From an optimization exercise on the open Yosys and OpenROAD flow, aimed at small area; shortcuts taken in it are not production practice.
At most, simulation tests tie the RTL to the original design; equivalence was not proved.
The series may have gaps, and a smaller design here may also do less where the tests do not look.
Function not checked in runs 4 and 5: the RTL went through the layout flow alone.
Power and IR drop assume default switching activity.

run_1/ff_map.png
(1.5 px per micron) Other cells in grey.
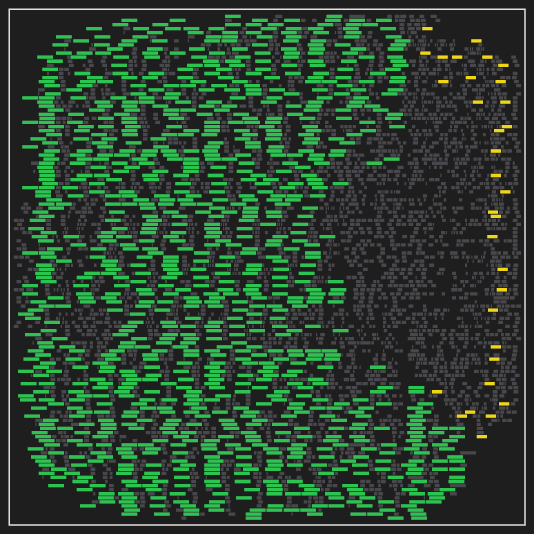
run_1/class_map.png
(1 px per micron)
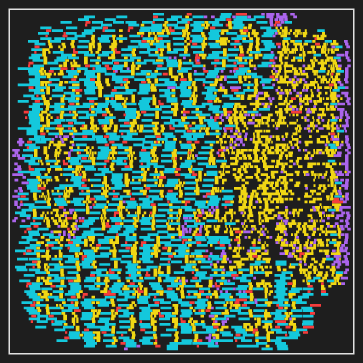
run_1/closeup.png
Window x 146 to 196, y 78 to 128 microns. Cells in grey, sequential cells in the stronger grey; small squares are vias.
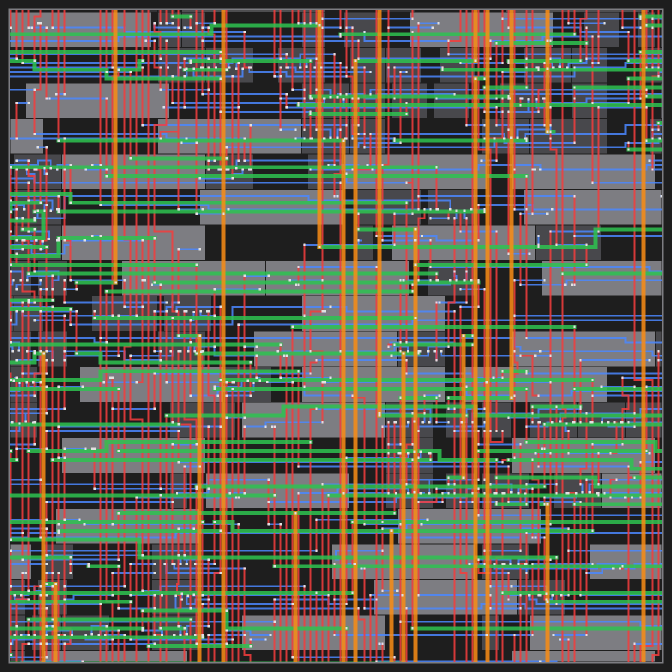
$ cat flow/design.v
module add_e (
    input  a, b, c,
    output s, nco, p, g
);
hax    h (.a(a), .b(b), .p(p), .g(g));
a21oix k (.a1(p), .a2(c), .b1(g), .y(nco));
xor2x  x (.a(p), .b(c), .y(s));
endmodule
module add_o (
    input  a, b, nc,
    output s, co, np, ng
);
xnor2x n1 (.a(a), .b(b), .y(np));
nand2x n2 (.a(a), .b(b), .y(ng));
o21aix k  (.a1(np), .a2(nc), .b1(ng), .y(co));
xor2x  x  (.a(np), .b(nc), .y(s));
endmodule
module addchain #(parameter N = 32) (
    input  [N-1:0] a,
    input  [N-1:0] b,
    input          ci,
    output [N-1:0] s,
    output [N-1:0] pp,
    output [N-1:0] gg
);
wire [N:0] c;       
assign c[0] = ci;
genvar i;
generate
    for (i = 0; i < N; i = i + 1) begin : bit_
        if (i % 2 == 0) begin : e
            add_e u (.a(a[i]), .b(b[i]), .c(c[i]), .s(s[i]), .nco(c[i+1]), .p(pp[i]), .g(gg[i]));
        end else begin : o
            add_o u (.a(a[i]), .b(b[i]), .nc(c[i]), .s(s[i]), .co(c[i+1]), .np(pp[i]), .ng(gg[i]));
        end
    end
endgenerate
endmodule
module shifter (
    input  [31:0] an,
    input  [4:0]  sa,
    input         fill,
    output [31:0] y
);
wire [31:0] s0 = an;
wire [31:0] s1, s2, s3, s4;
wire fn = ~fill;
genvar i;
generate
    for (i = 0; i < 32; i = i + 1) begin : m
        mux2ix u1 (.s(sa[0]), .a0(s0[i]), .a1(i + 1  < 32 ? s0[i+1]  : fn),   .y(s1[i]));
        mux2ix u2 (.s(sa[1]), .a0(s1[i]), .a1(i + 2  < 32 ? s1[i+2]  : fill), .y(s2[i]));
        mux2ix u3 (.s(sa[2]), .a0(s2[i]), .a1(i + 4  < 32 ? s2[i+4]  : fn),   .y(s3[i]));
        mux2ix u4 (.s(sa[3]), .a0(s3[i]), .a1(i + 8  < 32 ? s3[i+8]  : fill), .y(s4[i]));
        mux2ix u5 (.s(sa[4]), .a0(s4[i]), .a1(i + 16 < 32 ? s4[i+16] : fn),   .y(y[i]));
    end
endgenerate
endmodule
module ao222i(input a1, a2, b1, b2, c1, c2, output y);
assign y = ~((a1 & a2) | (b1 & b2) | (c1 & c2));
endmodule
module nand4x(input a, b, c, d, output y);
assign y = ~(a & b & c & d);
endmodule
module nand3x(input a, b, c, output y);
assign y = ~(a & b & c);
endmodule
module nand2x(input a, b, output y);
assign y = ~(a & b);
endmodule
module or3x(input a, b, c, output y);
assign y = a | b | c;
endmodule
module xor2x(input a, b, output y);
assign y = a ^ b;
endmodule
module xnor2x(input a, b, output y);
assign y = ~(a ^ b);
endmodule
module a21oix(input a1, a2, b1, output y);
assign y = ~((a1 & a2) | b1);
endmodule
module o21aix(input a1, a2, b1, output y);
assign y = ~((a1 | a2) & b1);
endmodule
module mux2ix(input s, a0, a1, output y);
assign y = ~(s ? a1 : a0);
endmodule
module hax(input a, b, output p, g);
assign p = a ^ b;
assign g = a & b;
endmodule
module dec5 (
    input  [4:0]  a,
    output [30:0] y
);
genvar k;
generate
    for (k = 1; k < 32; k = k + 1) begin : d
        assign y[k-1] = (a == k);
    end
endgenerate
endmodule
module rf_rdport (
    input  [30:0]  sel,
    input  [991:0] q,       
    output [31:0]  rd
);
genvar j, k;
generate
    for (j = 0; j < 32; j = j + 1) begin : b
        wire [30:0] d;
        for (k = 0; k < 31; k = k + 1) begin : t
            assign d[k] = q[32*k + j];
        end
        rdbit u (.s(sel), .d(d), .y(rd[j]));
    end
endgenerate
endmodule
module rdbit (
    input  [30:0] s,
    input  [30:0] d,
    output        y
);
wire [10:0] n;
genvar k;
generate
    for (k = 0; k < 10; k = k + 1) begin : g
        ao222i u (.a1(s[3*k]), .a2(d[3*k]), .b1(s[3*k+1]), .b2(d[3*k+1]),
                  .c1(s[3*k+2]), .c2(d[3*k+2]), .y(n[k]));
    end
endgenerate
nand2x u10 (.a(s[30]), .b(d[30]), .y(n[10]));
wire p0, p1, p2;
nand4x v0 (.a(n[0]), .b(n[1]), .c(n[2]), .d(n[3]), .y(p0));
nand4x v1 (.a(n[4]), .b(n[5]), .c(n[6]), .d(n[7]), .y(p1));
nand3x v2 (.a(n[8]), .b(n[9]), .c(n[10]), .y(p2));
or3x w (.a(p0), .b(p1), .c(p2), .y(y));
endmodule
module riscv(
    input clk,
    input reset,
    input [4:0] debug_reg_select,
    output [31:0] debug_reg_out,
    output [31:0] fetchPC,
    input  [31:0] imem_rdata,
    output [31:0] dmem_addr,
    output [31:0] dmem_wdata,
    output        dmem_we,
    output [1:0]  dmem_size,
    input  [31:0] dmem_rdata
);
wire [31:0] ins = imem_rdata;
wire b6 = ins[6];
wire b5 = ins[5];
wire b4 = ins[4];
wire b3 = ins[3];
wire b2 = ins[2];
wire [2:0] f3 = ins[14:12];
wire nr = ~reset;
wire is_load   = ~b6 & ~b5 & ~b4;
wire is_store  = ~b6 &  b5 & ~b4;
wire is_aluop  =  b4 & ~b2;             
wire is_op     =  b4 & ~b2 & b5;        
wire is_lui    =  b5 & b4 & b2;
wire is_auipc  = ~b5 & b4 & b2;
wire is_branch =  b6 & ~b2;
wire is_jal    =  b3;
wire is_jalr   =  b6 & b2 & ~b3;
wire is_link   =  b6 & b2;              
wire reg_write = ~(b5 & ~b4 & ~b2);     
reg  [31:0] pc;
wire [31:0] pc4;
wire [31:0] tgt;
wire [31:0] npc;
wire [31:2] ic;
assign ic[2] = 1'b1;
genvar gi;
generate
    for (gi = 2; gi < 32; gi = gi + 1) begin : inc
        assign pc4[gi] = pc[gi] ^ ic[gi];
        if (gi < 31) begin : c
            assign ic[gi+1] = ic[gi] & pc[gi];
        end
    end
endgenerate
assign pc4[1:0] = pc[1:0];
wire [31:0] imm_t;
assign imm_t[0]     = 1'b0;
assign imm_t[4:1]   = b6 ? (b3 ? ins[24:21] : ins[11:8]) : 4'b0;
assign imm_t[10:5]  = b6 ? ins[30:25] : 6'b0;
assign imm_t[11]    = b6 & (b3 ? ins[20] : ins[7]);
assign imm_t[19:12] = b2 ? ins[19:12] : {8{ins[31]}};
assign imm_t[31:20] = b6 ? {12{ins[31]}} : ins[31:20];
wire [31:2] tgt_pp, tgt_gg;
assign tgt[0] = pc[0];
assign tgt[1] = pc[1] ^ imm_t[1];
addchain #(30) tgt_add (.a(pc[31:2]), .b(imm_t[31:2]), .ci(pc[1] & imm_t[1]),
                        .s(tgt[31:2]), .pp(tgt_pp), .gg(tgt_gg));
wire [31:0] rs1, rs2, wd;
wire [991:0] q;
wire [30:0] wdec, sel1, sel2, sel3;
dec5 dec_w (.a(ins[11:7]), .y(wdec));
generate
    for (gi = 1; gi < 32; gi = gi + 1) begin : x
        reg [31:0] r;
        always @(posedge clk)
            if (reset | (reg_write & wdec[gi-1]))
                r <= wd;
        assign q[32*(gi-1) +: 32] = r;
    end
endgenerate
dec5 dec_1 (.a(ins[19:15]), .y(sel1));
dec5 dec_2 (.a(ins[24:20]), .y(sel2));
dec5 dec_3 (.a(debug_reg_select), .y(sel3));
rf_rdport rp1 (.sel(sel1), .q(q), .rd(rs1));
rf_rdport rp2 (.sel(sel2), .q(q), .rd(rs2));
rf_rdport rp3 (.sel(sel3), .q(q), .rd(debug_reg_out));
wire store_a = b5 & ~b6;
wire [31:0] imm_a = {{21{ins[31]}}, ins[30:25], store_a ? ins[11:7] : ins[24:20]};
wire use_rs2 = b5 & ~b2 & (b4 | b6);    
wire [31:0] srcb = use_rs2 ? rs2 : imm_a;
wire sub = is_branch | (is_aluop & ~f3[2] & f3[1]) | (is_op & (f3 == 3'b000) & ins[30]);
wire [31:0] sum, pp, gg;
addchain #(32) alu_add (.a(rs1), .b(srcb ^ {32{sub}}), .ci(sub), .s(sum), .pp(pp), .gg(gg));
wire [31:0] p, g;
generate
    for (gi = 0; gi < 32; gi = gi + 1) begin : pg
        if (gi % 2 == 0) begin : e
            assign p[gi] = pp[gi];
            assign g[gi] = gg[gi];
        end else begin : o
            assign p[gi] = ~pp[gi];
            assign g[gi] = ~gg[gi];
        end
    end
endgenerate
wire sdiff = rs1[31] ^ srcb[31];
wire lt  = sdiff ? rs1[31]  : sum[31];
wire ltu = sdiff ? srcb[31] : sum[31];
wire eq  = &p;                           
wire cond = (f3[2] ? (f3[1] ? ltu : lt) : eq) ^ f3[0];
wire take = is_jal | (is_branch & cond);
wire left = ~f3[2];
wire [31:0] shin_n, shr, shr_rev;
generate
    for (gi = 0; gi < 32; gi = gi + 1) begin : rev
        mux2ix u (.s(left), .a0(rs1[gi]), .a1(rs1[31-gi]), .y(shin_n[gi]));
        assign shr_rev[gi] = shr[31-gi];
    end
endgenerate
shifter sh (.an(shin_n), .sa(srcb[4:0]), .fill(ins[30] & rs1[31]), .y(shr));
wire sx = ~f3[2];
wire [31:0] ld;
assign ld[7:0]   = dmem_rdata[7:0];
assign ld[15:8]  = (f3[1] | f3[0]) ? dmem_rdata[15:8] : {8{sx & dmem_rdata[7]}};
assign ld[31:16] = f3[1] ? dmem_rdata[31:16] : {16{sx & (f3[0] ? dmem_rdata[15] : dmem_rdata[7])}};
wire a_nr   = is_aluop & nr;
wire s_sum  = a_nr & (f3 == 3'b000);
wire s_lui  = is_lui & nr;
wire s_sll  = a_nr & (f3 == 3'b001);
wire s_slt  = a_nr & (f3 == 3'b010);
wire s_sltu = a_nr & (f3 == 3'b011);
wire s_sr   = a_nr & (f3 == 3'b101);
wire s_p    = a_nr & f3[2] & ~f3[0];                 
wire s_g    = a_nr & f3[2] & f3[1];                  
wire s_ld   = is_load & nr;
wire s_pc4  = is_link & nr;
wire s_tgt  = is_auipc & nr;
assign wd = ({32{s_sum}} & sum)
          | ({32{s_sll}} & shr_rev)
          | ({32{s_sr}}  & shr)
          | {31'b0, (s_slt & lt) | (s_sltu & ltu)}
          | ({32{s_p}}   & p)
          | ({32{s_g}}   & g)
          | ({32{s_ld}}  & ld)
          | ({32{s_pc4}} & pc4)
          | ({32{s_tgt}} & tgt)
          | ({32{s_lui}} & {ins[31:12], 12'b0});
wire n_sum = nr & is_jalr;
wire n_tgt = nr & take;
wire n_pc4 = nr & ~is_jalr & ~take;
assign npc = ({32{n_sum}} & sum) | ({32{n_tgt}} & tgt) | ({32{n_pc4}} & pc4);
always @(posedge clk)
    pc <= npc;
assign fetchPC    = pc;
assign dmem_addr  = sum;
assign dmem_wdata = rs2;
assign dmem_we    = is_store;
assign dmem_size  = {f3[1], f3[1] | f3[0]};
endmodule
$ cat flow/run.sh
#!/bin/bash
# synth_recipe.tcl (not shown) runs the flow's synth.tcl, then flattens the netlist and writes it again
# the make line also repeats each setting of config.mk as NAME=value (left out here)
make -C /OpenROAD-flow-scripts/flow DESIGN_CONFIG=/design/flow/config.mk WORK_HOME=/design/flow/orfs CLKGATE_MAP_FILE= SYNTH_SCRIPT=/design/flow/synth_recipe.tcl finish
$ cat flow/config.mk
export PLATFORM = sky130hd
export DESIGN_NAME = riscv
export DESIGN_NICKNAME = riscv
export VERILOG_FILES = /design/flow/design.v
export SDC_FILE = /design/flow/constraint.sdc
export NUM_CORES = 8
export LEC_CHECK = 0
export CAP_MARGIN = 0
export CORE_MARGIN = 2
export CORE_UTILIZATION = 45
export CTS_BUF_LIST = sky130_fd_sc_hd__clkbuf_8
export PLACE_DENSITY = 0.6
export SLEW_MARGIN = 0
export SYNTH_HIERARCHICAL = 1
$ cat flow/constraint.sdc
create_clock -name core_clock -period 15.0 [get_ports {clk}]
set_input_delay 3.0000 -clock core_clock [delete_from_list [all_inputs] [get_ports {clk}]]
set_output_delay 3.0000 -clock core_clock [all_outputs]
set_load 0.01 [all_outputs]
==> qor.txt, run 1 <==
Routed WL per cell - 43.08 microns
# port buffers - 199
gp weighted congestion - 1.034
initial antenna violation count - 16
vias in the first global route - 44.45k
first-pass GRT wire length - 348600 microns
setup slack, reg-to-reg - 5.17 ns
CP Data Arrival Time - 11.47 ns
DIE WIDTH - 342.9 microns
pins over their slew limit - 0
cell count after synthesis - 3734
Core ar. - 114200 sq um
Rel. slew slack - 11.98%
gr busiest metal - met2
CTS Buffer Depth - 3
Final ANT Viol Nets - 0
crit-path max cell delay - 0.59 ns
vias per cell - 8.184
Sum Neg Setup Slack - 0 ns
nets - 4436
vias post-DR - 48.88k
syn_area_per_cell - 13.84 sq um
DR DRC count - 0
Hold Crit Endpoint - pc[0]
clock period minus worst slack - 14.47 ns
Worst Path Max Fanout - 6
Yosys warning count - 7
grt ovf - 0
worst skew pair latency - 0.90 ns
Die Span Y - 342.9 microns
All-Layer GR Usage - 42.12%
met3 Use GR - 12.26%
R2R cell count - 47
Worst Setup SP - imem_rdata[23]
proportion of layout cells with a drive suffix above 1 - 16.45%
Min-Delay Startpoint - pc[0]
Post-Syn Area - 51680 sq um
Area growth syn-to-layout - 19.17%
Final Skew - 0.04002 ns
Reg clk slew, reported paths - 0.06 ns
status - complete, no violations
Iteration-0 DRC Markers - 15.32k
RSZ-0062 raised after global routing - false
worst vdd ir - 0.00007339 V
syn_nets - 3865
class of the worst hold path - reg2reg
Die ar. - 117600 sq um
hold path depth - 2
CTS tree - built
-- ff_map.png (at the start) --
colour	netlist name	flops
green	x.r	992
yellow	pc	32

-- class_map.png (at the start) --
colour	class	cells	share of their area
red	clock drivers and dummy loads	319	5.5%
cyan	sequential cells	1024	51%
purple	remaining buffers and delay cells	492	7.1%
yellow	remaining logic cells	2615	36%

-- closeup.png (at the start) --
colour	layer
red	M2
orange	M4
blue	M1
green	M3
most frequent	a222oi_1 (33), edfxtp_1 (31), buf_4 (12)
sequential cells in the window	31
netlist names of flops here include	x.r (31)
cells with their middle in the window	99

## run 1: area by class of cell
type                            instances  area, sq um  share of cell area, %
Tap cell                             1512         1892                  3.072
Clock inverter                        145        877.1                  1.424
Multi-Input combinational cell       2599        21700                  35.23
Inverter                               16        60.06                0.09751
Clock buffer                          174         2395                  3.888
Timing Repair Buffer                  492         4212                  6.838
Sequential cell                      1024        30430                  49.41
Antenna cell                           11        27.53                0.04469
## run 1: cell usage in the layout, fill, tap and decap left out, types with 13 or more instances in the layout
master and instances:
xnor2_1 59, a221oi_1 31, o21ai_1 39, a21oi_2 31, clkbuf_8 174, or3_1 101
nor2b_1 23, nand2_1 212, ha_1 60, edfxtp_1 992, a21o_2 31, nand3b_1 13
a222oi_1 1007, nor2_4 82, nand2b_1 17, a21oi_1 30, nand4_1 230, mux2i_1 207
nand3_1 109, buf_4 290, clkinv_2 23, xor2_1 67, o211ai_1 36, nor2_1 47
o21ai_0 26, clkdlybuf4s50_1 188, clkinv_1 38, a22oi_1 27, dfxtp_1 32, inv_1 73
nor2_2 16
## run 1: through the flow
step | cells | hold slack [ns] | worst slack, ns | cell area [sq um] | util (%)
floorplan | 3734 | 0.4636 | 0.04040 | 51690 | -
global placement | 5641 | 0.5235 | -0.01479 | 58270 | 51.03
detailed placement | 5641 | 0.5393 | -0.03904 | 58270 | 51.03
CTS | 5961 | 0.5491 | 0.006727 | 61550 | 53.90
global route | 5965 | 0.5750 | 0.01718 | 61570 | 53.92
finish | 5973 | 0.5644 | 0.5334 | 61590 | 53.94
## run 1: how the worst max path moves through the flow
stage | to | cells after the start
finish | dmem_addr[31] | 45
global placement | dmem_addr[31] | 45
floorplan | dmem_addr[31] | 40
detailed placement | dmem_addr[31] | 44
global route | dmem_addr[31] | 45
CTS | dmem_addr[31] | 44
## run 1: flip-flops by register name, summed over array words and instances, names as in the netlist
register and flops:
pc 32, x.r 992
## run 1: metal layers
metal  vias up  share of wire [%]
met2      5229                 42
li1      18960                  -
met3       883                 16
met1     23810                 34
met5         -                  0
met4         0                8.5
## run 1: report_power, final
part | internal [mW] | total [mW] | switching (mW)
Sequential | 3.70 | 4.02 | 0.317
Combinational | 0.750 | 2.24 | 1.49
Clock | 1.22 | 2.44 | 1.22
Total | 5.67 | 8.70 | 3.03
## run 1: worst max-delay path, delay by kind of cell
family | cells | cell delay, ns
compound gates | 33 | 5.32
xor+xnor | 2 | 0.39
fa+ha+maj | 1 | 0.33
buf+inv | 4 | 1.21
simple gates | 5 | 1.19
## run 1: timing repair
| action | in CTS | in global routing |
|---|---|---|
| hold endpoints to repair | 0 | 0 |
| pin swaps | 1 | 4 |
| endpoints found under the setup margin | 2 | 5 |
| cloned | 0 | 0 |
| gates resized for setup | 2 | 19 |
| buffers inserted | 1 | 1 |
--- run 2 (diff from run 1) ---
--- a/flow/config.mk
+++ b/flow/config.mk
@@ -8,7 +8,7 @@
 export CAP_MARGIN = 0
 export CORE_MARGIN = 2
 export CORE_UTILIZATION = 45
-export CTS_BUF_LIST = sky130_fd_sc_hd__clkbuf_8
+export CTS_BUF_LIST = sky130_fd_sc_hd__clkbuf_4
 export PLACE_DENSITY = 0.6
 export SLEW_MARGIN = 0
 export SYNTH_HIERARCHICAL = 1
run_2/ff_map.png
(1.5 px per micron) Other cells in grey.
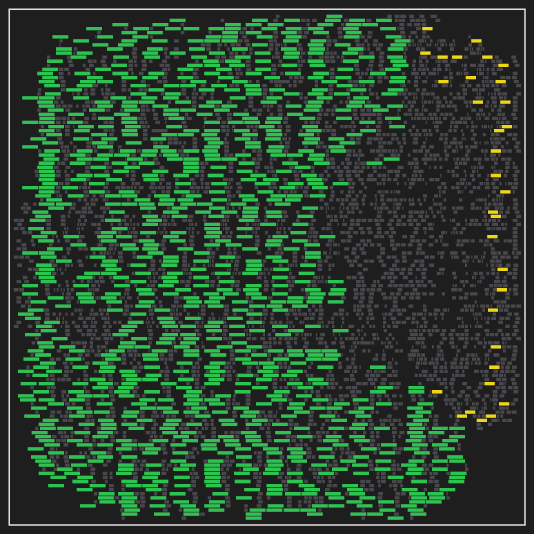
colour	netlist name	flops
yellow	pc	32
green	x.r	992

run_2/port_trees.png
(1.5 px per micron)
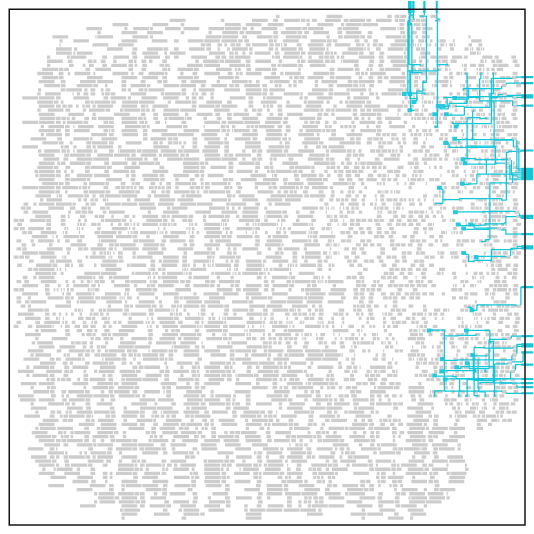
colour	port	direction	edge	end cells	buffers	wire
cyan	dmem_addr	output	27 east, 5 north	32	32	2390 microns

run_2/class_map.png
(1 px per micron)
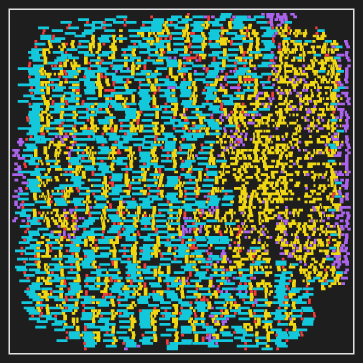
colour	class	cells	share of their area
purple	remaining buffers and delay cells	492	7.1%
yellow	remaining logic cells	2615	36%
red	clock drivers and dummy loads	477	5.7%
cyan	sequential cells	1024	51%

==> run 2 against run 1 <==
Still clean. Core utilization rose by 0.15 points. Non-clock buffer count unchanged. Final cell count increased by 2.7%. Register-to-register slack improved by 0.04 ns. Synthesized area is the same. Design area grew 0.27%. Clock-buffer cell count grew 232. Sequential share of layout area is 0.13 points lower. Total power is 0.70% higher. Largest cell class unchanged.
==> qor.txt, run 2 <==
status - complete, no violations
Area growth syn-to-layout - 19.50%
vias in the first global route - 45.59k
most common cell after layout, fill and taps aside - a222oi_1
CP Data Arrival Time - 11.47 ns
FF+latch area - 30430 sq um
Final Skew - 0.1273 ns
initial antenna violation count - 17
Die ar. - 117600 sq um
post-layout util - 54.08%
CP delay by family, top - compound AO/OA/AOI/OAI gates
Worst Hold Slack - 0.5458 ns
most frequent cells in the layout - 1007 x a222oi_1, 992 x edfxtp_1, 406 x clkbuf_4, 290 x buf_4, 230 x nand4_1
first-pass GRT wire length - 349300 microns
Post-Syn Area - 51680 sq um
Min-Delay Startpoint - pc[0]
# port buffers - 199
Hold Crit Endpoint - pc[0]
Rel. slew slack - 6.765%
Reg clk slew, reported paths - 0.05 ns
Worst Path Max Fanout - 9
CP Buf/Inv Count - 3
RSZ-0062 raised after global routing - false
worst vdd ir - 0.00006439 V
vias post-DR - 49.77k
DR DRC count - 0
Final ANT Viol Nets - 0
R2R cell count - 47
cell count after synthesis - 3734
footprint of the multi-input gates - 21700 sq um
Placed Instances - 5641
proportion of layout cells with a drive suffix above 1 - 20.40%
vias per cell - 8.113
grt ovf - 0
All-Layer GR Usage - 42.19%
syn_area_per_cell - 13.84 sq um
Biggest register - x.r
crit-path max cell delay - 0.59 ns
class of the worst hold path - reg2reg
nets - 4557
==> run 2: how the worst max path moves through the flow <==
stage                              start       endpoint  slack, ns  cells past startpoint
after global routing      imem_rdata[20]  dmem_addr[31]       0.05                     44
after global placement    imem_rdata[23]  dmem_addr[31]      -0.01                     45
after floorplan           imem_rdata[24]  dmem_addr[31]       0.04                     40
after CTS                 imem_rdata[20]  dmem_addr[31]      0.007                     44
after detailed placement  imem_rdata[20]  dmem_addr[31]      -0.04                     44
final                     imem_rdata[20]  dmem_addr[31]       0.53                     44
==> run 2: final cells by class <==
class | instances | area share, %
tap | 1512 | 3.063
clock inverter | 71 | 0.5997
multi-input combinational | 2599 | 35.14
clock buffer | 406 | 4.935
sequential | 1024 | 49.27
antenna | 15 | 0.06078
inverter | 16 | 0.09725
timing repair buffer | 492 | 6.832
==> run 2: through the flow <==
step | setup WS [ns] | instance area [sq um] | power, mW | setup TNS [ns]
final | 0.5305 | 61760 | 8.765 | 0
after global routing | 0.05244 | 61730 | 9.014 | 0
after CTS | 0.006954 | 61700 | 8.671 | 0
after detailed placement | -0.03904 | 58270 | 6.196 | -0.03904
after global placement | -0.01479 | 58270 | 6.155 | -0.01479
after floorplan | 0.04040 | 51690 | 5.006 | 0
==> run 2: tightest hold or removal path: stages, from the launching register on <==
cell,delay [ns]
dfxtp_1,0.34
o21ai_0,0.09
a21oi_1,0.06
==> run 2: routing by layer <==
| metal | wire, microns | GRT usage (%) | up-vias |
|---|---|---|---|
| met5 | 39 | 0 | - |
| met1 | 86130 | 54.42 | 24020 |
| met2 | 106700 | 60.84 | 5448 |
| met3 | 42320 | 12.54 | 949 |
| li1 | - | - | 19350 |
| met4 | 22490 | 29.68 | 4 |
==> run 2: power breakdown <==
| part | switching [mW] | internal [mW] | leakage (nW) |
|---|---|---|---|
| Clock | 1.21 | 1.29 | 2.07 |
| Sequential | 0.316 | 3.70 | 10.5 |
| Combinational | 1.50 | 0.750 | 9.10 |
==> run 2: timing repair <==
item / in CTS / in global routing
setup endpoints to repair: 2 / 5
buffers inserted: 1 / 1
resized for setup: 2 / 19
pin swaps: 1 / 5
--- run 3 (diff from run 2) ---
--- a/flow/config.mk
+++ b/flow/config.mk
@@ -7,8 +7,10 @@
 export LEC_CHECK = 0
 export CAP_MARGIN = 0
 export CORE_MARGIN = 2
-export CORE_UTILIZATION = 45
-export CTS_BUF_LIST = sky130_fd_sc_hd__clkbuf_4
-export PLACE_DENSITY = 0.6
+export CORE_UTILIZATION = 60
+export CTS_BUF_LIST = sky130_fd_sc_hd__clkbuf_16
+export CTS_CLUSTER_DIAMETER = 80
+export CTS_CLUSTER_SIZE = 30
+export PLACE_DENSITY = 0.75
 export SLEW_MARGIN = 0
 export SYNTH_HIERARCHICAL = 1
run_3/class_map.png
(1 px per micron)
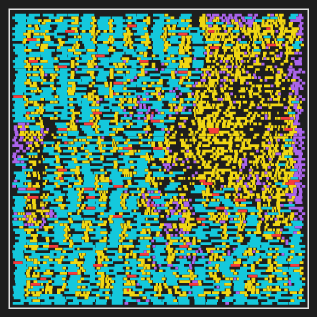
colour	class	cells	share of their area
red	clock drivers and dummy loads	69	2.5%
yellow	remaining logic cells	2615	37%
purple	remaining buffers and delay cells	508	7.5%
cyan	sequential cells	1024	52%

run_3/closeup.png
Window x 124 to 174, y 64 to 114 microns. Cells in grey, sequential cells in the stronger grey; small squares are vias.
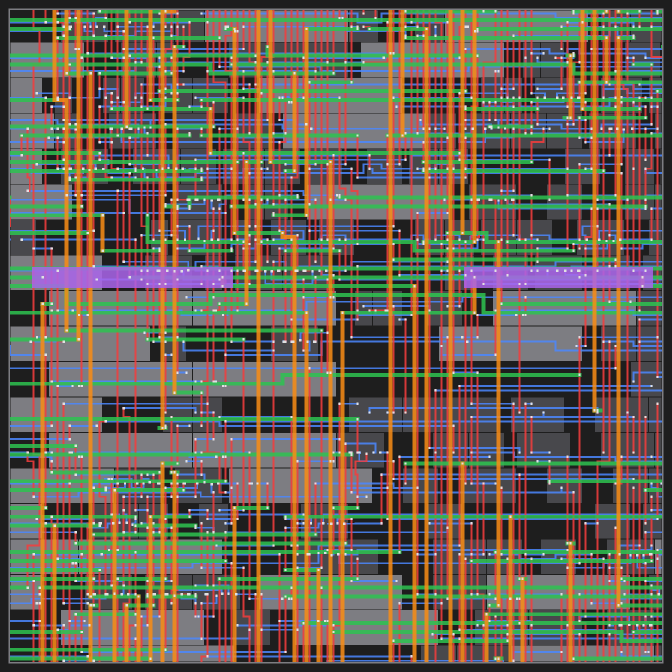
colour	layer
blue	M1
red	M2
orange	M4
green	M3
purple	M5
sequential cells in the window	25
netlist names of flops here include	x.r (25)
cells with their middle in the window	140
most frequent	buf_4 (36), a222oi_1 (27), edfxtp_1 (25)

run_3/ff_map.png
(2 px per micron) Other cells in grey.
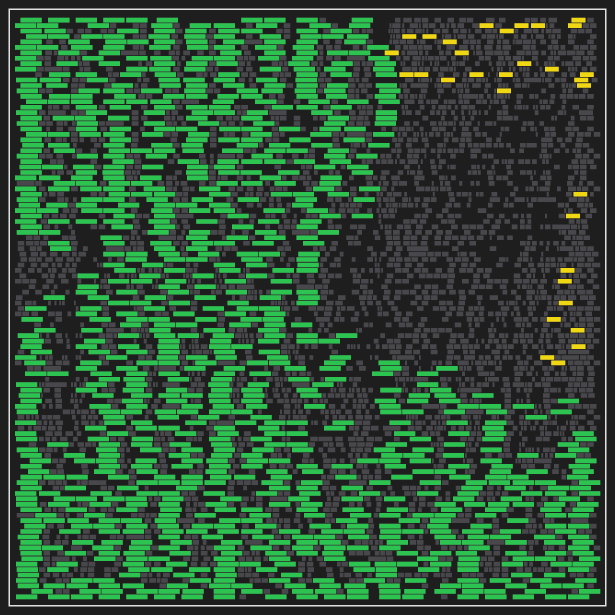
colour	netlist name	flops
green	x.r	992
yellow	pc	32

==> run 3 against run 2 <==
Hold slack better by 0.0078 ns. Clock-buffer cell count shrank 359. Still clean. Combinational power about the same. Routed wire length down 3.7%. Global-route usage grew 12 points. Largest power group unchanged. Synthesized area is the same. Critical path depth increased by 1. Total power is 11% lower. Fmax fell by 0.66%. Design area fell by 3.7%. Highest routed layer unchanged. Setup slack worse by 0.096 ns. Register-to-register slack gained 0.10 ns.
==> qor.txt, run 3 <==
status - complete, no violations
max reg flops - 992
first-pass GRT wire length - 340500 microns
DIE WIDTH - 297.5 microns
Hold Crit Endpoint - pc[0]
Die ar. - 88500 sq um
Sum Neg Setup Slack - 0 ns
Reg clk slew, reported paths - 0.10 ns
initial antenna violation count - 37
pins over their slew limit - 0
syn_nets - 3865
worst skew pair latency - 0.70 ns
biggest regs - x.r x992, pc x32
RSZ-0062 raised after global routing - false
class of the worst hold path - reg2reg
Psw - 2.777 mW
most common cell after layout, fill and taps aside - a222oi_1
nets - 4326
vias in the first global route - 45.57k
CP delay by family, top - compound AO/OA/AOI/OAI gates
CTS Buffer Depth - 3
CP Data Arrival Time - 11.57 ns
All-Layer GR Usage - 53.79%
Cell Int Power - 5.065 mW
worst vdd ir - 0.0001621 V
vias per cell - 9.289
Rel. slew slack - 7.651%
Clock power frac - 20.0%
hold path depth - 2
vias post-DR - 50.11k
Logic pwr share - 28.6%
Area growth syn-to-layout - 15.12%
Yosys warning count - 7
==> run 3: worst max path at each step <==
stage | from | to | slack (ns) | cells past startpoint
global route | imem_rdata[24] | dmem_addr[31] | 0.05 | 45
finish | imem_rdata[24] | dmem_addr[31] | 0.43 | 45
CTS | imem_rdata[21] | dmem_addr[31] | 0.11 | 43
global placement | imem_rdata[22] | dmem_addr[31] | 0.16 | 45
detailed placement | imem_rdata[20] | dmem_addr[31] | 0.15 | 43
floorplan | imem_rdata[24] | dmem_addr[31] | 0.04 | 40
==> run 3: layout make-up <==
type,count,share of cell area [%]
Sequential cell,1024,51.15
Multi-Input combinational cell,2599,36.38
Timing Repair Buffer,508,7.335
Tap cell,1144,2.406
Clock buffer,47,1.977
Clock inverter,22,0.5068
Antenna cell,34,0.1430
Inverter,16,0.1009
==> run 3: per-layer routing <==
layer  vias to the layer above  GRT usage [%]  wire [microns]
met2                      6441          76.16           98590
met3                      1655          23.37           48820
met1                     23330          65.77           74050
met5                         -              0             239
met4                        34          38.48           26380
li1                      18650              -               -
==> run 3: tightest hold or removal path, stage by stage, from the launching register on <==
cell,delay (ns)
dfxtp_1,0.35
o21ai_0,0.09
a21oi_1,0.07
==> run 3: power by group through the flow <==
stage | Sequential, mW | Combinational, mW | Clock (mW)
4_1_cts | 4.00 | 2.10 | 1.55
2_1_floorplan | 4.00 | 1.01 | 0
5_1_grt | 4.06 | 2.25 | 1.64
3_3_place_gp | 4.03 | 2.07 | 0
6_report | 4.03 | 2.24 | 1.57
3_5_place_dp | 4.07 | 2.09 | 0
==> run 3: repair_timing <==
item,4_1_cts,5_1_grt
endpoints found under the setup margin,0,4
hold endpoints to repair,0,0
gates resized for setup,0,17
setup buffers,0,3
hold buffers,0,0
==> run 3: per-stage QoR <==
step                instance area, sq um  setup WS, ns  utilization [%]  hold slack (ns)
finish                             59490        0.4342            69.76           0.5536
detailed placement                 57850        0.1487            67.83           0.5263
global route                       59420       0.05240            69.67           0.5910
floorplan                          51690       0.04040                -           0.4636
CTS                                59330        0.1080            69.57           0.5427
global placement                   57850        0.1607            67.83           0.5150
--- run 4 (diff from run 3) ---
--- a/flow/design.v
+++ b/flow/design.v
@@ -210,14 +210,18 @@
         assign q[32*(gi-1) +: 32] = r;
     end
 endgenerate
-dec5 dec_1 (.a(ins[19:15]), .y(sel1));
+dec5 dec_1 (.a(ins[19:15] & {5{~(b4 & b2)}}), .y(sel1));
 dec5 dec_2 (.a(ins[24:20]), .y(sel2));
 dec5 dec_3 (.a(debug_reg_select), .y(sel3));
 rf_rdport rp1 (.sel(sel1), .q(q), .rd(rs1));
 rf_rdport rp2 (.sel(sel2), .q(q), .rd(rs2));
 rf_rdport rp3 (.sel(sel3), .q(q), .rd(debug_reg_out));
+wire lui_a   = b4 & b2;
 wire store_a = b5 & ~b6;
-wire [31:0] imm_a = {{21{ins[31]}}, ins[30:25], store_a ? ins[11:7] : ins[24:20]};
+wire [31:0] imm_a;
+assign imm_a[4:0]   = lui_a ? 5'b0 : (store_a ? ins[11:7] : ins[24:20]);
+assign imm_a[11:5]  = lui_a ? 7'b0 : ins[31:25];
+assign imm_a[31:12] = lui_a ? ins[31:12] : {20{ins[31]}};
 wire use_rs2 = b5 & ~b2 & (b4 | b6);    
 wire [31:0] srcb = use_rs2 ? rs2 : imm_a;
 wire sub = is_branch | (is_aluop & ~f3[2] & f3[1]) | (is_op & (f3 == 3'b000) & ins[30]);
@@ -256,8 +260,7 @@
 assign ld[15:8]  = (f3[1] | f3[0]) ? dmem_rdata[15:8] : {8{sx & dmem_rdata[7]}};
 assign ld[31:16] = f3[1] ? dmem_rdata[31:16] : {16{sx & (f3[0] ? dmem_rdata[15] : dmem_rdata[7])}};
 wire a_nr   = is_aluop & nr;
-wire s_sum  = a_nr & (f3 == 3'b000);
-wire s_lui  = is_lui & nr;
+wire s_sum  = (is_lui & nr) | (a_nr & (f3 == 3'b000));
 wire s_sll  = a_nr & (f3 == 3'b001);
 wire s_slt  = a_nr & (f3 == 3'b010);
 wire s_sltu = a_nr & (f3 == 3'b011);
@@ -275,8 +278,7 @@
           | ({32{s_g}}   & g)
           | ({32{s_ld}}  & ld)
           | ({32{s_pc4}} & pc4)
-          | ({32{s_tgt}} & tgt)
-          | ({32{s_lui}} & {ins[31:12], 12'b0});
+          | ({32{s_tgt}} & tgt);
 wire n_sum = nr & is_jalr;
 wire n_tgt = nr & take;
 wire n_pc4 = nr & ~is_jalr & ~take;
==> flow/config.mk (replaced) <==
export PLATFORM = sky130hd
export DESIGN_NAME = riscv
export DESIGN_NICKNAME = riscv
export VERILOG_FILES = /design/flow/design.v
export SDC_FILE = /design/flow/constraint.sdc
export NUM_CORES = 8
export LEC_CHECK = 0
export CAP_MARGIN = 20
export CORE_MARGIN = 2
export CORE_UTILIZATION = 25
export PLACE_DENSITY = 0.45
export SLEW_MARGIN = 20
export SYNTH_HIERARCHICAL = 1
run_4/port_trees.png
(1 px per micron)
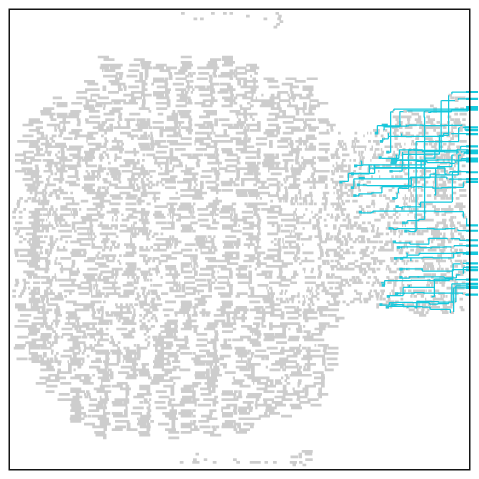
colour	port	direction	edge	end cells	buffers	wire
cyan	dmem_addr	output	east	32	35	3550 microns

run_4/placed.png
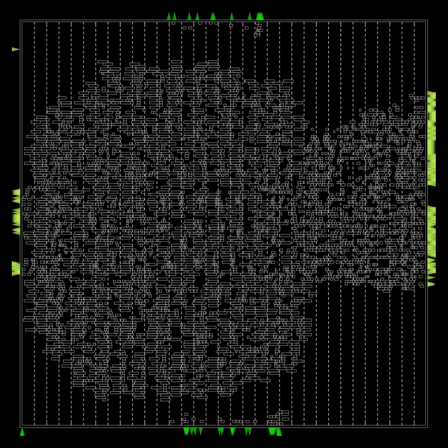
Core ar.: 206400 sq um
FF+latch count: 1024
number of fill cells in the layout: 20.65k

run_4/ff_map.png
(1 px per micron) Other cells in grey.
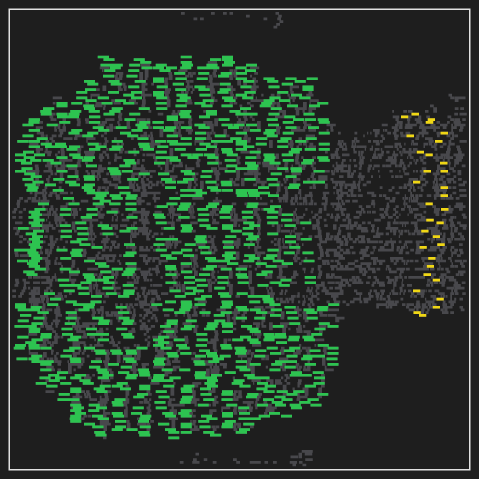
colour	netlist name	flops
yellow	pc	32
green	x.r	992

==> run 4 against run 3 <==
Total power is 23% higher. Sequential share of layout area is 4.5 points lower. Synthesized cell count is 0.11% lower. Final cell count is 34% higher. Routed wire length is 16% higher. Critical path depth stayed put. Largest cell class unchanged.
==> qor.txt, run 4 <==
vias in the first global route - 44.75k
clock period minus worst slack - 14.43 ns
Worst Hold Slack - 0.5534 ns
syn_area_per_cell - 13.88 sq um
worst skew pair latency - 0.79 ns
gp weighted congestion - 0.9462
DIE WIDTH - 459.1 microns
CTS Hold Bufs - 0
crit-path max cell delay - 0.59 ns
grt ovf - 0
CP Data Arrival Time - 11.43 ns
# port buffers - 199
Yosys warning count - 7
Routed WL per cell - 39.64 microns
pins over their slew limit - 0
CP Buf/Inv Count - 7
initial antenna violation count - 22
FF+latch area - 30430 sq um
CTS Buffer Depth - 3
Die ar. - 210800 sq um
Final Skew - 0.08043 ns
status - complete, no violations
cell count after synthesis - 3730
met2 WL - 117600 microns
Post-Syn Area - 51780 sq um
class of the worst hold path - reg2reg
Final ANT Viol Nets - 0
Final Power - 9.635 mW
DR DRC count - 0
Max Used Layer - met5
vias per cell - 6.710
footprint of the multi-input gates - 21760 sq um
All-Layer GR Usage - 25.83%
Iteration-0 DRC Markers - 13.87k
Worst Path Max Fanout - 7
worst vdd ir - 0.0001003 V
postcts setup bufs - 0
vias post-DR - 48.57k
CTS tree - built
CP delay by family, top - compound AO/OA/AOI/OAI gates
most frequent cells in the layout - 992 x a222oi_1, 992 x edfxtp_1, 410 x buf_4, 236 x nand2_1, 214 x nand4_1
nets - 4535
Biggest register - x.r
Reg clk slew, reported paths - 0.06 ns
Die Span Y - 459.1 microns
syn_nets - 3861
max reg flops - 992
proportion of layout cells with a drive suffix above 1 - 18.41%
run 4: final cells by class:
cell class / count / area share, %
flip-flops and latches: 1024 / 46.63
well taps: 2704 / 5.185
diodes: 33 / 0.1266
clock buffers: 140 / 4.652
inverters: 18 / 0.1035
multi-input cells: 2603 / 33.35
clock inverters: 75 / 1.183
repair buffers: 642 / 8.771
run 4: power by group:
group	switching, mW	internal, mW	leakage, nW	total (mW)
sequential	0.360	3.78	10.5	4.14
combinational	1.71	0.882	10.0	2.59
clock	1.26	1.65	1.86	2.90
total	3.32	6.31	22.4	9.63
run 4: repair_timing:
action,in CTS,in global routing
resized for setup,4,13
endpoints found under the setup margin,4,5
pin swaps,1,1
gates cloned,0,0
run 4: worst min-delay path, cell delays in order (launching register included):
cell and delay [ns]:
dfxtp_1 0.35, o21ai_0 0.09, a21oi_1 0.07
run 4: path summary, 6_finish.rpt:
check                startpoint       endpoint  slack, ns  cells past startpoint
hold / removal            pc[0]          pc[0]       0.55                      2
setup / recovery  imem_rdata[4]  dmem_addr[29]       0.57                     45
hold reg to reg           pc[0]          pc[0]       0.55                      2
setup reg to reg     x[13].r[0]         pc[14]       5.59                     46
run 4: metal layers:
metal  track usage (%)  vias up
met5                 0        -
met4             14.91        4
met3             6.902      752
met2             37.48     4437
met1             34.49    24280
li1                  -    19100
run 4: per-stage QoR:
stage / setup slack, ns / utilization (%) / cells / instance area, sq um / setup TNS (ns)
after floorplan: 0.06523 / - / 3730 / 51780 / 0
after global placement: -0.2249 / 29.69 / 6991 / 61300 / -0.4547
after detailed placement: -0.2232 / 29.69 / 6991 / 61300 / -0.4925
after CTS: 0.0004743 / 31.54 / 7206 / 65120 / 0
after global routing: -0.006445 / 31.57 / 7209 / 65180 / -0.006445
final: 0.5733 / 31.61 / 7239 / 65250 / 0
--- run 5 (diff from run 4) ---
--- a/flow/config.mk
+++ b/flow/config.mk
@@ -7,7 +7,7 @@
 export LEC_CHECK = 0
 export CAP_MARGIN = 20
 export CORE_MARGIN = 2
-export CORE_UTILIZATION = 25
-export PLACE_DENSITY = 0.45
+export CORE_UTILIZATION = 45
+export PLACE_DENSITY = 0.6
 export SLEW_MARGIN = 20
 export SYNTH_HIERARCHICAL = 1
run_5/ff_map.png
(1.5 px per micron) Other cells in grey.
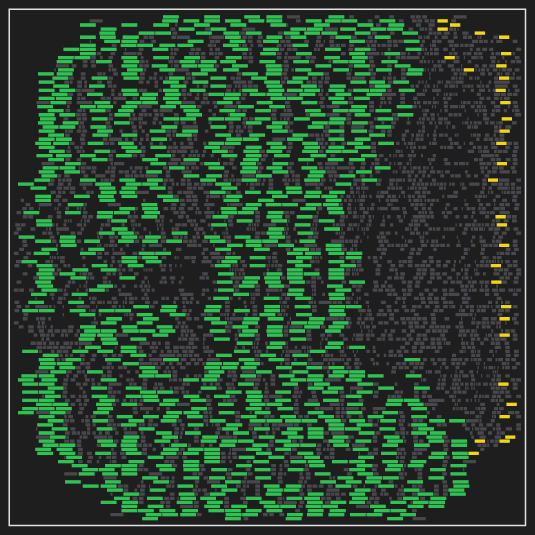
colour	netlist name	flops
green	x.r	992
yellow	pc	32

run_5/closeup.png
Window x 147 to 197, y 78 to 128 microns. Cells in grey, sequential cells in the stronger grey; small squares are vias.
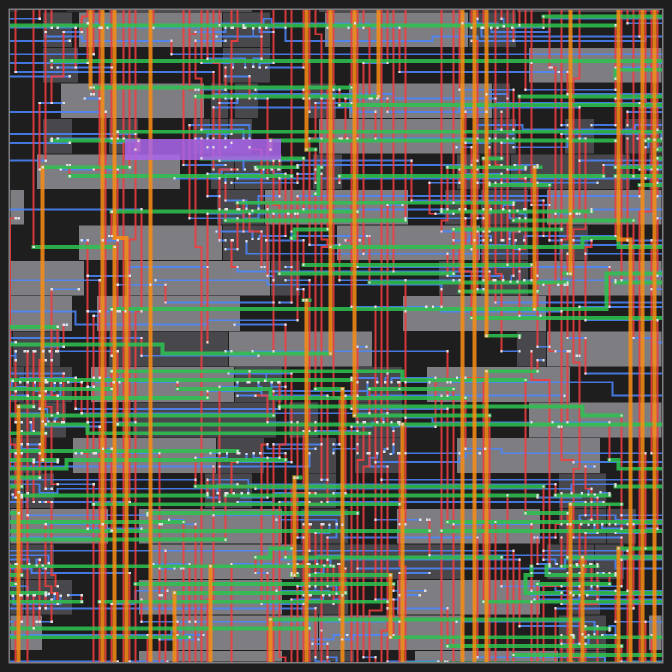
colour	layer
red	M2
purple	M5
green	M3
orange	M4
blue	M1
cells with their middle in the window	95
most frequent	edfxtp_1 (31), a222oi_1 (28), nand4_1 (8)
netlist names of flops here include	x.r (31)
sequential cells in the window	31

run_5/placed.png
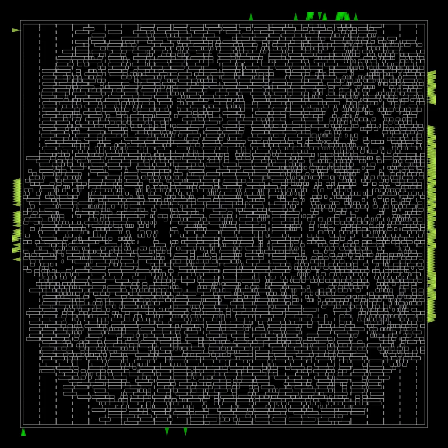
post-layout util: 55.09%
row count: 124

==> run 5 against run 4 <==
Critical path depth is 1 higher. Core utilization is 23 points higher. Sequential power hardly changed. Clock skew is 0.035 ns lower. Critical endpoint is now dmem_addr[31]. Highest routed layer unchanged.
==> qor.txt, run 5 <==
Final ANT Viol Nets - 0
worst vdd ir - 0.00009116 V
clock period minus worst slack - 14.65 ns
Iteration-0 DRC Markers - 15.61k
first-pass GRT wire length - 349600 microns
DR DRC count - 0
vias in the first global route - 44.97k
pins over their slew limit - 0
Reg clk slew, reported paths - 0.06 ns
Worst Hold Slack - 0.5985 ns
status - complete, no violations
Area growth syn-to-layout - 21.50%
Placed Instances - 5757
syn_nets - 3861
CTS Buffer Depth - 3
CP Data Arrival Time - 11.65 ns
routed length on met1 - 84380 microns
grt ovf - 0
Rel. slew slack - 16.77%
Die Span Y - 343.2 microns
met2 WL - 108900 microns
nets - 4488
Yosys warning count - 7
biggest regs - x.r x992, pc x32
Post-Syn Area - 51780 sq um
setup ws final - 0.3529 ns
Final Power - 9.294 mW
CTS tree - built
max reg flops - 992
-- run 5: repair_timing --
item,4_1_cts,5_1_grt
pin swaps,2,3
hold buffers,0,0
gates resized for setup,3,11
setup buffers,0,1
hold endpoints to repair,0,0
setup endpoints to repair,2,4
-- run 5: cell type report --
class                      count  area, sq um
clock buffer                 133         2839
sequential                  1024        30430
fill                        9522        51280
clock inverter                65        601.8
tap                         1512         1892
antenna                       14        35.03
multi-input combinational   2603        21740
inverter                      18        67.56
timing repair buffer         601         5300
-- run 5: power breakdown --
group / switching (mW) / internal (mW) / leakage [nW]
logic: 1.62 / 0.862 / 9.78
clock network: 1.19 / 1.48 / 1.68
registers: 0.356 / 3.78 / 10.5
-- run 5: stage by stage --
step / instance area (sq um) / utilization (%)
floorplan: 51780 / -
global placement: 59260 / 51.89
detailed placement: 59360 / 51.98
CTS: 62810 / 55.01
global route: 62890 / 55.07
finish: 62910 / 55.09
-- run 5: worst min-delay path: cells and delay by family (launching register included) --
kind           cells  cell delay, ns
AO/OA/AOI/OAI      2            0.21
flip-flops         1            0.34
-- run 5: final timing paths --
kind,startpoint,end,cells past startpoint
min,pc[0],pc[0],2
max,imem_rdata[21],dmem_addr[31],46
min reg2reg,pc[0],pc[0],2
max reg2reg,x[22].r[0],pc[17],47
-- run 5: per-layer routing --
layer | track usage [%] | up-vias
li1 | - | 18970
met1 | 53.09 | 23670
met2 | 62.76 | 5067
met3 | 12.69 | 1038
met4 | 29.81 | 18
met5 | 0 | -
--- run 6 (diff from run 5) ---
--- a/flow/design.v
+++ b/flow/design.v
@@ -210,18 +210,14 @@
         assign q[32*(gi-1) +: 32] = r;
     end
 endgenerate
-dec5 dec_1 (.a(ins[19:15] & {5{~(b4 & b2)}}), .y(sel1));
+dec5 dec_1 (.a(ins[19:15]), .y(sel1));
 dec5 dec_2 (.a(ins[24:20]), .y(sel2));
 dec5 dec_3 (.a(debug_reg_select), .y(sel3));
 rf_rdport rp1 (.sel(sel1), .q(q), .rd(rs1));
 rf_rdport rp2 (.sel(sel2), .q(q), .rd(rs2));
 rf_rdport rp3 (.sel(sel3), .q(q), .rd(debug_reg_out));
-wire lui_a   = b4 & b2;
 wire store_a = b5 & ~b6;
-wire [31:0] imm_a;
-assign imm_a[4:0]   = lui_a ? 5'b0 : (store_a ? ins[11:7] : ins[24:20]);
-assign imm_a[11:5]  = lui_a ? 7'b0 : ins[31:25];
-assign imm_a[31:12] = lui_a ? ins[31:12] : {20{ins[31]}};
+wire [31:0] imm_a = {{21{ins[31]}}, ins[30:25], store_a ? ins[11:7] : ins[24:20]};
 wire use_rs2 = b5 & ~b2 & (b4 | b6);    
 wire [31:0] srcb = use_rs2 ? rs2 : imm_a;
 wire sub = is_branch | (is_aluop & ~f3[2] & f3[1]) | (is_op & (f3 == 3'b000) & ins[30]);
@@ -260,7 +256,8 @@
 assign ld[15:8]  = (f3[1] | f3[0]) ? dmem_rdata[15:8] : {8{sx & dmem_rdata[7]}};
 assign ld[31:16] = f3[1] ? dmem_rdata[31:16] : {16{sx & (f3[0] ? dmem_rdata[15] : dmem_rdata[7])}};
 wire a_nr   = is_aluop & nr;
-wire s_sum  = (is_lui & nr) | (a_nr & (f3 == 3'b000));
+wire s_sum  = a_nr & (f3 == 3'b000);
+wire s_lui  = is_lui & nr;
 wire s_sll  = a_nr & (f3 == 3'b001);
 wire s_slt  = a_nr & (f3 == 3'b010);
 wire s_sltu = a_nr & (f3 == 3'b011);
@@ -278,7 +275,8 @@
           | ({32{s_g}}   & g)
           | ({32{s_ld}}  & ld)
           | ({32{s_pc4}} & pc4)
-          | ({32{s_tgt}} & tgt);
+          | ({32{s_tgt}} & tgt)
+          | ({32{s_lui}} & {ins[31:12], 12'b0});
 wire n_sum = nr & is_jalr;
 wire n_tgt = nr & take;
 wire n_pc4 = nr & ~is_jalr & ~take;
==> flow/flow/run.sh (new file) <==
#!/bin/bash
# Own layout flow: the standard ORFS flow (standard.sh, all steps), with
#  - every input and output port buffered by the smallest buffer, buf_1,
#    instead of the flow's default port buffer cell;
#  - the clock tree built from clkbuf_16 clusters of up to 30 sinks, without
#    dummy loads.
# Each ORFS step writes its full log under orfs/logs/; make's own output goes
# to make_finish.log in this folder.
set -euo pipefail
export BUFFER_PORTS_ARGS="-buffer_cell sky130_fd_sc_hd__buf_1"
export CTS_ARGS="-sink_clustering_enable -repair_clock_nets -dont_use_dummy_load -buf_list sky130_fd_sc_hd__clkbuf_16 -sink_clustering_size 30 -sink_clustering_max_diameter 80"
bash standard.sh > make_finish.log 2>&1
==> flow/standard.sh (new file) <==
#!/bin/bash
# synth_recipe.tcl (not shown) runs the flow's synth.tcl, then flattens the netlist and writes it again
# the make line also repeats each setting of config.mk as NAME=value (left out here)
make -C /OpenROAD-flow-scripts/flow DESIGN_CONFIG=/design/flow/config.mk WORK_HOME=/design/flow/orfs CLKGATE_MAP_FILE= SYNTH_SCRIPT=/design/flow/synth_recipe.tcl "${@:-finish}"
==> flow/config.mk (replaced) <==
export PLATFORM = sky130hd
export DESIGN_NAME = riscv
export DESIGN_NICKNAME = riscv
export VERILOG_FILES = /design/flow/design.v
export SDC_FILE = /design/flow/constraint.sdc
export NUM_CORES = 8
export LEC_CHECK = 0
export CAP_MARGIN = 0
export CORE_MARGIN = 2
export CORE_UTILIZATION = 60
export PLACE_DENSITY = 0.75
export SLEW_MARGIN = 0
export SYNTH_HIERARCHICAL = 1
removed: flow/run.sh
run_6/placed.png
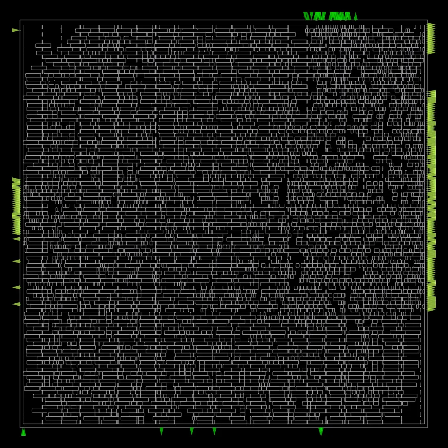
row count: 107
Seq area share: 53.07%
final non-filler cell total: 5277
tap cells: 1144
number of fill cells in the layout: 6241

run_6/closeup.png
Window x 124 to 174, y 64 to 114 microns. Cells in grey, sequential cells in the stronger grey; small squares are vias.
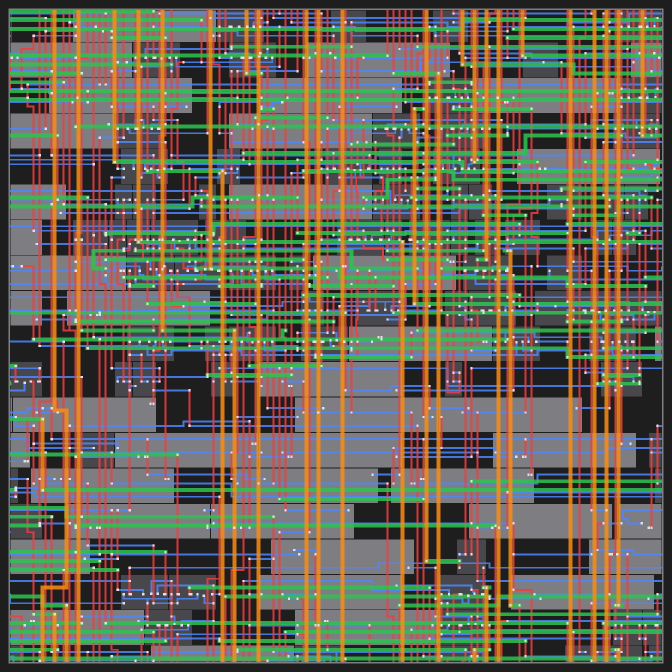
colour	layer
blue	M1
red	M2
green	M3
orange	M4
most frequent	a222oi_1 (35), edfxtp_1 (34)
netlist names of flops here include	x.r (34)
sequential cells in the window	34
cells with their middle in the window	110

run_6/port_trees.png
(1.5 px per micron)
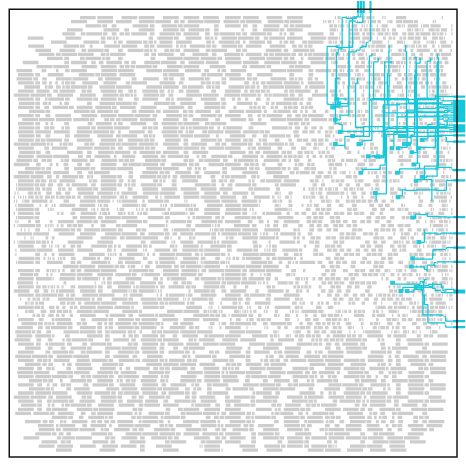
colour	port	direction	edge	end cells	buffers	wire
cyan	dmem_addr	output	28 east, 4 north	32	32	2650 microns

==> run 6 against run 5 <==
Synthesized area is 0.18% lower. Combinational power is 19% lower. Hold slack worse by 0.037 ns. Via count is 0.85% higher. Critical path depth is 7 lower. Non-clock buffer count is 171 lower. Sequential power is 3% lower. Clock power is 47% lower. Final cell count is 12% lower. Highest routed layer unchanged. Synthesized cell count is 0.11% higher. Routed wire length is 6.7% lower.
==> qor.txt, run 6 <==
DR DRC count - 0
initial antenna violation count - 22
class of the worst hold path - reg2reg
max reg flops - 992
vias per cell - 9.320
Psw - 2.685 mW
CTS Buffer Depth - 3
CTS tree - built
nets - 4248
Yosys warning count - 7
syn_nets - 3865
status - complete, no violations
grt ovf - 0
clock period minus worst slack - 14.63 ns
most frequent cells in the layout - 1007 x a222oi_1, 992 x edfxtp_1, 230 x nand4_1, 227 x buf_4, 212 x nand2_1
vias in the first global route - 44.09k
# port buffers - 199
Final ANT Viol Nets - 0
Sw Share - 35.95%
RR Startpoint - x[7].r[0]
Rel. slew slack - 8.255%
sequential fraction of design power - 53.8%
Biggest register - x.r
FF+latch area - 30430 sq um
setup ws final - 0.3690 ns
Post-Syn Area - 51680 sq um
Core ar. - 85280 sq um
Logic pwr share - 27.1%
==> run 6: layout make-up <==
cell class | instances | share of cell area [%]
repair buffers | 430 | 4.404
inverters | 16 | 0.1047
clock buffers | 46 | 2.008
diodes | 18 | 0.07856
multi-input cells | 2599 | 37.84
flip-flops and latches | 1024 | 53.07
well taps | 1144 | 2.496
==> run 6: path summary, 6_finish.rpt <==
path	depth (start not counted)	slack (ns)	endpoint
max	39	0.37	dmem_addr[31]
min	2	0.56	pc[1]
max reg2reg	46	4.77	pc[2]
min reg2reg	2	0.56	pc[1]
==> run 6: what timing repair did <==
action | 4_1_cts | 5_1_grt
resized for setup | 0 | 13
setup endpoints to repair | 0 | 4
hold endpoints to repair | 0 | 0
==> run 6: through the flow <==
stage | util, % | instances | hold slack, ns | cell area (sq um) | total power [mW]
6_report | 67.23 | 5277 | 0.5619 | 57340 | 7.468
3_5_place_dp | 65.76 | 5213 | 0.5493 | 56080 | 5.919
3_3_place_gp | 65.76 | 5213 | 0.5489 | 56080 | 5.865
2_1_floorplan | - | 3734 | 0.4636 | 51690 | 5.006
4_1_cts | 67.11 | 5259 | 0.5570 | 57230 | 7.255
5_1_grt | 67.19 | 5262 | 0.5664 | 57300 | 7.562
==> run 6: layer usage <==
layer | global-route usage [%] | up-vias | share of wire, %
met5 | 1.948 | - | 0.11
met4 | 40.03 | 20 | 11
met3 | 21.52 | 1514 | 20
met2 | 72.10 | 6341 | 39
met1 | 65.46 | 22860 | 30
li1 | - | 18450 | -
==> run 6: worst max-delay path, delay by kind of cell <==
kind | cells | cell delay (ns)
buffers and inverters | 4 | 1.14
AOI/OAI and AO/OA | 28 | 5.22
xor gates and xnor gates | 3 | 0.90
and+or+nand+nor | 4 | 1.34
==> run 6: power by group through the flow <==
stage	logic [mW]	clock network (mW)	registers (mW)
2_1_floorplan	1.01	0	4.00
3_5_place_dp	1.86	0	4.06
6_report	2.02	1.42	4.02
5_1_grt	2.02	1.49	4.06
4_1_cts	1.86	1.40	4.00
3_3_place_gp	1.84	0	4.02
--- run 7 (changed files replaced; the others as in run 6) ---
==> flow/design.v <==
module add_e (
    input  a, b, c,
    output s, nco, p, g
);
hax    h (.a(a), .b(b), .p(p), .g(g));
a21oix k (.a1(p), .a2(c), .b1(g), .y(nco));
xor2x  x (.a(p), .b(c), .y(s));
endmodule
module add_o (
    input  a, b, nc,
    output s, co, np, ng
);
xnor2x n1 (.a(a), .b(b), .y(np));
nand2x n2 (.a(a), .b(b), .y(ng));
o21aix k  (.a1(np), .a2(nc), .b1(ng), .y(co));
xor2x  x  (.a(np), .b(nc), .y(s));
endmodule
module addchain #(parameter N = 32) (
    input  [N-1:0] a,
    input  [N-1:0] b,
    input          ci,
    output [N-1:0] s,
    output [N-1:0] pp,
    output [N-1:0] gg,
    output         co       
);
wire [N:0] c;       
assign c[0] = ci;
genvar i;
generate
    for (i = 0; i < N; i = i + 1) begin : bit_
        if (i % 2 == 0) begin : e
            add_e u (.a(a[i]), .b(b[i]), .c(c[i]), .s(s[i]), .nco(c[i+1]), .p(pp[i]), .g(gg[i]));
        end else begin : o
            add_o u (.a(a[i]), .b(b[i]), .nc(c[i]), .s(s[i]), .co(c[i+1]), .np(pp[i]), .ng(gg[i]));
        end
    end
endgenerate
assign co = c[N];
endmodule
module addsel #(parameter N = 16) (
    input  [N-1:0] a,
    input  [N-1:0] b,
    input          ci,
    output [N-1:0] s,
    output [N-1:0] pp,
    output [N-1:0] gg
);
wire [N:0] c0, c1;       
wire [N-1:0] s0n, s1n;   
genvar i;
generate
    for (i = 0; i < N; i = i + 1) begin : bit_
        if (i == 0) begin : f
            hax    h  (.a(a[i]), .b(b[i]), .p(pp[i]), .g(gg[i]));
            invx   k0 (.a(gg[i]), .y(c0[i+1]));
            nor2x  k1 (.a(gg[i]), .b(pp[i]), .y(c1[i+1]));
            invx   x0 (.a(pp[i]), .y(s0n[i]));
            assign s1n[i] = pp[i];
        end else if (i % 2 == 0) begin : e
            hax    h  (.a(a[i]), .b(b[i]), .p(pp[i]), .g(gg[i]));
            a21oix k0 (.a1(pp[i]), .a2(c0[i]), .b1(gg[i]), .y(c0[i+1]));
            a21oix k1 (.a1(pp[i]), .a2(c1[i]), .b1(gg[i]), .y(c1[i+1]));
            xnor2x x0 (.a(pp[i]), .b(c0[i]), .y(s0n[i]));
            xnor2x x1 (.a(pp[i]), .b(c1[i]), .y(s1n[i]));
        end else begin : o
            xnor2x n1 (.a(a[i]), .b(b[i]), .y(pp[i]));
            nand2x n2 (.a(a[i]), .b(b[i]), .y(gg[i]));
            o21aix k0 (.a1(pp[i]), .a2(c0[i]), .b1(gg[i]), .y(c0[i+1]));
            o21aix k1 (.a1(pp[i]), .a2(c1[i]), .b1(gg[i]), .y(c1[i+1]));
            xnor2x x0 (.a(pp[i]), .b(c0[i]), .y(s0n[i]));
            xnor2x x1 (.a(pp[i]), .b(c1[i]), .y(s1n[i]));
        end
        mux2ix m (.s(ci), .a0(s0n[i]), .a1(s1n[i]), .y(s[i]));
    end
endgenerate
endmodule
module shifter (
    input  [31:0] an,
    input  [4:0]  sa,
    input         fill,
    output [31:0] y
);
wire [31:0] s0 = an;
wire [31:0] s1, s2, s3, s4;
wire fn = ~fill;
genvar i;
generate
    for (i = 0; i < 32; i = i + 1) begin : m
        mux2ix u1 (.s(sa[0]), .a0(s0[i]), .a1(i + 1  < 32 ? s0[i+1]  : fn),   .y(s1[i]));
        mux2ix u2 (.s(sa[1]), .a0(s1[i]), .a1(i + 2  < 32 ? s1[i+2]  : fill), .y(s2[i]));
        mux2ix u3 (.s(sa[2]), .a0(s2[i]), .a1(i + 4  < 32 ? s2[i+4]  : fn),   .y(s3[i]));
        mux2ix u4 (.s(sa[3]), .a0(s3[i]), .a1(i + 8  < 32 ? s3[i+8]  : fill), .y(s4[i]));
        mux2ix u5 (.s(sa[4]), .a0(s4[i]), .a1(i + 16 < 32 ? s4[i+16] : fn),   .y(y[i]));
    end
endgenerate
endmodule
module ao222i(input a1, a2, b1, b2, c1, c2, output y);
assign y = ~((a1 & a2) | (b1 & b2) | (c1 & c2));
endmodule
module nand4x(input a, b, c, d, output y);
assign y = ~(a & b & c & d);
endmodule
module nand3x(input a, b, c, output y);
assign y = ~(a & b & c);
endmodule
module nand2x(input a, b, output y);
assign y = ~(a & b);
endmodule
module or3x(input a, b, c, output y);
assign y = a | b | c;
endmodule
module xor2x(input a, b, output y);
assign y = a ^ b;
endmodule
module xnor2x(input a, b, output y);
assign y = ~(a ^ b);
endmodule
module a21oix(input a1, a2, b1, output y);
assign y = ~((a1 & a2) | b1);
endmodule
module o21aix(input a1, a2, b1, output y);
assign y = ~((a1 | a2) & b1);
endmodule
module mux2ix(input s, a0, a1, output y);
assign y = ~(s ? a1 : a0);
endmodule
module hax(input a, b, output p, g);
assign p = a ^ b;
assign g = a & b;
endmodule
module ao22i(input a1, a2, b1, b2, output y);
assign y = ~((a1 & a2) | (b1 & b2));
endmodule
module ao221i(input a1, a2, b1, b2, c1, output y);
assign y = ~((a1 & a2) | (b1 & b2) | c1);
endmodule
module oa22(input a1, a2, b1, b2, output y);
assign y = (a1 | a2) & (b1 | b2);
endmodule
module invx(input a, output y);
assign y = ~a;
endmodule
module nor2x(input a, b, output y);
assign y = ~(a | b);
endmodule
module dec5 (
    input  [4:0]  a,
    output [30:0] y
);
genvar k;
generate
    for (k = 1; k < 32; k = k + 1) begin : d
        assign y[k-1] = (a == k);
    end
endgenerate
endmodule
module rf_rdport (
    input  [30:0]  sel,
    input  [991:0] q,       
    output [31:0]  rd
);
genvar j, k;
generate
    for (j = 0; j < 32; j = j + 1) begin : b
        wire [30:0] d;
        for (k = 0; k < 31; k = k + 1) begin : t
            assign d[k] = q[32*k + j];
        end
        rdbit u (.s(sel), .d(d), .y(rd[j]));
    end
endgenerate
endmodule
module rdbit (
    input  [30:0] s,
    input  [30:0] d,
    output        y
);
wire [10:0] n;
genvar k;
generate
    for (k = 0; k < 10; k = k + 1) begin : g
        ao222i u (.a1(s[3*k]), .a2(d[3*k]), .b1(s[3*k+1]), .b2(d[3*k+1]),
                  .c1(s[3*k+2]), .c2(d[3*k+2]), .y(n[k]));
    end
endgenerate
nand2x u10 (.a(s[30]), .b(d[30]), .y(n[10]));
wire p0, p1, p2;
nand4x v0 (.a(n[0]), .b(n[1]), .c(n[2]), .d(n[3]), .y(p0));
nand4x v1 (.a(n[4]), .b(n[5]), .c(n[6]), .d(n[7]), .y(p1));
nand3x v2 (.a(n[8]), .b(n[9]), .c(n[10]), .y(p2));
or3x w (.a(p0), .b(p1), .c(p2), .y(y));
endmodule
module riscv(
    input clk,
    input reset,
    input [4:0] debug_reg_select,
    output [31:0] debug_reg_out,
    output [31:0] fetchPC,
    input  [31:0] imem_rdata,
    output [31:0] dmem_addr,
    output [31:0] dmem_wdata,
    output        dmem_we,
    output [1:0]  dmem_size,
    input  [31:0] dmem_rdata
);
wire [31:0] ins = imem_rdata;
wire b6 = ins[6];
wire b5 = ins[5];
wire b4 = ins[4];
wire b3 = ins[3];
wire b2 = ins[2];
wire [2:0] f3 = ins[14:12];
wire nr = ~reset;
wire is_load   = ~b6 & ~b5 & ~b4;
wire is_store  = ~b6 &  b5 & ~b4;
wire is_aluop  =  b4 & ~b2;             
wire is_op     =  b4 & ~b2 & b5;        
wire is_lui    =  b5 & b4 & b2;
wire is_auipc  = ~b5 & b4 & b2;
wire is_branch =  b6 & ~b2;
wire is_jal    =  b3;
wire is_jalr   =  b6 & b2 & ~b3;
wire is_link   =  b6 & b2;              
wire reg_write = ~(b5 & ~b4 & ~b2);     
reg  [31:0] pc;
wire [31:0] pc4;
wire [31:0] tgt;
wire [31:0] npc;
wire [31:2] ic;
assign ic[2] = 1'b1;
genvar gi;
generate
    for (gi = 2; gi < 32; gi = gi + 1) begin : inc
        assign pc4[gi] = pc[gi] ^ ic[gi];
        if (gi < 31) begin : c
            assign ic[gi+1] = ic[gi] & pc[gi];
        end
    end
endgenerate
assign pc4[1:0] = pc[1:0];
wire [31:0] imm_t;
assign imm_t[0]     = 1'b0;
assign imm_t[4:1]   = b6 ? (b3 ? ins[24:21] : ins[11:8]) : 4'b0;
assign imm_t[10:5]  = b6 ? ins[30:25] : 6'b0;
assign imm_t[11]    = b6 & (b3 ? ins[20] : ins[7]);
assign imm_t[19:12] = b2 ? ins[19:12] : {8{ins[31]}};
assign imm_t[31:20] = b6 ? {12{ins[31]}} : ins[31:20];
wire [31:2] tgt_pp, tgt_gg;
assign tgt[0] = pc[0];
assign tgt[1] = pc[1] ^ imm_t[1];
wire tgt_co;
addchain #(30) tgt_add (.a(pc[31:2]), .b(imm_t[31:2]), .ci(pc[1] & imm_t[1]),
                        .s(tgt[31:2]), .pp(tgt_pp), .gg(tgt_gg), .co(tgt_co));
wire [31:0] rs1, rs2, wd;
wire [991:0] q;
wire [30:0] wdec, sel1, sel2, sel3;
dec5 dec_w (.a(ins[11:7]), .y(wdec));
generate
    for (gi = 1; gi < 32; gi = gi + 1) begin : x
        reg [31:0] r;
        always @(posedge clk)
            if (reset | (reg_write & wdec[gi-1]))
                r <= wd;
        assign q[32*(gi-1) +: 32] = r;
    end
endgenerate
dec5 dec_1 (.a(ins[19:15]), .y(sel1));
dec5 dec_2 (.a(ins[24:20]), .y(sel2));
dec5 dec_3 (.a(debug_reg_select), .y(sel3));
rf_rdport rp1 (.sel(sel1), .q(q), .rd(rs1));
rf_rdport rp2 (.sel(sel2), .q(q), .rd(rs2));
rf_rdport rp3 (.sel(sel3), .q(q), .rd(debug_reg_out));
wire store_a = b5 & ~b6;
wire [31:0] imm_a = {{21{ins[31]}}, ins[30:25], store_a ? ins[11:7] : ins[24:20]};
wire use_rs2 = b5 & ~b2 & (b4 | b6);    
wire sub = is_branch | (is_aluop & ~f3[2] & f3[1]) | (is_op & (f3 == 3'b000) & ins[30]);
wire [31:0] nsrcb, beff;
generate
    for (gi = 0; gi < 32; gi = gi + 1) begin : opb
        mux2ix m (.s(use_rs2), .a0(imm_a[gi]), .a1(rs2[gi]), .y(nsrcb[gi]));
        xnor2x x (.a(nsrcb[gi]), .b(sub), .y(beff[gi]));
    end
endgenerate
wire [31:0] sum, pp, gg;
wire c16;
addchain #(16) alu_add (.a(rs1[15:0]), .b(beff[15:0]), .ci(sub), .s(sum[15:0]),
                        .pp(pp[15:0]), .gg(gg[15:0]), .co(c16));
addsel #(16) alu_addh (.a(rs1[31:16]), .b(beff[31:16]), .ci(c16), .s(sum[31:16]),
                       .pp(pp[31:16]), .gg(gg[31:16]));
wire b31 = ~nsrcb[31];
wire sdiff = rs1[31] ^ b31;
wire lt  = sdiff ? rs1[31] : sum[31];
wire ltu = sdiff ? b31     : sum[31];
wire eq  = &{pp[30], pp[28], pp[26], pp[24], pp[22], pp[20], pp[18], pp[16],
             pp[14], pp[12], pp[10], pp[8], pp[6], pp[4], pp[2], pp[0]}
         & ~|{pp[31], pp[29], pp[27], pp[25], pp[23], pp[21], pp[19], pp[17],
              pp[15], pp[13], pp[11], pp[9], pp[7], pp[5], pp[3], pp[1]};
wire cond = (f3[2] ? (f3[1] ? ltu : lt) : eq) ^ f3[0];
wire take = is_jal | (is_branch & cond);
wire left = ~f3[2];
wire [31:0] shin_n, shr;
generate
    for (gi = 0; gi < 32; gi = gi + 1) begin : rev
        mux2ix u (.s(left), .a0(rs1[gi]), .a1(rs1[31-gi]), .y(shin_n[gi]));
    end
endgenerate
shifter sh (.an(shin_n), .sa(beff[4:0]), .fill(ins[30] & rs1[31]), .y(shr));
wire a_nr   = is_aluop & nr;
wire s_sum  = a_nr & (f3 == 3'b000);
wire s_lui  = is_lui & nr;
wire s_sll  = a_nr & (f3 == 3'b001);
wire s_slt  = a_nr & (f3 == 3'b010);
wire s_sltu = a_nr & (f3 == 3'b011);
wire s_sr   = a_nr & (f3 == 3'b101);
wire s_p    = a_nr & f3[2] & ~f3[0];                 
wire s_g    = a_nr & f3[2] & f3[1];                  
wire ns_p   = ~s_p;
wire ns_g   = ~s_g;
wire s_pc4  = is_link & nr;
wire s_tgt  = is_auipc & nr;
wire slt_bit = (s_slt & lt) | (s_sltu & ltu);
wire s_ld   = is_load & nr;
wire s_ldh  = s_ld & (f3[1] | f3[0]);                
wire s_ldw  = s_ld & f3[1];                          
wire ldx8   = s_ld & (f3 == 3'b000) & dmem_rdata[7];
wire ldx16  = s_ld & ~f3[2] & ~f3[1] & (f3[0] ? dmem_rdata[15] : dmem_rdata[7]);
wire nldx8  = ~ldx8;
wire nldx16 = ~ldx16;
generate
    if (1) begin : wb
        wire wb0_1, wb0_2, wb0_3;
        ao222i u_wb0_1 (.a1(s_sum), .a2(sum[0]), .b1(s_sr), .b2(shr[0]), .c1(s_sll), .c2(shr[31]), .y(wb0_1));
        ao222i u_wb0_2 (.a1(s_p), .a2(pp[0]), .b1(s_g), .b2(gg[0]), .c1(s_ld), .c2(dmem_rdata[0]), .y(wb0_2));
        ao221i u_wb0_3 (.a1(s_pc4), .a2(pc4[0]), .b1(s_tgt), .b2(tgt[0]), .c1(slt_bit), .y(wb0_3));
        nand3x u_wb0 (.a(wb0_1), .b(wb0_2), .c(wb0_3), .y(wd[0]));
        wire wb1_1, wb1_2, wb1_3;
        oa22 u_wb1_1 (.a1(ns_p), .a2(pp[1]), .b1(ns_g), .b2(gg[1]), .y(wb1_1));
        ao222i u_wb1_2 (.a1(s_sum), .a2(sum[1]), .b1(s_sr), .b2(shr[1]), .c1(s_sll), .c2(shr[30]), .y(wb1_2));
        ao222i u_wb1_3 (.a1(s_ld), .a2(dmem_rdata[1]), .b1(s_pc4), .b2(pc4[1]), .c1(s_tgt), .c2(tgt[1]), .y(wb1_3));
        nand3x u_wb1 (.a(wb1_1), .b(wb1_2), .c(wb1_3), .y(wd[1]));
        wire wb2_1, wb2_2, wb2_3;
        ao222i u_wb2_1 (.a1(s_sum), .a2(sum[2]), .b1(s_sr), .b2(shr[2]), .c1(s_sll), .c2(shr[29]), .y(wb2_1));
        ao222i u_wb2_2 (.a1(s_p), .a2(pp[2]), .b1(s_g), .b2(gg[2]), .c1(s_ld), .c2(dmem_rdata[2]), .y(wb2_2));
        ao22i u_wb2_3 (.a1(s_pc4), .a2(pc4[2]), .b1(s_tgt), .b2(tgt[2]), .y(wb2_3));
        nand3x u_wb2 (.a(wb2_1), .b(wb2_2), .c(wb2_3), .y(wd[2]));
        wire wb3_1, wb3_2, wb3_3;
        oa22 u_wb3_1 (.a1(ns_p), .a2(pp[3]), .b1(ns_g), .b2(gg[3]), .y(wb3_1));
        ao222i u_wb3_2 (.a1(s_sum), .a2(sum[3]), .b1(s_sr), .b2(shr[3]), .c1(s_sll), .c2(shr[28]), .y(wb3_2));
        ao222i u_wb3_3 (.a1(s_ld), .a2(dmem_rdata[3]), .b1(s_pc4), .b2(pc4[3]), .c1(s_tgt), .c2(tgt[3]), .y(wb3_3));
        nand3x u_wb3 (.a(wb3_1), .b(wb3_2), .c(wb3_3), .y(wd[3]));
        wire wb4_1, wb4_2, wb4_3;
        ao222i u_wb4_1 (.a1(s_sum), .a2(sum[4]), .b1(s_sr), .b2(shr[4]), .c1(s_sll), .c2(shr[27]), .y(wb4_1));
        ao222i u_wb4_2 (.a1(s_p), .a2(pp[4]), .b1(s_g), .b2(gg[4]), .c1(s_ld), .c2(dmem_rdata[4]), .y(wb4_2));
        ao22i u_wb4_3 (.a1(s_pc4), .a2(pc4[4]), .b1(s_tgt), .b2(tgt[4]), .y(wb4_3));
        nand3x u_wb4 (.a(wb4_1), .b(wb4_2), .c(wb4_3), .y(wd[4]));
        wire wb5_1, wb5_2, wb5_3;
        oa22 u_wb5_1 (.a1(ns_p), .a2(pp[5]), .b1(ns_g), .b2(gg[5]), .y(wb5_1));
        ao222i u_wb5_2 (.a1(s_sum), .a2(sum[5]), .b1(s_sr), .b2(shr[5]), .c1(s_sll), .c2(shr[26]), .y(wb5_2));
        ao222i u_wb5_3 (.a1(s_ld), .a2(dmem_rdata[5]), .b1(s_pc4), .b2(pc4[5]), .c1(s_tgt), .c2(tgt[5]), .y(wb5_3));
        nand3x u_wb5 (.a(wb5_1), .b(wb5_2), .c(wb5_3), .y(wd[5]));
        wire wb6_1, wb6_2, wb6_3;
        ao222i u_wb6_1 (.a1(s_sum), .a2(sum[6]), .b1(s_sr), .b2(shr[6]), .c1(s_sll), .c2(shr[25]), .y(wb6_1));
        ao222i u_wb6_2 (.a1(s_p), .a2(pp[6]), .b1(s_g), .b2(gg[6]), .c1(s_ld), .c2(dmem_rdata[6]), .y(wb6_2));
        ao22i u_wb6_3 (.a1(s_pc4), .a2(pc4[6]), .b1(s_tgt), .b2(tgt[6]), .y(wb6_3));
        nand3x u_wb6 (.a(wb6_1), .b(wb6_2), .c(wb6_3), .y(wd[6]));
        wire wb7_1, wb7_2, wb7_3;
        oa22 u_wb7_1 (.a1(ns_p), .a2(pp[7]), .b1(ns_g), .b2(gg[7]), .y(wb7_1));
        ao222i u_wb7_2 (.a1(s_sum), .a2(sum[7]), .b1(s_sr), .b2(shr[7]), .c1(s_sll), .c2(shr[24]), .y(wb7_2));
        ao222i u_wb7_3 (.a1(s_ld), .a2(dmem_rdata[7]), .b1(s_pc4), .b2(pc4[7]), .c1(s_tgt), .c2(tgt[7]), .y(wb7_3));
        nand3x u_wb7 (.a(wb7_1), .b(wb7_2), .c(wb7_3), .y(wd[7]));
        wire wb8_1, wb8_2, wb8_3;
        ao222i u_wb8_1 (.a1(s_sum), .a2(sum[8]), .b1(s_sr), .b2(shr[8]), .c1(s_sll), .c2(shr[23]), .y(wb8_1));
        ao222i u_wb8_2 (.a1(s_p), .a2(pp[8]), .b1(s_g), .b2(gg[8]), .c1(s_ldh), .c2(dmem_rdata[8]), .y(wb8_2));
        ao221i u_wb8_3 (.a1(s_pc4), .a2(pc4[8]), .b1(s_tgt), .b2(tgt[8]), .c1(ldx8), .y(wb8_3));
        nand3x u_wb8 (.a(wb8_1), .b(wb8_2), .c(wb8_3), .y(wd[8]));
        wire wb9_1, wb9_2, wb9_3;
        oa22 u_wb9_1 (.a1(ns_p), .a2(pp[9]), .b1(ns_g), .b2(gg[9]), .y(wb9_1));
        ao222i u_wb9_2 (.a1(s_sum), .a2(sum[9]), .b1(s_sr), .b2(shr[9]), .c1(s_sll), .c2(shr[22]), .y(wb9_2));
        ao222i u_wb9_3 (.a1(s_ldh), .a2(dmem_rdata[9]), .b1(s_pc4), .b2(pc4[9]), .c1(s_tgt), .c2(tgt[9]), .y(wb9_3));
        nand4x u_wb9 (.a(wb9_1), .b(wb9_2), .c(wb9_3), .d(nldx8), .y(wd[9]));
        wire wb10_1, wb10_2, wb10_3;
        ao222i u_wb10_1 (.a1(s_sum), .a2(sum[10]), .b1(s_sr), .b2(shr[10]), .c1(s_sll), .c2(shr[21]), .y(wb10_1));
        ao222i u_wb10_2 (.a1(s_p), .a2(pp[10]), .b1(s_g), .b2(gg[10]), .c1(s_ldh), .c2(dmem_rdata[10]), .y(wb10_2));
        ao221i u_wb10_3 (.a1(s_pc4), .a2(pc4[10]), .b1(s_tgt), .b2(tgt[10]), .c1(ldx8), .y(wb10_3));
        nand3x u_wb10 (.a(wb10_1), .b(wb10_2), .c(wb10_3), .y(wd[10]));
        wire wb11_1, wb11_2, wb11_3;
        oa22 u_wb11_1 (.a1(ns_p), .a2(pp[11]), .b1(ns_g), .b2(gg[11]), .y(wb11_1));
        ao222i u_wb11_2 (.a1(s_sum), .a2(sum[11]), .b1(s_sr), .b2(shr[11]), .c1(s_sll), .c2(shr[20]), .y(wb11_2));
        ao222i u_wb11_3 (.a1(s_ldh), .a2(dmem_rdata[11]), .b1(s_pc4), .b2(pc4[11]), .c1(s_tgt), .c2(tgt[11]), .y(wb11_3));
        nand4x u_wb11 (.a(wb11_1), .b(wb11_2), .c(wb11_3), .d(nldx8), .y(wd[11]));
        wire wb12_1, wb12_2, wb12_3;
        ao222i u_wb12_1 (.a1(s_sum), .a2(sum[12]), .b1(s_sr), .b2(shr[12]), .c1(s_sll), .c2(shr[19]), .y(wb12_1));
        ao222i u_wb12_2 (.a1(s_p), .a2(pp[12]), .b1(s_g), .b2(gg[12]), .c1(s_ldh), .c2(dmem_rdata[12]), .y(wb12_2));
        ao222i u_wb12_3 (.a1(s_pc4), .a2(pc4[12]), .b1(s_tgt), .b2(tgt[12]), .c1(s_lui), .c2(ins[12]), .y(wb12_3));
        nand4x u_wb12 (.a(wb12_1), .b(wb12_2), .c(wb12_3), .d(nldx8), .y(wd[12]));
        wire wb13_1, wb13_2, wb13_3, wb13_4;
        oa22 u_wb13_1 (.a1(ns_p), .a2(pp[13]), .b1(ns_g), .b2(gg[13]), .y(wb13_1));
        ao222i u_wb13_2 (.a1(s_sum), .a2(sum[13]), .b1(s_sr), .b2(shr[13]), .c1(s_sll), .c2(shr[18]), .y(wb13_2));
        ao222i u_wb13_3 (.a1(s_ldh), .a2(dmem_rdata[13]), .b1(s_pc4), .b2(pc4[13]), .c1(s_tgt), .c2(tgt[13]), .y(wb13_3));
        a21oix u_wb13_4 (.a1(s_lui), .a2(ins[13]), .b1(ldx8), .y(wb13_4));
        nand4x u_wb13 (.a(wb13_1), .b(wb13_2), .c(wb13_3), .d(wb13_4), .y(wd[13]));
        wire wb14_1, wb14_2, wb14_3;
        ao222i u_wb14_1 (.a1(s_sum), .a2(sum[14]), .b1(s_sr), .b2(shr[14]), .c1(s_sll), .c2(shr[17]), .y(wb14_1));
        ao222i u_wb14_2 (.a1(s_p), .a2(pp[14]), .b1(s_g), .b2(gg[14]), .c1(s_ldh), .c2(dmem_rdata[14]), .y(wb14_2));
        ao222i u_wb14_3 (.a1(s_pc4), .a2(pc4[14]), .b1(s_tgt), .b2(tgt[14]), .c1(s_lui), .c2(ins[14]), .y(wb14_3));
        nand4x u_wb14 (.a(wb14_1), .b(wb14_2), .c(wb14_3), .d(nldx8), .y(wd[14]));
        wire wb15_1, wb15_2, wb15_3, wb15_4;
        oa22 u_wb15_1 (.a1(ns_p), .a2(pp[15]), .b1(ns_g), .b2(gg[15]), .y(wb15_1));
        ao222i u_wb15_2 (.a1(s_sum), .a2(sum[15]), .b1(s_sr), .b2(shr[15]), .c1(s_sll), .c2(shr[16]), .y(wb15_2));
        ao222i u_wb15_3 (.a1(s_ldh), .a2(dmem_rdata[15]), .b1(s_pc4), .b2(pc4[15]), .c1(s_tgt), .c2(tgt[15]), .y(wb15_3));
        a21oix u_wb15_4 (.a1(s_lui), .a2(ins[15]), .b1(ldx8), .y(wb15_4));
        nand4x u_wb15 (.a(wb15_1), .b(wb15_2), .c(wb15_3), .d(wb15_4), .y(wd[15]));
        wire wb16_1, wb16_2, wb16_3;
        ao222i u_wb16_1 (.a1(s_sum), .a2(sum[16]), .b1(s_sr), .b2(shr[16]), .c1(s_sll), .c2(shr[15]), .y(wb16_1));
        ao222i u_wb16_2 (.a1(s_p), .a2(pp[16]), .b1(s_g), .b2(gg[16]), .c1(s_ldw), .c2(dmem_rdata[16]), .y(wb16_2));
        ao222i u_wb16_3 (.a1(s_pc4), .a2(pc4[16]), .b1(s_tgt), .b2(tgt[16]), .c1(s_lui), .c2(ins[16]), .y(wb16_3));
        nand4x u_wb16 (.a(wb16_1), .b(wb16_2), .c(wb16_3), .d(nldx16), .y(wd[16]));
        wire wb17_1, wb17_2, wb17_3, wb17_4;
        oa22 u_wb17_1 (.a1(ns_p), .a2(pp[17]), .b1(ns_g), .b2(gg[17]), .y(wb17_1));
        ao222i u_wb17_2 (.a1(s_sum), .a2(sum[17]), .b1(s_sr), .b2(shr[17]), .c1(s_sll), .c2(shr[14]), .y(wb17_2));
        ao222i u_wb17_3 (.a1(s_ldw), .a2(dmem_rdata[17]), .b1(s_pc4), .b2(pc4[17]), .c1(s_tgt), .c2(tgt[17]), .y(wb17_3));
        a21oix u_wb17_4 (.a1(s_lui), .a2(ins[17]), .b1(ldx16), .y(wb17_4));
        nand4x u_wb17 (.a(wb17_1), .b(wb17_2), .c(wb17_3), .d(wb17_4), .y(wd[17]));
        wire wb18_1, wb18_2, wb18_3;
        ao222i u_wb18_1 (.a1(s_sum), .a2(sum[18]), .b1(s_sr), .b2(shr[18]), .c1(s_sll), .c2(shr[13]), .y(wb18_1));
        ao222i u_wb18_2 (.a1(s_p), .a2(pp[18]), .b1(s_g), .b2(gg[18]), .c1(s_ldw), .c2(dmem_rdata[18]), .y(wb18_2));
        ao222i u_wb18_3 (.a1(s_pc4), .a2(pc4[18]), .b1(s_tgt), .b2(tgt[18]), .c1(s_lui), .c2(ins[18]), .y(wb18_3));
        nand4x u_wb18 (.a(wb18_1), .b(wb18_2), .c(wb18_3), .d(nldx16), .y(wd[18]));
        wire wb19_1, wb19_2, wb19_3, wb19_4;
        oa22 u_wb19_1 (.a1(ns_p), .a2(pp[19]), .b1(ns_g), .b2(gg[19]), .y(wb19_1));
        ao222i u_wb19_2 (.a1(s_sum), .a2(sum[19]), .b1(s_sr), .b2(shr[19]), .c1(s_sll), .c2(shr[12]), .y(wb19_2));
        ao222i u_wb19_3 (.a1(s_ldw), .a2(dmem_rdata[19]), .b1(s_pc4), .b2(pc4[19]), .c1(s_tgt), .c2(tgt[19]), .y(wb19_3));
        a21oix u_wb19_4 (.a1(s_lui), .a2(ins[19]), .b1(ldx16), .y(wb19_4));
        nand4x u_wb19 (.a(wb19_1), .b(wb19_2), .c(wb19_3), .d(wb19_4), .y(wd[19]));
        wire wb20_1, wb20_2, wb20_3;
        ao222i u_wb20_1 (.a1(s_sum), .a2(sum[20]), .b1(s_sr), .b2(shr[20]), .c1(s_sll), .c2(shr[11]), .y(wb20_1));
        ao222i u_wb20_2 (.a1(s_p), .a2(pp[20]), .b1(s_g), .b2(gg[20]), .c1(s_ldw), .c2(dmem_rdata[20]), .y(wb20_2));
        ao222i u_wb20_3 (.a1(s_pc4), .a2(pc4[20]), .b1(s_tgt), .b2(tgt[20]), .c1(s_lui), .c2(ins[20]), .y(wb20_3));
        nand4x u_wb20 (.a(wb20_1), .b(wb20_2), .c(wb20_3), .d(nldx16), .y(wd[20]));
        wire wb21_1, wb21_2, wb21_3, wb21_4;
        oa22 u_wb21_1 (.a1(ns_p), .a2(pp[21]), .b1(ns_g), .b2(gg[21]), .y(wb21_1));
        ao222i u_wb21_2 (.a1(s_sum), .a2(sum[21]), .b1(s_sr), .b2(shr[21]), .c1(s_sll), .c2(shr[10]), .y(wb21_2));
        ao222i u_wb21_3 (.a1(s_ldw), .a2(dmem_rdata[21]), .b1(s_pc4), .b2(pc4[21]), .c1(s_tgt), .c2(tgt[21]), .y(wb21_3));
        a21oix u_wb21_4 (.a1(s_lui), .a2(ins[21]), .b1(ldx16), .y(wb21_4));
        nand4x u_wb21 (.a(wb21_1), .b(wb21_2), .c(wb21_3), .d(wb21_4), .y(wd[21]));
        wire wb22_1, wb22_2, wb22_3;
        ao222i u_wb22_1 (.a1(s_sum), .a2(sum[22]), .b1(s_sr), .b2(shr[22]), .c1(s_sll), .c2(shr[9]), .y(wb22_1));
        ao222i u_wb22_2 (.a1(s_p), .a2(pp[22]), .b1(s_g), .b2(gg[22]), .c1(s_ldw), .c2(dmem_rdata[22]), .y(wb22_2));
        ao222i u_wb22_3 (.a1(s_pc4), .a2(pc4[22]), .b1(s_tgt), .b2(tgt[22]), .c1(s_lui), .c2(ins[22]), .y(wb22_3));
        nand4x u_wb22 (.a(wb22_1), .b(wb22_2), .c(wb22_3), .d(nldx16), .y(wd[22]));
        wire wb23_1, wb23_2, wb23_3, wb23_4;
        oa22 u_wb23_1 (.a1(ns_p), .a2(pp[23]), .b1(ns_g), .b2(gg[23]), .y(wb23_1));
        ao222i u_wb23_2 (.a1(s_sum), .a2(sum[23]), .b1(s_sr), .b2(shr[23]), .c1(s_sll), .c2(shr[8]), .y(wb23_2));
        ao222i u_wb23_3 (.a1(s_ldw), .a2(dmem_rdata[23]), .b1(s_pc4), .b2(pc4[23]), .c1(s_tgt), .c2(tgt[23]), .y(wb23_3));
        a21oix u_wb23_4 (.a1(s_lui), .a2(ins[23]), .b1(ldx16), .y(wb23_4));
        nand4x u_wb23 (.a(wb23_1), .b(wb23_2), .c(wb23_3), .d(wb23_4), .y(wd[23]));
        wire wb24_1, wb24_2, wb24_3;
        ao222i u_wb24_1 (.a1(s_sum), .a2(sum[24]), .b1(s_sr), .b2(shr[24]), .c1(s_sll), .c2(shr[7]), .y(wb24_1));
        ao222i u_wb24_2 (.a1(s_p), .a2(pp[24]), .b1(s_g), .b2(gg[24]), .c1(s_ldw), .c2(dmem_rdata[24]), .y(wb24_2));
        ao222i u_wb24_3 (.a1(s_pc4), .a2(pc4[24]), .b1(s_tgt), .b2(tgt[24]), .c1(s_lui), .c2(ins[24]), .y(wb24_3));
        nand4x u_wb24 (.a(wb24_1), .b(wb24_2), .c(wb24_3), .d(nldx16), .y(wd[24]));
        wire wb25_1, wb25_2, wb25_3, wb25_4;
        oa22 u_wb25_1 (.a1(ns_p), .a2(pp[25]), .b1(ns_g), .b2(gg[25]), .y(wb25_1));
        ao222i u_wb25_2 (.a1(s_sum), .a2(sum[25]), .b1(s_sr), .b2(shr[25]), .c1(s_sll), .c2(shr[6]), .y(wb25_2));
        ao222i u_wb25_3 (.a1(s_ldw), .a2(dmem_rdata[25]), .b1(s_pc4), .b2(pc4[25]), .c1(s_tgt), .c2(tgt[25]), .y(wb25_3));
        a21oix u_wb25_4 (.a1(s_lui), .a2(ins[25]), .b1(ldx16), .y(wb25_4));
        nand4x u_wb25 (.a(wb25_1), .b(wb25_2), .c(wb25_3), .d(wb25_4), .y(wd[25]));
        wire wb26_1, wb26_2, wb26_3;
        ao222i u_wb26_1 (.a1(s_sum), .a2(sum[26]), .b1(s_sr), .b2(shr[26]), .c1(s_sll), .c2(shr[5]), .y(wb26_1));
        ao222i u_wb26_2 (.a1(s_p), .a2(pp[26]), .b1(s_g), .b2(gg[26]), .c1(s_ldw), .c2(dmem_rdata[26]), .y(wb26_2));
        ao222i u_wb26_3 (.a1(s_pc4), .a2(pc4[26]), .b1(s_tgt), .b2(tgt[26]), .c1(s_lui), .c2(ins[26]), .y(wb26_3));
        nand4x u_wb26 (.a(wb26_1), .b(wb26_2), .c(wb26_3), .d(nldx16), .y(wd[26]));
        wire wb27_1, wb27_2, wb27_3, wb27_4;
        oa22 u_wb27_1 (.a1(ns_p), .a2(pp[27]), .b1(ns_g), .b2(gg[27]), .y(wb27_1));
        ao222i u_wb27_2 (.a1(s_sum), .a2(sum[27]), .b1(s_sr), .b2(shr[27]), .c1(s_sll), .c2(shr[4]), .y(wb27_2));
        ao222i u_wb27_3 (.a1(s_ldw), .a2(dmem_rdata[27]), .b1(s_pc4), .b2(pc4[27]), .c1(s_tgt), .c2(tgt[27]), .y(wb27_3));
        a21oix u_wb27_4 (.a1(s_lui), .a2(ins[27]), .b1(ldx16), .y(wb27_4));
        nand4x u_wb27 (.a(wb27_1), .b(wb27_2), .c(wb27_3), .d(wb27_4), .y(wd[27]));
        wire wb28_1, wb28_2, wb28_3;
        ao222i u_wb28_1 (.a1(s_sum), .a2(sum[28]), .b1(s_sr), .b2(shr[28]), .c1(s_sll), .c2(shr[3]), .y(wb28_1));
        ao222i u_wb28_2 (.a1(s_p), .a2(pp[28]), .b1(s_g), .b2(gg[28]), .c1(s_ldw), .c2(dmem_rdata[28]), .y(wb28_2));
        ao222i u_wb28_3 (.a1(s_pc4), .a2(pc4[28]), .b1(s_tgt), .b2(tgt[28]), .c1(s_lui), .c2(ins[28]), .y(wb28_3));
        nand4x u_wb28 (.a(wb28_1), .b(wb28_2), .c(wb28_3), .d(nldx16), .y(wd[28]));
        wire wb29_1, wb29_2, wb29_3, wb29_4;
        oa22 u_wb29_1 (.a1(ns_p), .a2(pp[29]), .b1(ns_g), .b2(gg[29]), .y(wb29_1));
        ao222i u_wb29_2 (.a1(s_sum), .a2(sum[29]), .b1(s_sr), .b2(shr[29]), .c1(s_sll), .c2(shr[2]), .y(wb29_2));
        ao222i u_wb29_3 (.a1(s_ldw), .a2(dmem_rdata[29]), .b1(s_pc4), .b2(pc4[29]), .c1(s_tgt), .c2(tgt[29]), .y(wb29_3));
        a21oix u_wb29_4 (.a1(s_lui), .a2(ins[29]), .b1(ldx16), .y(wb29_4));
        nand4x u_wb29 (.a(wb29_1), .b(wb29_2), .c(wb29_3), .d(wb29_4), .y(wd[29]));
        wire wb30_1, wb30_2, wb30_3;
        ao222i u_wb30_1 (.a1(s_sum), .a2(sum[30]), .b1(s_sr), .b2(shr[30]), .c1(s_sll), .c2(shr[1]), .y(wb30_1));
        ao222i u_wb30_2 (.a1(s_p), .a2(pp[30]), .b1(s_g), .b2(gg[30]), .c1(s_ldw), .c2(dmem_rdata[30]), .y(wb30_2));
        ao222i u_wb30_3 (.a1(s_pc4), .a2(pc4[30]), .b1(s_tgt), .b2(tgt[30]), .c1(s_lui), .c2(ins[30]), .y(wb30_3));
        nand4x u_wb30 (.a(wb30_1), .b(wb30_2), .c(wb30_3), .d(nldx16), .y(wd[30]));
        wire wb31_1, wb31_2, wb31_3, wb31_4;
        oa22 u_wb31_1 (.a1(ns_p), .a2(pp[31]), .b1(ns_g), .b2(gg[31]), .y(wb31_1));
        ao222i u_wb31_2 (.a1(s_sum), .a2(sum[31]), .b1(s_sr), .b2(shr[31]), .c1(s_sll), .c2(shr[0]), .y(wb31_2));
        ao222i u_wb31_3 (.a1(s_ldw), .a2(dmem_rdata[31]), .b1(s_pc4), .b2(pc4[31]), .c1(s_tgt), .c2(tgt[31]), .y(wb31_3));
        a21oix u_wb31_4 (.a1(s_lui), .a2(ins[31]), .b1(ldx16), .y(wb31_4));
        nand4x u_wb31 (.a(wb31_1), .b(wb31_2), .c(wb31_3), .d(wb31_4), .y(wd[31]));
    end
endgenerate
wire n_sum = nr & is_jalr;
wire n_tgt = nr & take;
wire n_pc4 = nr & ~is_jalr & ~take;
generate
    for (gi = 0; gi < 32; gi = gi + 1) begin : np
        wire n;
        ao222i a (.a1(n_sum), .a2(sum[gi]), .b1(n_tgt), .b2(tgt[gi]), .c1(n_pc4), .c2(pc4[gi]), .y(n));
        invx   v (.a(n), .y(npc[gi]));
    end
endgenerate
always @(posedge clk)
    pc <= npc;
assign fetchPC    = pc;
assign dmem_addr  = sum;
assign dmem_wdata = rs2;
assign dmem_we    = is_store;
assign dmem_size  = {f3[1], f3[1] | f3[0]};
endmodule
==> flow/config.mk <==
export PLATFORM = sky130hd
export DESIGN_NAME = riscv
export DESIGN_NICKNAME = riscv
export VERILOG_FILES = /design/flow/design.v
export SDC_FILE = /design/flow/constraint.sdc
export NUM_CORES = 8
export LEC_CHECK = 0
export CAP_MARGIN = 0
export CORE_MARGIN = 2
export CORE_UTILIZATION = 55.0
export PLACE_DENSITY = 0.75
export SLEW_MARGIN = 0
export SYNTH_HIERARCHICAL = 1
run_7/port_trees.png
(1.5 px per micron)
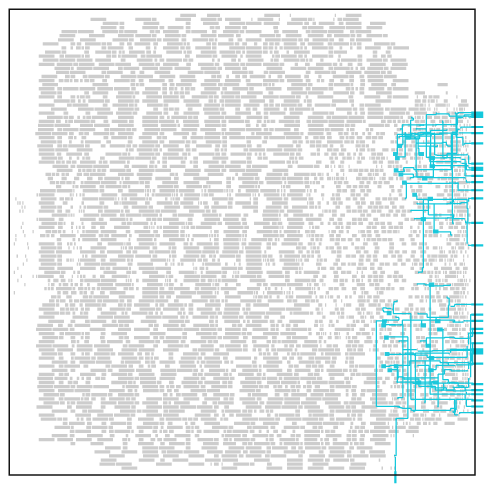
colour	port	direction	edge	end cells	buffers	wire
cyan	dmem_addr	output	31 east, 1 south	32	33	2810 microns

run_7/placed.png
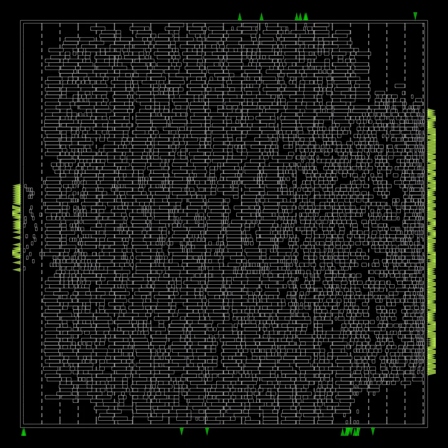
number of fill cells in the layout: 7123
Core ar.: 92910 sq um

run_7/ff_map.png
(2 px per micron) Other cells in grey.
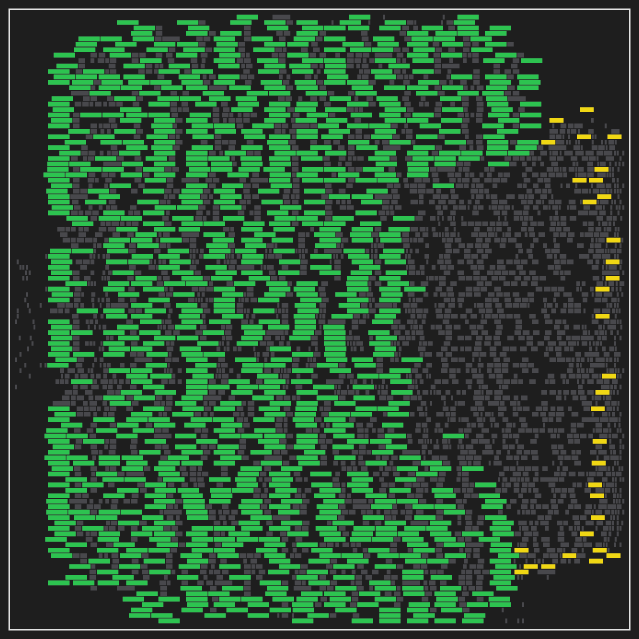
colour	netlist name	flops
green	x.r	992
yellow	pc	32

==> run 7 against run 6 <==
Die area rose by 8.3%. Register-to-register slack improved by 1.6 ns. Core utilization fell by 6.2 points. Final cell count fell by 0.97%. Synthesized area fell by 0.65%. First-iteration DRC count rose by 1.9%. Clock-buffer cell count fell by 1. Critical path depth fell by 12. Synthesized cell count fell by 4.0%. Largest cell class unchanged. Sequential power barely moved. Critical endpoint is now dmem_addr[23]. Still clean on timing, DRC and antenna. Global-route usage fell by 5.5 points.
==> qor.txt, run 7 <==
All-Layer GR Usage - 46.91%
class of the worst hold path - reg2reg
clock period minus worst slack - 14.13 ns
most frequent cells in the layout - 1066 x a222oi_1, 992 x edfxtp_1, 246 x mux2i_1, 217 x nand4_1, 198 x buf_1
Yosys warning count - 7
pins over their slew limit - 0
crit-path max cell delay - 0.93 ns
setup ws final - 0.8682 ns
status - complete, no violations
Final Skew - 0.09111 ns
CTS Hold Bufs - 0
CP delay by family, top - compound AO/OA/AOI/OAI gates
max reg flops - 992
hold path depth - 2
biggest regs - x.r x992, pc x32
Sum Neg Setup Slack - 0 ns
Final ANT Viol Nets - 0
Rel. slew slack - 16.98%
Worst Path Max Fanout - 24
Die Span Y - 309.5 microns
Min-Delay Startpoint - pc[1]
RSZ-0062 raised after global routing - false
Routed WL per cell - 44.75 microns
Iteration-0 DRC Markers - 17.60k
DR DRC count - 0
worst slack at placement - 1.541 ns
## run 7: where the power goes
part	internal, mW	switching [mW]
registers	3.69	0.314
clock network	0.538	0.874
logic	0.580	1.48
## run 7: per-stage QoR
stage / std cells / hold WS, ns / power [mW] / utilization [%]
after floorplan: 3584 / 0.5028 / 5.088 / -
after global placement: 5169 / 0.5565 / 5.901 / 59.75
after detailed placement: 5169 / 0.5523 / 5.964 / 59.75
after CTS: 5214 / 0.5807 / 7.290 / 60.96
after global routing: 5214 / 0.6172 / 7.607 / 60.96
final: 5226 / 0.5854 / 7.474 / 60.99
## run 7: worst max path at each step
stage	start	cells after the start	slack [ns]	endpoint
after global placement	imem_rdata[23]	27	1.61	dmem_addr[23]
after detailed placement	imem_rdata[23]	27	1.54	dmem_addr[23]
after floorplan	imem_rdata[24]	25	0.34	dmem_addr[31]
final	imem_rdata[23]	27	0.87	dmem_addr[23]
after global routing	imem_rdata[23]	28	0.78	dmem_addr[23]
after CTS	imem_rdata[23]	27	1.54	dmem_addr[23]
## run 7: final cells by class
cell class / instances / area [sq um] / share of cell area, %
multi-input cells: 2471 / 21300 / 37.58
inverters: 54 / 202.7 / 0.3577
repair buffers: 366 / 2014 / 3.555
flip-flops and latches: 1024 / 30430 / 53.70
clock buffers: 45 / 1126 / 1.987
diodes: 12 / 30.03 / 0.05299
well taps: 1254 / 1569 / 2.769
## run 7: worst reg2reg max path, delay by kind of cell (launching register included)
kind / cells / cell delay, ns
muxes: 2 / 0.66
adders and majority gates: 1 / 0.38
DFF: 1 / 0.43
buffers and inverters: 4 / 0.92
xor gates and xnor gates: 1 / 0.11
and+or+nand+nor: 3 / 0.82
AOI/OAI and AO/OA: 22 / 5.23
## run 7: routing by layer
layer / track usage (%) / routed length [microns]
met1: 57.28 / 70140
met5: 0 / 25
met2: 66.87 / 93430
met4: 35.52 / 25100
met3: 18.61 / 45160
--- run 8 (diff from run 7) ---
--- a/flow/design.v
+++ b/flow/design.v
@@ -76,25 +76,64 @@
 endgenerate
 endmodule
 module shifter (
-    input  [31:0] an,
+    input  [31:0] a,
+    input         left,
     input  [4:0]  sa,
-    input         fill,
+    input         f,
     output [31:0] y
 );
-wire [31:0] s0 = an;
-wire [31:0] s1, s2, s3, s4;
-wire fn = ~fill;
+wire r0 = ~left & ~sa[0], r1 = ~left & sa[0], l0 = left & ~sa[0], l1 = left & sa[0];
+wire [3:0] d, e;      
+assign d = {sa[2] & sa[1], sa[2] & ~sa[1], ~sa[2] & sa[1], ~sa[2] & ~sa[1]};
+assign e = {sa[4] & sa[3], sa[4] & ~sa[3], ~sa[4] & sa[3], ~sa[4] & ~sa[3]};
+wire d23 = sa[2], d123 = sa[2] | sa[1];
+wire e23 = sa[4], e123 = sa[4] | sa[3];
+wire [31:0] sa_, sb_;
 genvar i;
 generate
     for (i = 0; i < 32; i = i + 1) begin : m
-        mux2ix u1 (.s(sa[0]), .a0(s0[i]), .a1(i + 1  < 32 ? s0[i+1]  : fn),   .y(s1[i]));
-        mux2ix u2 (.s(sa[1]), .a0(s1[i]), .a1(i + 2  < 32 ? s1[i+2]  : fill), .y(s2[i]));
-        mux2ix u3 (.s(sa[2]), .a0(s2[i]), .a1(i + 4  < 32 ? s2[i+4]  : fn),   .y(s3[i]));
-        mux2ix u4 (.s(sa[3]), .a0(s3[i]), .a1(i + 8  < 32 ? s3[i+8]  : fill), .y(s4[i]));
-        mux2ix u5 (.s(sa[4]), .a0(s4[i]), .a1(i + 16 < 32 ? s4[i+16] : fn),   .y(y[i]));
+        if (i < 31) begin : a4
+            sel4 u (.s0(r0), .d0(a[i]), .s1(r1), .d1(a[i+1]), .s2(l0), .d2(a[31-i]), .s3(l1), .d3(a[30-i]), .y(sa_[i]));
+        end else begin : a3
+            sel3 u (.s0(r0), .d0(a[i]), .s1(l0), .d1(a[31-i]), .s2(sa[0]), .d2(f), .y(sa_[i]));
+        end
+        if (i + 6 < 32) begin : b4
+            sel4 u (.s0(d[0]), .d0(sa_[i]), .s1(d[1]), .d1(sa_[i+2]), .s2(d[2]), .d2(sa_[i+4]), .s3(d[3]), .d3(sa_[i+6]), .y(sb_[i]));
+        end else if (i + 4 < 32) begin : b4f
+            sel4 u (.s0(d[0]), .d0(sa_[i]), .s1(d[1]), .d1(sa_[i+2]), .s2(d[2]), .d2(sa_[i+4]), .s3(d[3]), .d3(f), .y(sb_[i]));
+        end else if (i + 2 < 32) begin : b3
+            sel3 u (.s0(d[0]), .d0(sa_[i]), .s1(d[1]), .d1(sa_[i+2]), .s2(d23), .d2(f), .y(sb_[i]));
+        end else begin : b2
+            sel2 u (.s0(d[0]), .d0(sa_[i]), .s1(d123), .d1(f), .y(sb_[i]));
+        end
+        if (i + 24 < 32) begin : c4
+            sel4 u (.s0(e[0]), .d0(sb_[i]), .s1(e[1]), .d1(sb_[i+8]), .s2(e[2]), .d2(sb_[i+16]), .s3(e[3]), .d3(sb_[i+24]), .y(y[i]));
+        end else if (i + 16 < 32) begin : c4f
+            sel4 u (.s0(e[0]), .d0(sb_[i]), .s1(e[1]), .d1(sb_[i+8]), .s2(e[2]), .d2(sb_[i+16]), .s3(e[3]), .d3(f), .y(y[i]));
+        end else if (i + 8 < 32) begin : c3
+            sel3 u (.s0(e[0]), .d0(sb_[i]), .s1(e[1]), .d1(sb_[i+8]), .s2(e23), .d2(f), .y(y[i]));
+        end else begin : c2
+            sel2 u (.s0(e[0]), .d0(sb_[i]), .s1(e123), .d1(f), .y(y[i]));
+        end
     end
 endgenerate
 endmodule
+module sel4(input s0, d0, s1, d1, s2, d2, s3, d3, output y);
+wire n0, n1;
+ao222i u0 (.a1(s0), .a2(d0), .b1(s1), .b2(d1), .c1(s2), .c2(d2), .y(n0));
+nand2x u1 (.a(s3), .b(d3), .y(n1));
+nand2x u2 (.a(n0), .b(n1), .y(y));
+endmodule
+module sel3(input s0, d0, s1, d1, s2, d2, output y);
+wire n0;
+ao222i u0 (.a1(s0), .a2(d0), .b1(s1), .b2(d1), .c1(s2), .c2(d2), .y(n0));
+invx u1 (.a(n0), .y(y));
+endmodule
+module sel2(input s0, d0, s1, d1, output y);
+wire n0;
+mux2ix u0 (.s(s1), .a0(d0), .a1(d1), .y(n0));
+invx u1 (.a(n0), .y(y));
+endmodule
 module ao222i(input a1, a2, b1, b2, c1, c2, output y);
 assign y = ~((a1 & a2) | (b1 & b2) | (c1 & c2));
 endmodule
@@ -144,6 +183,9 @@
 module nor2x(input a, b, output y);
 assign y = ~(a | b);
 endmodule
+module a21ox(input a1, a2, b1, output y);
+assign y = (a1 & a2) | b1;
+endmodule
 module dec5 (
     input  [4:0]  a,
     output [30:0] y
@@ -155,6 +197,27 @@
     end
 endgenerate
 endmodule
+module dec5w (
+    input  [4:0]  a,
+    input         en,
+    input         force1,
+    output [30:0] y
+);
+wire [3:0] h;       
+wire [7:0] l;       
+genvar k;
+generate
+    for (k = 0; k < 4; k = k + 1) begin : hi
+        assign h[k] = en & (a[4:3] == k);
+    end
+    for (k = 0; k < 8; k = k + 1) begin : lo
+        assign l[k] = (a[2:0] == k);
+    end
+    for (k = 1; k < 32; k = k + 1) begin : d
+        a21ox u (.a1(h[k/8]), .a2(l[k%8]), .b1(force1), .y(y[k-1]));
+    end
+endgenerate
+endmodule
 module rf_rdport (
     input  [30:0]  sel,
     input  [991:0] q,       
@@ -255,12 +318,12 @@
 wire [31:0] rs1, rs2, wd;
 wire [991:0] q;
 wire [30:0] wdec, sel1, sel2, sel3;
-dec5 dec_w (.a(ins[11:7]), .y(wdec));
+dec5w dec_w (.a(ins[11:7]), .en(reg_write), .force1(reset), .y(wdec));
 generate
     for (gi = 1; gi < 32; gi = gi + 1) begin : x
         reg [31:0] r;
         always @(posedge clk)
-            if (reset | (reg_write & wdec[gi-1]))
+            if (wdec[gi-1])
                 r <= wd;
         assign q[32*(gi-1) +: 32] = r;
     end
@@ -298,14 +361,8 @@
               pp[15], pp[13], pp[11], pp[9], pp[7], pp[5], pp[3], pp[1]};
 wire cond = (f3[2] ? (f3[1] ? ltu : lt) : eq) ^ f3[0];
 wire take = is_jal | (is_branch & cond);
-wire left = ~f3[2];
-wire [31:0] shin_n, shr;
-generate
-    for (gi = 0; gi < 32; gi = gi + 1) begin : rev
-        mux2ix u (.s(left), .a0(rs1[gi]), .a1(rs1[31-gi]), .y(shin_n[gi]));
-    end
-endgenerate
-shifter sh (.an(shin_n), .sa(beff[4:0]), .fill(ins[30] & rs1[31]), .y(shr));
+wire [31:0] shr;
+shifter sh (.a(rs1), .left(~f3[2]), .sa(beff[4:0]), .f(ins[30] & rs1[31]), .y(shr));
 wire a_nr   = is_aluop & nr;
 wire s_sum  = a_nr & (f3 == 3'b000);
 wire s_lui  = is_lui & nr;
==> flow/flow/run.sh (replaced) <==
#!/bin/bash
# Own layout flow: the standard ORFS flow (standard.sh, all steps), with
#  - every input and output port buffered by the smallest buffer, buf_1,
#    instead of the flow's default port buffer cell;
#  - the clock tree built from clkbuf_16 clusters of up to 28 sinks, without
#    dummy loads.
# Each ORFS step writes its full log under orfs/logs/; make's own output goes
# to make_finish.log in this folder.
set -euo pipefail
export BUFFER_PORTS_ARGS="-buffer_cell sky130_fd_sc_hd__buf_1"
export CTS_ARGS="-sink_clustering_enable -repair_clock_nets -dont_use_dummy_load -buf_list sky130_fd_sc_hd__clkbuf_16 -sink_clustering_size 28 -sink_clustering_max_diameter 90"
bash standard.sh > make_finish.log 2>&1
--- a/flow/config.mk
+++ b/flow/config.mk
@@ -5,9 +5,9 @@
 export SDC_FILE = /design/flow/constraint.sdc
 export NUM_CORES = 8
 export LEC_CHECK = 0
-export CAP_MARGIN = 0
+export CAP_MARGIN = 10
 export CORE_MARGIN = 2
 export CORE_UTILIZATION = 55.0
 export PLACE_DENSITY = 0.75
-export SLEW_MARGIN = 0
+export SLEW_MARGIN = 10
 export SYNTH_HIERARCHICAL = 1
run_8/placed.png
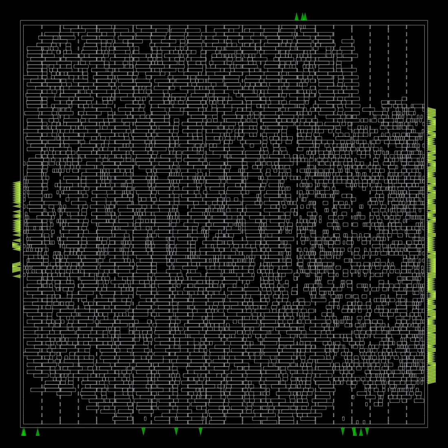
Seq area share: 54.02%
tap cells: 1186
post-layout util: 61.46%

run_8/port_trees.png
(1.5 px per micron)
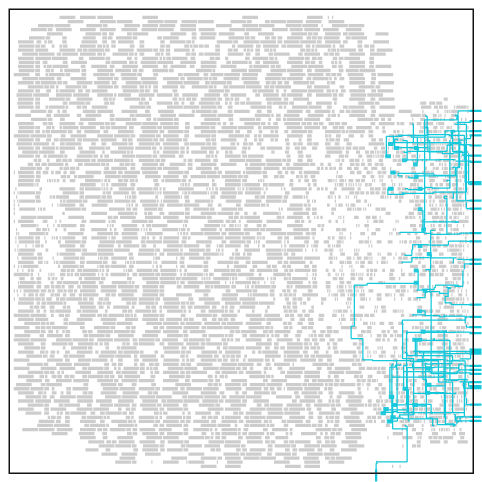
colour	port	direction	edge	end cells	buffers	wire
cyan	dmem_addr	output	31 east, 1 south	32	36	3250 microns

run_8/closeup.png
Window x 129 to 179, y 67 to 117 microns. Cells in grey, sequential cells in the stronger grey; small squares are vias.
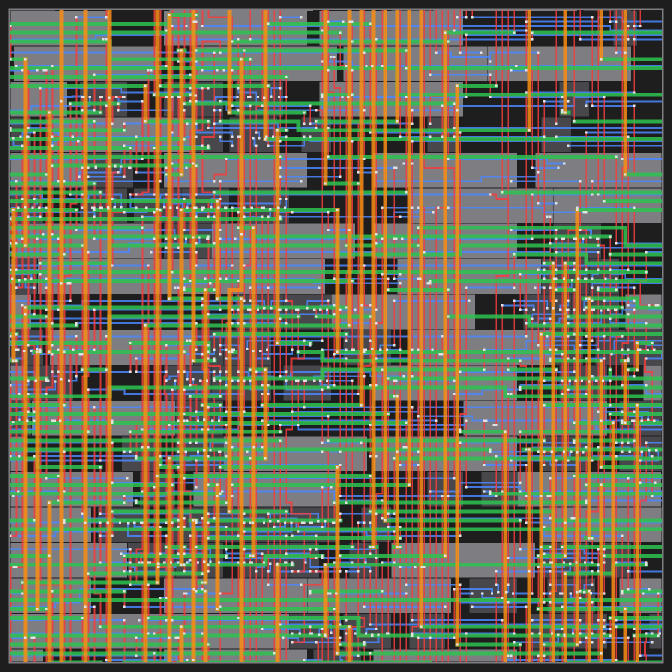
colour	layer
green	M3
red	M2
blue	M1
orange	M4
cells with their middle in the window	109
sequential cells in the window	41
netlist names of flops here include	x.r (41)
most frequent	a222oi_1 (42), edfxtp_1 (41), nand4_1 (13)

==> run 8 against run 7 <==
Still clean. Core utilization grew 0.46 points. Sequential share of layout area grew 0.32 points. Hold slack lost 0.011 ns. Critical path depth grew 1. Fmax shrank 2.3%. Via count grew 2.0%. Critical endpoint is now dmem_addr[21].
==> qor.txt, run 8 <==
Post-Syn Area - 50920 sq um
DIE WIDTH - 308.3 microns
Worst Path Max Fanout - 18
Final Power - 7.628 mW
class of the worst hold path - reg2reg
worst slack at placement - 1.347 ns
cell count after synthesis - 3622
Final Skew - 0.1261 ns
vias in the first global route - 42.89k
CTS H-tree lvls - 2
worst skew pair latency - 0.72 ns
Resized cells post-CTS - 0
Die ar. - 95020 sq um
DR DRC count - 0
proportion of layout cells with a drive suffix above 1 - 10.94%
CP Data Arrival Time - 11.46 ns
All-Layer GR Usage - 48.58%
pins over their slew limit - 0
initial antenna violation count - 17
Final ANT Viol Nets - 0
period utilization - 96.42%
setup ws final - 0.5367 ns
CTS Hold Bufs - 0
CTS tree - built
postcts setup bufs - 0
worst slew pin tran - 1.394 ns
row count - 111
biggest regs - x.r x992, pc x32
Die Span Y - 308.3 microns
vias per cell - 9.288
most common cell after layout, fill and taps aside - a222oi_1
grt ovf - 0
CP delay by family, top - compound AO/OA/AOI/OAI gates
Reg clk slew, reported paths - 0.05 ns
worst vdd ir - 0.0001131 V
Area growth syn-to-layout - 10.64%
first-pass GRT wire length - 325200 microns
status - complete, no violations
max reg flops - 992
CP Buf/Inv Count - 4
Biggest register - x.r
syn_nets - 3753
CTS Buffer Depth - 3
vias post-DR - 48.55k
Routed WL per cell - 45.87 microns
Sum Neg Setup Slack - 0 ns
crit-path max cell delay - 0.84 ns
most frequent cells in the layout - 1152 x a222oi_1, 992 x edfxtp_1, 296 x nand2_1, 218 x nand4_1, 198 x buf_1
syn_area_per_cell - 14.06 sq um
Yosys warning count - 7
I/O pin total - 202
Rel. slew slack - 6.818%
Iteration-0 DRC Markers - 19.31k
gp weighted congestion - 1.120
nets - 4155
Worst Hold Slack - 0.5742 ns
RSZ-0062 raised after global routing - false
clock period minus worst slack - 14.46 ns
# port buffers - 199
Max Cap Viol - 0
[run 8: worst reg2reg max path: cells and delay by family, from the launching register on]
family          cells  cell delay [ns]
simple gates        2             0.87
compound gates     20             4.20
flops               1             0.43
fa+ha+maj           2             0.88
mux                 3             1.02
buf+inv             4             1.03
xor+xnor            1             0.26
[run 8: final timing paths]
check                 startpoint       endpoint  slack (ns)  depth (start not counted)
hold / removal             pc[1]          pc[1]        0.57                          2
setup reg to reg      x[19].r[0]          pc[7]        6.20                         32
setup / recovery  imem_rdata[22]  dmem_addr[21]        0.54                         28
hold reg to reg            pc[1]          pc[1]        0.57                          2
[run 8: where the power goes]
part	switching [mW]	total [mW]	internal (mW)
logic	1.57	2.15	0.576
clock network	0.878	1.45	0.571
registers	0.324	4.03	3.71
total	2.78	7.63	4.85
[run 8: area by class of cell]
| class | instances | area, sq um |
|---|---|---|
| fill | 7076 | 35330 |
| sequential | 1024 | 30430 |
| multi-input combinational | 2501 | 20820 |
| timing repair buffer | 373 | 2067 |
| tap | 1186 | 1484 |
| clock buffer | 48 | 1201 |
| inverter | 76 | 285.3 |
| antenna | 19 | 47.55 |
[run 8: stage by stage]
| stage | area (sq um) | instances | utilization [%] |
|---|---|---|---|
| final | 56330 | 5227 | 61.46 |
| after global routing | 56290 | 5209 | 61.41 |
| after CTS | 56290 | 5208 | 61.40 |
| after detailed placement | 55080 | 5160 | 60.09 |
| after global placement | 55080 | 5160 | 60.09 |
| after floorplan | 50920 | 3622 | - |
[run 8: routing by layer]
layer	up-vias	global-route usage, %	share of wire [%]
li1	18340	-	-
met1	22670	60.06	30
met2	6169	68.40	40
met3	1362	19.61	20
met4	6	36.13	11
met5	-	0.2584	0.013
--- run 9: outline of the changes from run 8 ---
flow/design.v: 578 -> 600 lines; modules unchanged: 28
  oa221: new, 3 lines
  dec5: edited, 11 -> 23 lines
  riscv: edited, 322 -> 329 lines
==> module oa221 as of run 9 <==
module oa221(input a1, a2, b1, b2, c1, output y);
assign y = (a1 | a2) & (b1 | b2) & c1;
endmodule
==> module dec5 as of run 9 <==
module dec5 (
    input  [4:0]  a,
    output [30:0] y
);
wire [4:0] na;
wire [3:0] nh;      
wire [7:0] nl;      
genvar k;
generate
    for (k = 0; k < 5; k = k + 1) begin : n
        invx u (.a(a[k]), .y(na[k]));
    end
    for (k = 0; k < 4; k = k + 1) begin : h
        nand2x u (.a((k & 2) != 0 ? a[4] : na[4]), .b((k & 1) != 0 ? a[3] : na[3]), .y(nh[k]));
    end
    for (k = 0; k < 8; k = k + 1) begin : l
        nand3x u (.a((k & 4) != 0 ? a[2] : na[2]), .b((k & 2) != 0 ? a[1] : na[1]), .c((k & 1) != 0 ? a[0] : na[0]), .y(nl[k]));
    end
    for (k = 1; k < 32; k = k + 1) begin : d
        nor2x u (.a(nh[k/8]), .b(nl[k%8]), .y(y[k-1]));
    end
endgenerate
endmodule
==> flow/flow/run.sh (replaced) <==
#!/bin/bash
# Own layout flow: the standard ORFS flow (standard.sh, all steps), with
#  - every input and output port buffered by the smallest buffer, buf_1,
#    instead of the flow's default port buffer cell;
#  - the clock tree built from clkbuf_16 clusters of up to 28 sinks, without
#    dummy loads, under a clkbuf_8 root buffer.
# Each ORFS step writes its full log under orfs/logs/; make's own output goes
# to make_finish.log in this folder.
set -euo pipefail
export BUFFER_PORTS_ARGS="-buffer_cell sky130_fd_sc_hd__buf_1"
export CTS_ARGS="-sink_clustering_enable -repair_clock_nets -dont_use_dummy_load -buf_list sky130_fd_sc_hd__clkbuf_16 -sink_clustering_size 28 -sink_clustering_max_diameter 90 -root_buf sky130_fd_sc_hd__clkbuf_8"
bash standard.sh > make_finish.log 2>&1
--- a/flow/config.mk
+++ b/flow/config.mk
@@ -9,5 +9,5 @@
 export CORE_MARGIN = 2
 export CORE_UTILIZATION = 55.0
-export PLACE_DENSITY = 0.75
+export PLACE_DENSITY = 0.8
 export SLEW_MARGIN = 10
 export SYNTH_HIERARCHICAL = 1
run_9/placed.png
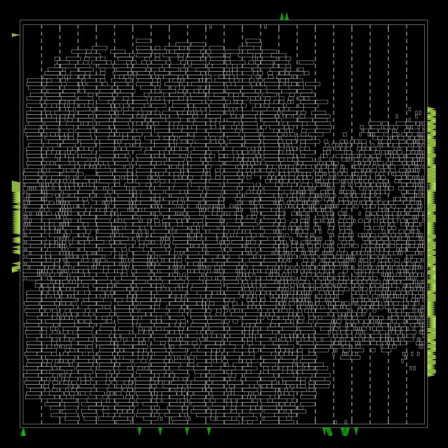
Core ar.: 91660 sq um
final non-filler cell total: 5225
row count: 111

run_9/ff_map.png
(2 px per micron) Other cells in grey.
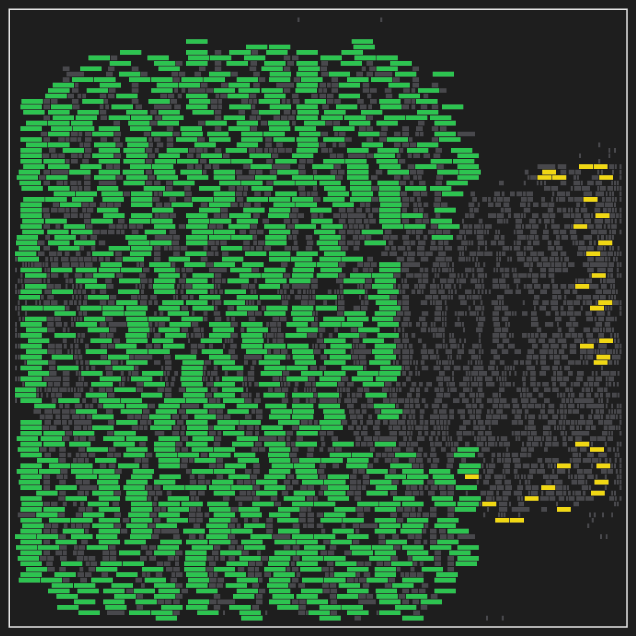
colour	netlist name	flops
green	x.r	992
yellow	pc	32

run_9/class_map.png
(1 px per micron)
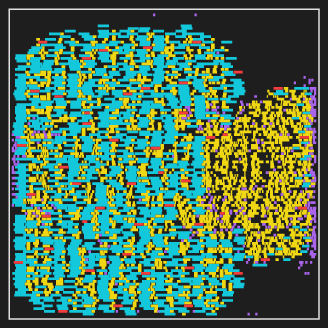
colour	class	cells	share of their area
cyan	sequential cells	1024	56%
yellow	remaining logic cells	2607	39%
purple	remaining buffers and delay cells	349	3.5%
red	clock-net drivers	46	2.0%

==> run 9 against run 8 <==
Still clean. Via count is 1.4% higher. Register-to-register slack improved by 0.22 ns. Sequential cell count did not move. Synthesized area is essentially flat. Synthesized cell count grew 0.66%. Design area shrank 0.73%. Hold slack got worse by 0.0045 ns. Setup slack gained 0.039 ns. Non-clock buffer count is 24 lower. Clock skew rose by 0.043 ns. Sequential power up 1%. Final cell count about the same. Critical endpoint is now dmem_addr[22]. Highest routed layer unchanged.
==> qor.txt, run 9 <==
gp weighted congestion - 1.189
Yosys warning count - 7
status - complete, no violations
syn_area_per_cell - 13.96 sq um
Resized cells post-CTS - 0
Rel. slew slack - 8.302%
Post-Syn Area - 50890 sq um
vias post-DR - 49.24k
CTS tree - built
biggest regs - x.r x992, pc x32
RR Startpoint - x[19].r[1]
DR DRC count - 0
Biggest register - x.r
max reg flops - 992
worst slew pin tran - 1.365 ns
Die ar. - 94970 sq um
CP delay by family, top - compound AO/OA/AOI/OAI gates
Max Cap Viol - 0
Reg clk slew, reported paths - 0.07 ns
postcts setup bufs - 0
RSZ-0062 raised after global routing - false
pins over their slew limit - 0
r2r endpoint - pc[19]
initial antenna violation count - 19
dpl cell area - 54780 sq um
DIE WIDTH - 308.2 microns
Final ANT Viol Nets - 0
proportion of layout cells with a drive suffix above 1 - 9.737%
CP Buf/Inv Count - 4
Worst Setup SP - imem_rdata[22]
class of the worst hold path - reg2reg
number of fill cells in the layout - 6959
I/O pin total - 202
-- run 9: routing by layer --
metal	share of wire [%]	GRT usage, %
met5	0.11	1.447
met3	22	24.27
met1	29	55.57
met4	11	32.56
met2	38	63.62
-- run 9: per-stage QoR --
stage | power (mW) | setup WS (ns) | hold slack (ns) | utilization, %
after global routing | 7.719 | 0.5037 | 0.5981 | 60.98
final | 7.599 | 0.5753 | 0.5697 | 61.01
after global placement | 5.991 | 1.513 | 0.5231 | 59.76
after detailed placement | 6.076 | 1.401 | 0.5481 | 59.76
after CTS | 7.364 | 1.397 | 0.5624 | 60.95
after floorplan | 5.168 | 0.1690 | 0.5028 | -
-- run 9: worst min-delay path by stage --
stage	end	slack, ns	from	depth (start not counted)
after floorplan	pc[1]	0.50	pc[1]	2
after global placement	pc[1]	0.52	pc[1]	2
after detailed placement	pc[1]	0.55	pc[1]	2
after CTS	pc[1]	0.56	pc[1]	2
after global routing	pc[1]	0.60	pc[1]	2
final	pc[1]	0.57	pc[1]	2
-- run 9: where the power goes --
group          switching [mW]  total [mW]  internal (mW)
logic                    1.57        2.16          0.587
registers               0.340        4.07           3.73
clock network           0.857        1.37          0.514
-- run 9: area by class of cell --
class,count,area (sq um),area share (%)
Timing Repair Buffer,349,1882,3.365
Tap cell,1186,1484,2.654
Sequential cell,1024,30430,54.41
Inverter,89,334.1,0.5974
Clock buffer,46,1095,1.958
Antenna cell,13,32.53,0.05817
Multi-Input combinational cell,2518,20670,36.95
-- run 9: tightest hold or removal path, delay by kind of cell (launching register included) --
family | cells | cell delay [ns]
buffers and inverters | 1 | 0.05
AOI/OAI and AO/OA | 1 | 0.10
DFF | 1 | 0.39
--- run 10 (diff from run 9) ---
--- a/flow/design.v
+++ b/flow/design.v
@@ -189,26 +189,25 @@
 module oa221(input a1, a2, b1, b2, c1, output y);
 assign y = (a1 | a2) & (b1 | b2) & c1;
 endmodule
+module and2x(input a, b, output y);
+assign y = a & b;
+endmodule
 module dec5 (
     input  [4:0]  a,
     output [30:0] y
 );
-wire [4:0] na;
-wire [3:0] nh;      
-wire [7:0] nl;      
+wire [3:0] h;       
+wire [7:0] l;       
 genvar k;
 generate
-    for (k = 0; k < 5; k = k + 1) begin : n
-        invx u (.a(a[k]), .y(na[k]));
-    end
-    for (k = 0; k < 4; k = k + 1) begin : h
-        nand2x u (.a((k & 2) != 0 ? a[4] : na[4]), .b((k & 1) != 0 ? a[3] : na[3]), .y(nh[k]));
+    for (k = 0; k < 4; k = k + 1) begin : hi
+        assign h[k] = (a[4:3] == k);
     end
-    for (k = 0; k < 8; k = k + 1) begin : l
-        nand3x u (.a((k & 4) != 0 ? a[2] : na[2]), .b((k & 2) != 0 ? a[1] : na[1]), .c((k & 1) != 0 ? a[0] : na[0]), .y(nl[k]));
+    for (k = 0; k < 8; k = k + 1) begin : lo
+        assign l[k] = (a[2:0] == k);
     end
     for (k = 1; k < 32; k = k + 1) begin : d
-        nor2x u (.a(nh[k/8]), .b(nl[k%8]), .y(y[k-1]));
+        and2x u (.a(h[k/8]), .b(l[k%8]), .y(y[k-1]));
     end
 endgenerate
 endmodule
==> flow/flow/run.sh (replaced) <==
#!/bin/bash
# Own layout flow: the standard ORFS flow (standard.sh, all steps), with
#  - every input and output port buffered by the smallest buffer, buf_1,
#    instead of the flow's default port buffer cell;
#  - the clock tree built from clkbuf_16 clusters of up to 28 sinks, without
#    dummy loads, under a clkbuf_8 root buffer;
#  - timing-driven global placement that sizes and buffers nets once, at 30%
#    overflow, instead of at the flow's default overflow levels.
# Each ORFS step writes its full log under orfs/logs/; make's own output goes
# to make_finish.log in this folder.
set -euo pipefail
export BUFFER_PORTS_ARGS="-buffer_cell sky130_fd_sc_hd__buf_1"
export CTS_ARGS="-sink_clustering_enable -repair_clock_nets -dont_use_dummy_load -buf_list sky130_fd_sc_hd__clkbuf_16 -sink_clustering_size 28 -sink_clustering_max_diameter 90 -root_buf sky130_fd_sc_hd__clkbuf_8"
export GLOBAL_PLACEMENT_ARGS="-timing_driven_net_reweight_overflow {30}"
bash standard.sh > make_finish.log 2>&1
--- a/flow/config.mk
+++ b/flow/config.mk
@@ -8,6 +8,6 @@
 export CAP_MARGIN = 10
 export CORE_MARGIN = 2
 export CORE_UTILIZATION = 55.0
-export PLACE_DENSITY = 0.8
+export PLACE_DENSITY = 0.75
 export SLEW_MARGIN = 10
 export SYNTH_HIERARCHICAL = 1
run_10/class_map.png
(1 px per micron)
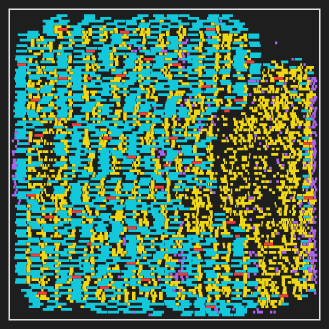
colour	class	cells	share of their area
yellow	remaining logic cells	2592	39%
cyan	sequential cells	1024	56%
purple	remaining buffers and delay cells	330	3.2%
red	clock-net drivers	47	2.1%

run_10/placed.png
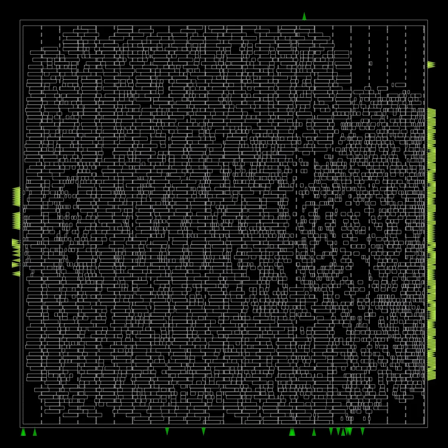
Seq area share: 54.58%
post-layout util: 60.64%
final non-filler cell total: 5253
number of fill cells in the layout: 7213
Core ar.: 91940 sq um

run_10/ff_map.png
(2 px per micron) Other cells in grey.
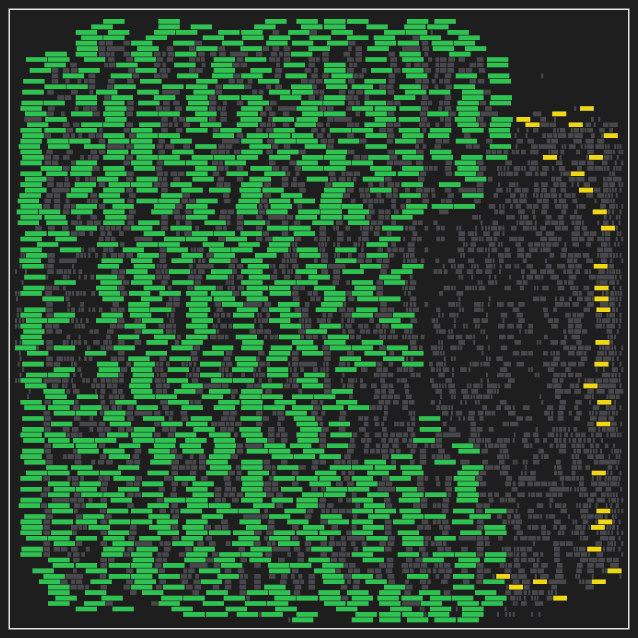
colour	netlist name	flops
yellow	pc	32
green	x.r	992

==> run 10 against run 9 <==
Largest cell class unchanged. Still clean on timing, DRC and antenna. Synthesized cell count down 0.41%. Die area up 0.53%. First-iteration DRC count down 16%. Total power up 0.61%. Non-clock buffer count down 19. Register-to-register slack worse by 0.27 ns.
==> qor.txt, run 10 <==
syn_nets - 3762
CP delay by family, top - compound AO/OA/AOI/OAI gates
Placed Instances - 5188
Die Span Y - 309.0 microns
Rel. slew slack - 9.359%
Worst Path Max Fanout - 12
vias in the first global route - 42.57k
cell count after synthesis - 3631
row count - 111
Area growth syn-to-layout - 8.973%
Yosys warning count - 7
I/O pin total - 202
vias post-DR - 47.89k
Iteration-0 DRC Markers - 18.02k
Final Skew - 0.1587 ns
Resized cells post-CTS - 0
Max Cap Viol - 0
proportion of layout cells with a drive suffix above 1 - 9.792%
CP Data Arrival Time - 11.06 ns
routed wl met3 - 45480 microns
syn_area_per_cell - 14.09 sq um
Sum Neg Setup Slack - 0 ns
RR Startpoint - x[16].r[0]
CTS H-tree lvls - 2
worst vdd ir - 0.0001263 V
postcts setup bufs - 0
worst skew pair latency - 0.92 ns
DR DRC count - 0
# port buffers - 199
Biggest register - x.r
Max Used Layer - met5
status - complete, no violations
-- run 10: cell types whose count changed in the layout (fill, tap and decap cells not counted), sizes merged, moves of 3 or more --
cell   change
nor3b      +9
nor2      -90
nor2b      +6
nor3       +3
nand2     -12
and3b      +9
and2      +96
diode      +4
buf       -20
and3       +3
inv       -15
nand3     -24
-- run 10: per-stage QoR --
stage | area, sq um | hold slack (ns) | worst slack [ns] | power (mW)
final | 55750 | 0.5756 | 0.9443 | 7.645
after global routing | 55710 | 0.6327 | 0.9269 | 7.787
after CTS | 55690 | 0.5910 | 1.473 | 7.445
after detailed placement | 54570 | 0.5684 | 1.490 | 6.120
after global placement | 54570 | 0.5649 | 1.464 | 6.063
after floorplan | 51160 | 0.5028 | 0.1690 | 5.166
-- run 10: area by class of cell --
cell class	count	area [sq um]	share of cell area, %
multi-input combinational	2518	20590	36.93
timing repair buffer	330	1740	3.122
antenna	17	42.54	0.07630
sequential	1024	30430	54.58
tap	1243	1555	2.790
inverter	74	277.8	0.4982
clock buffer	47	1120	2.009
-- run 10: final timing paths --
| kind | slack (ns) | cells after the start | to |
|---|---|---|---|
| max reg2reg | 6.15 | 31 | x[17].r[0] |
| min reg2reg | 0.58 | 2 | pc[1] |
| max | 0.94 | 29 | dmem_addr[30] |
| min | 0.58 | 2 | pc[1] |
-- run 10: per-layer routing --
layer / global-route usage [%] / vias to the layer above
met5: 0.3033 / -
met4: 35.98 / 10
met3: 17.92 / 1300
met2: 68.61 / 5688
met1: 58.37 / 22620
li1: - / 18270
-- run 10: power by group --
| group | switching (mW) | total [mW] | internal [mW] |
|---|---|---|---|
| clock network | 0.881 | 1.41 | 0.524 |
| registers | 0.336 | 4.06 | 3.73 |
| logic | 1.58 | 2.18 | 0.591 |
| total | 2.80 | 7.65 | 4.84 |

[static timing again, ports no longer ideal]
No port has a modelled driver above. Below, the same layouts with a new extraction and two added sets of constraints.
Step 1: set_driving_cell puts a clkbuf_16 on clk and a buf_2 on each other input, an assumption about the parent block.
Step 2 adds t to the input delays and takes it off the output delays; t is the mean of the earliest and latest rising clock arrival at the registers after step 1. Input paths then give back, and output paths get back, about the clock's delay inside the block.
Three values: ideal, step 1, step 2; two values: the first two.
| run | t, ns | setup slack, ns | worst data-port slew with drivers (ns) |
|---|---|---|---|
| run 1 | 0.943 | 0.533 / 0.507 / 0.507 | 0.07 |
| run 2 | 1.243 | 0.531 / 0.505 / 0.505 | 0.07 |
| run 3 | 0.736 | 0.434 / 0.407 / 0.407 | 0.10 |
| run 4 | 0.835 | 0.573 / 0.538 / 0.538 | 0.06 |
| run 5 | 0.790 | 0.353 / 0.324 / 0.324 | 0.12 |
| run 6 | 0.715 | 0.369 / 0.342 / 0.342 | 0.07 |
| run 7 | 0.754 | 0.868 / 0.845 / 0.845 | 0.06 |
| run 8 | 0.739 | 0.537 / 0.510 / 0.510 | 0.08 |
| run 9 | 0.855 | 0.575 / 0.550 / 0.550 | 0.11 |
| run 10 | 0.920 | 0.944 / 0.913 / 0.913 | 0.22 |
After both steps setup and hold are still met in every run listed. For run 4, which loses most, drivers alone change the setup slack by -0.035 ns; drivers and shift together by -0.035 ns.
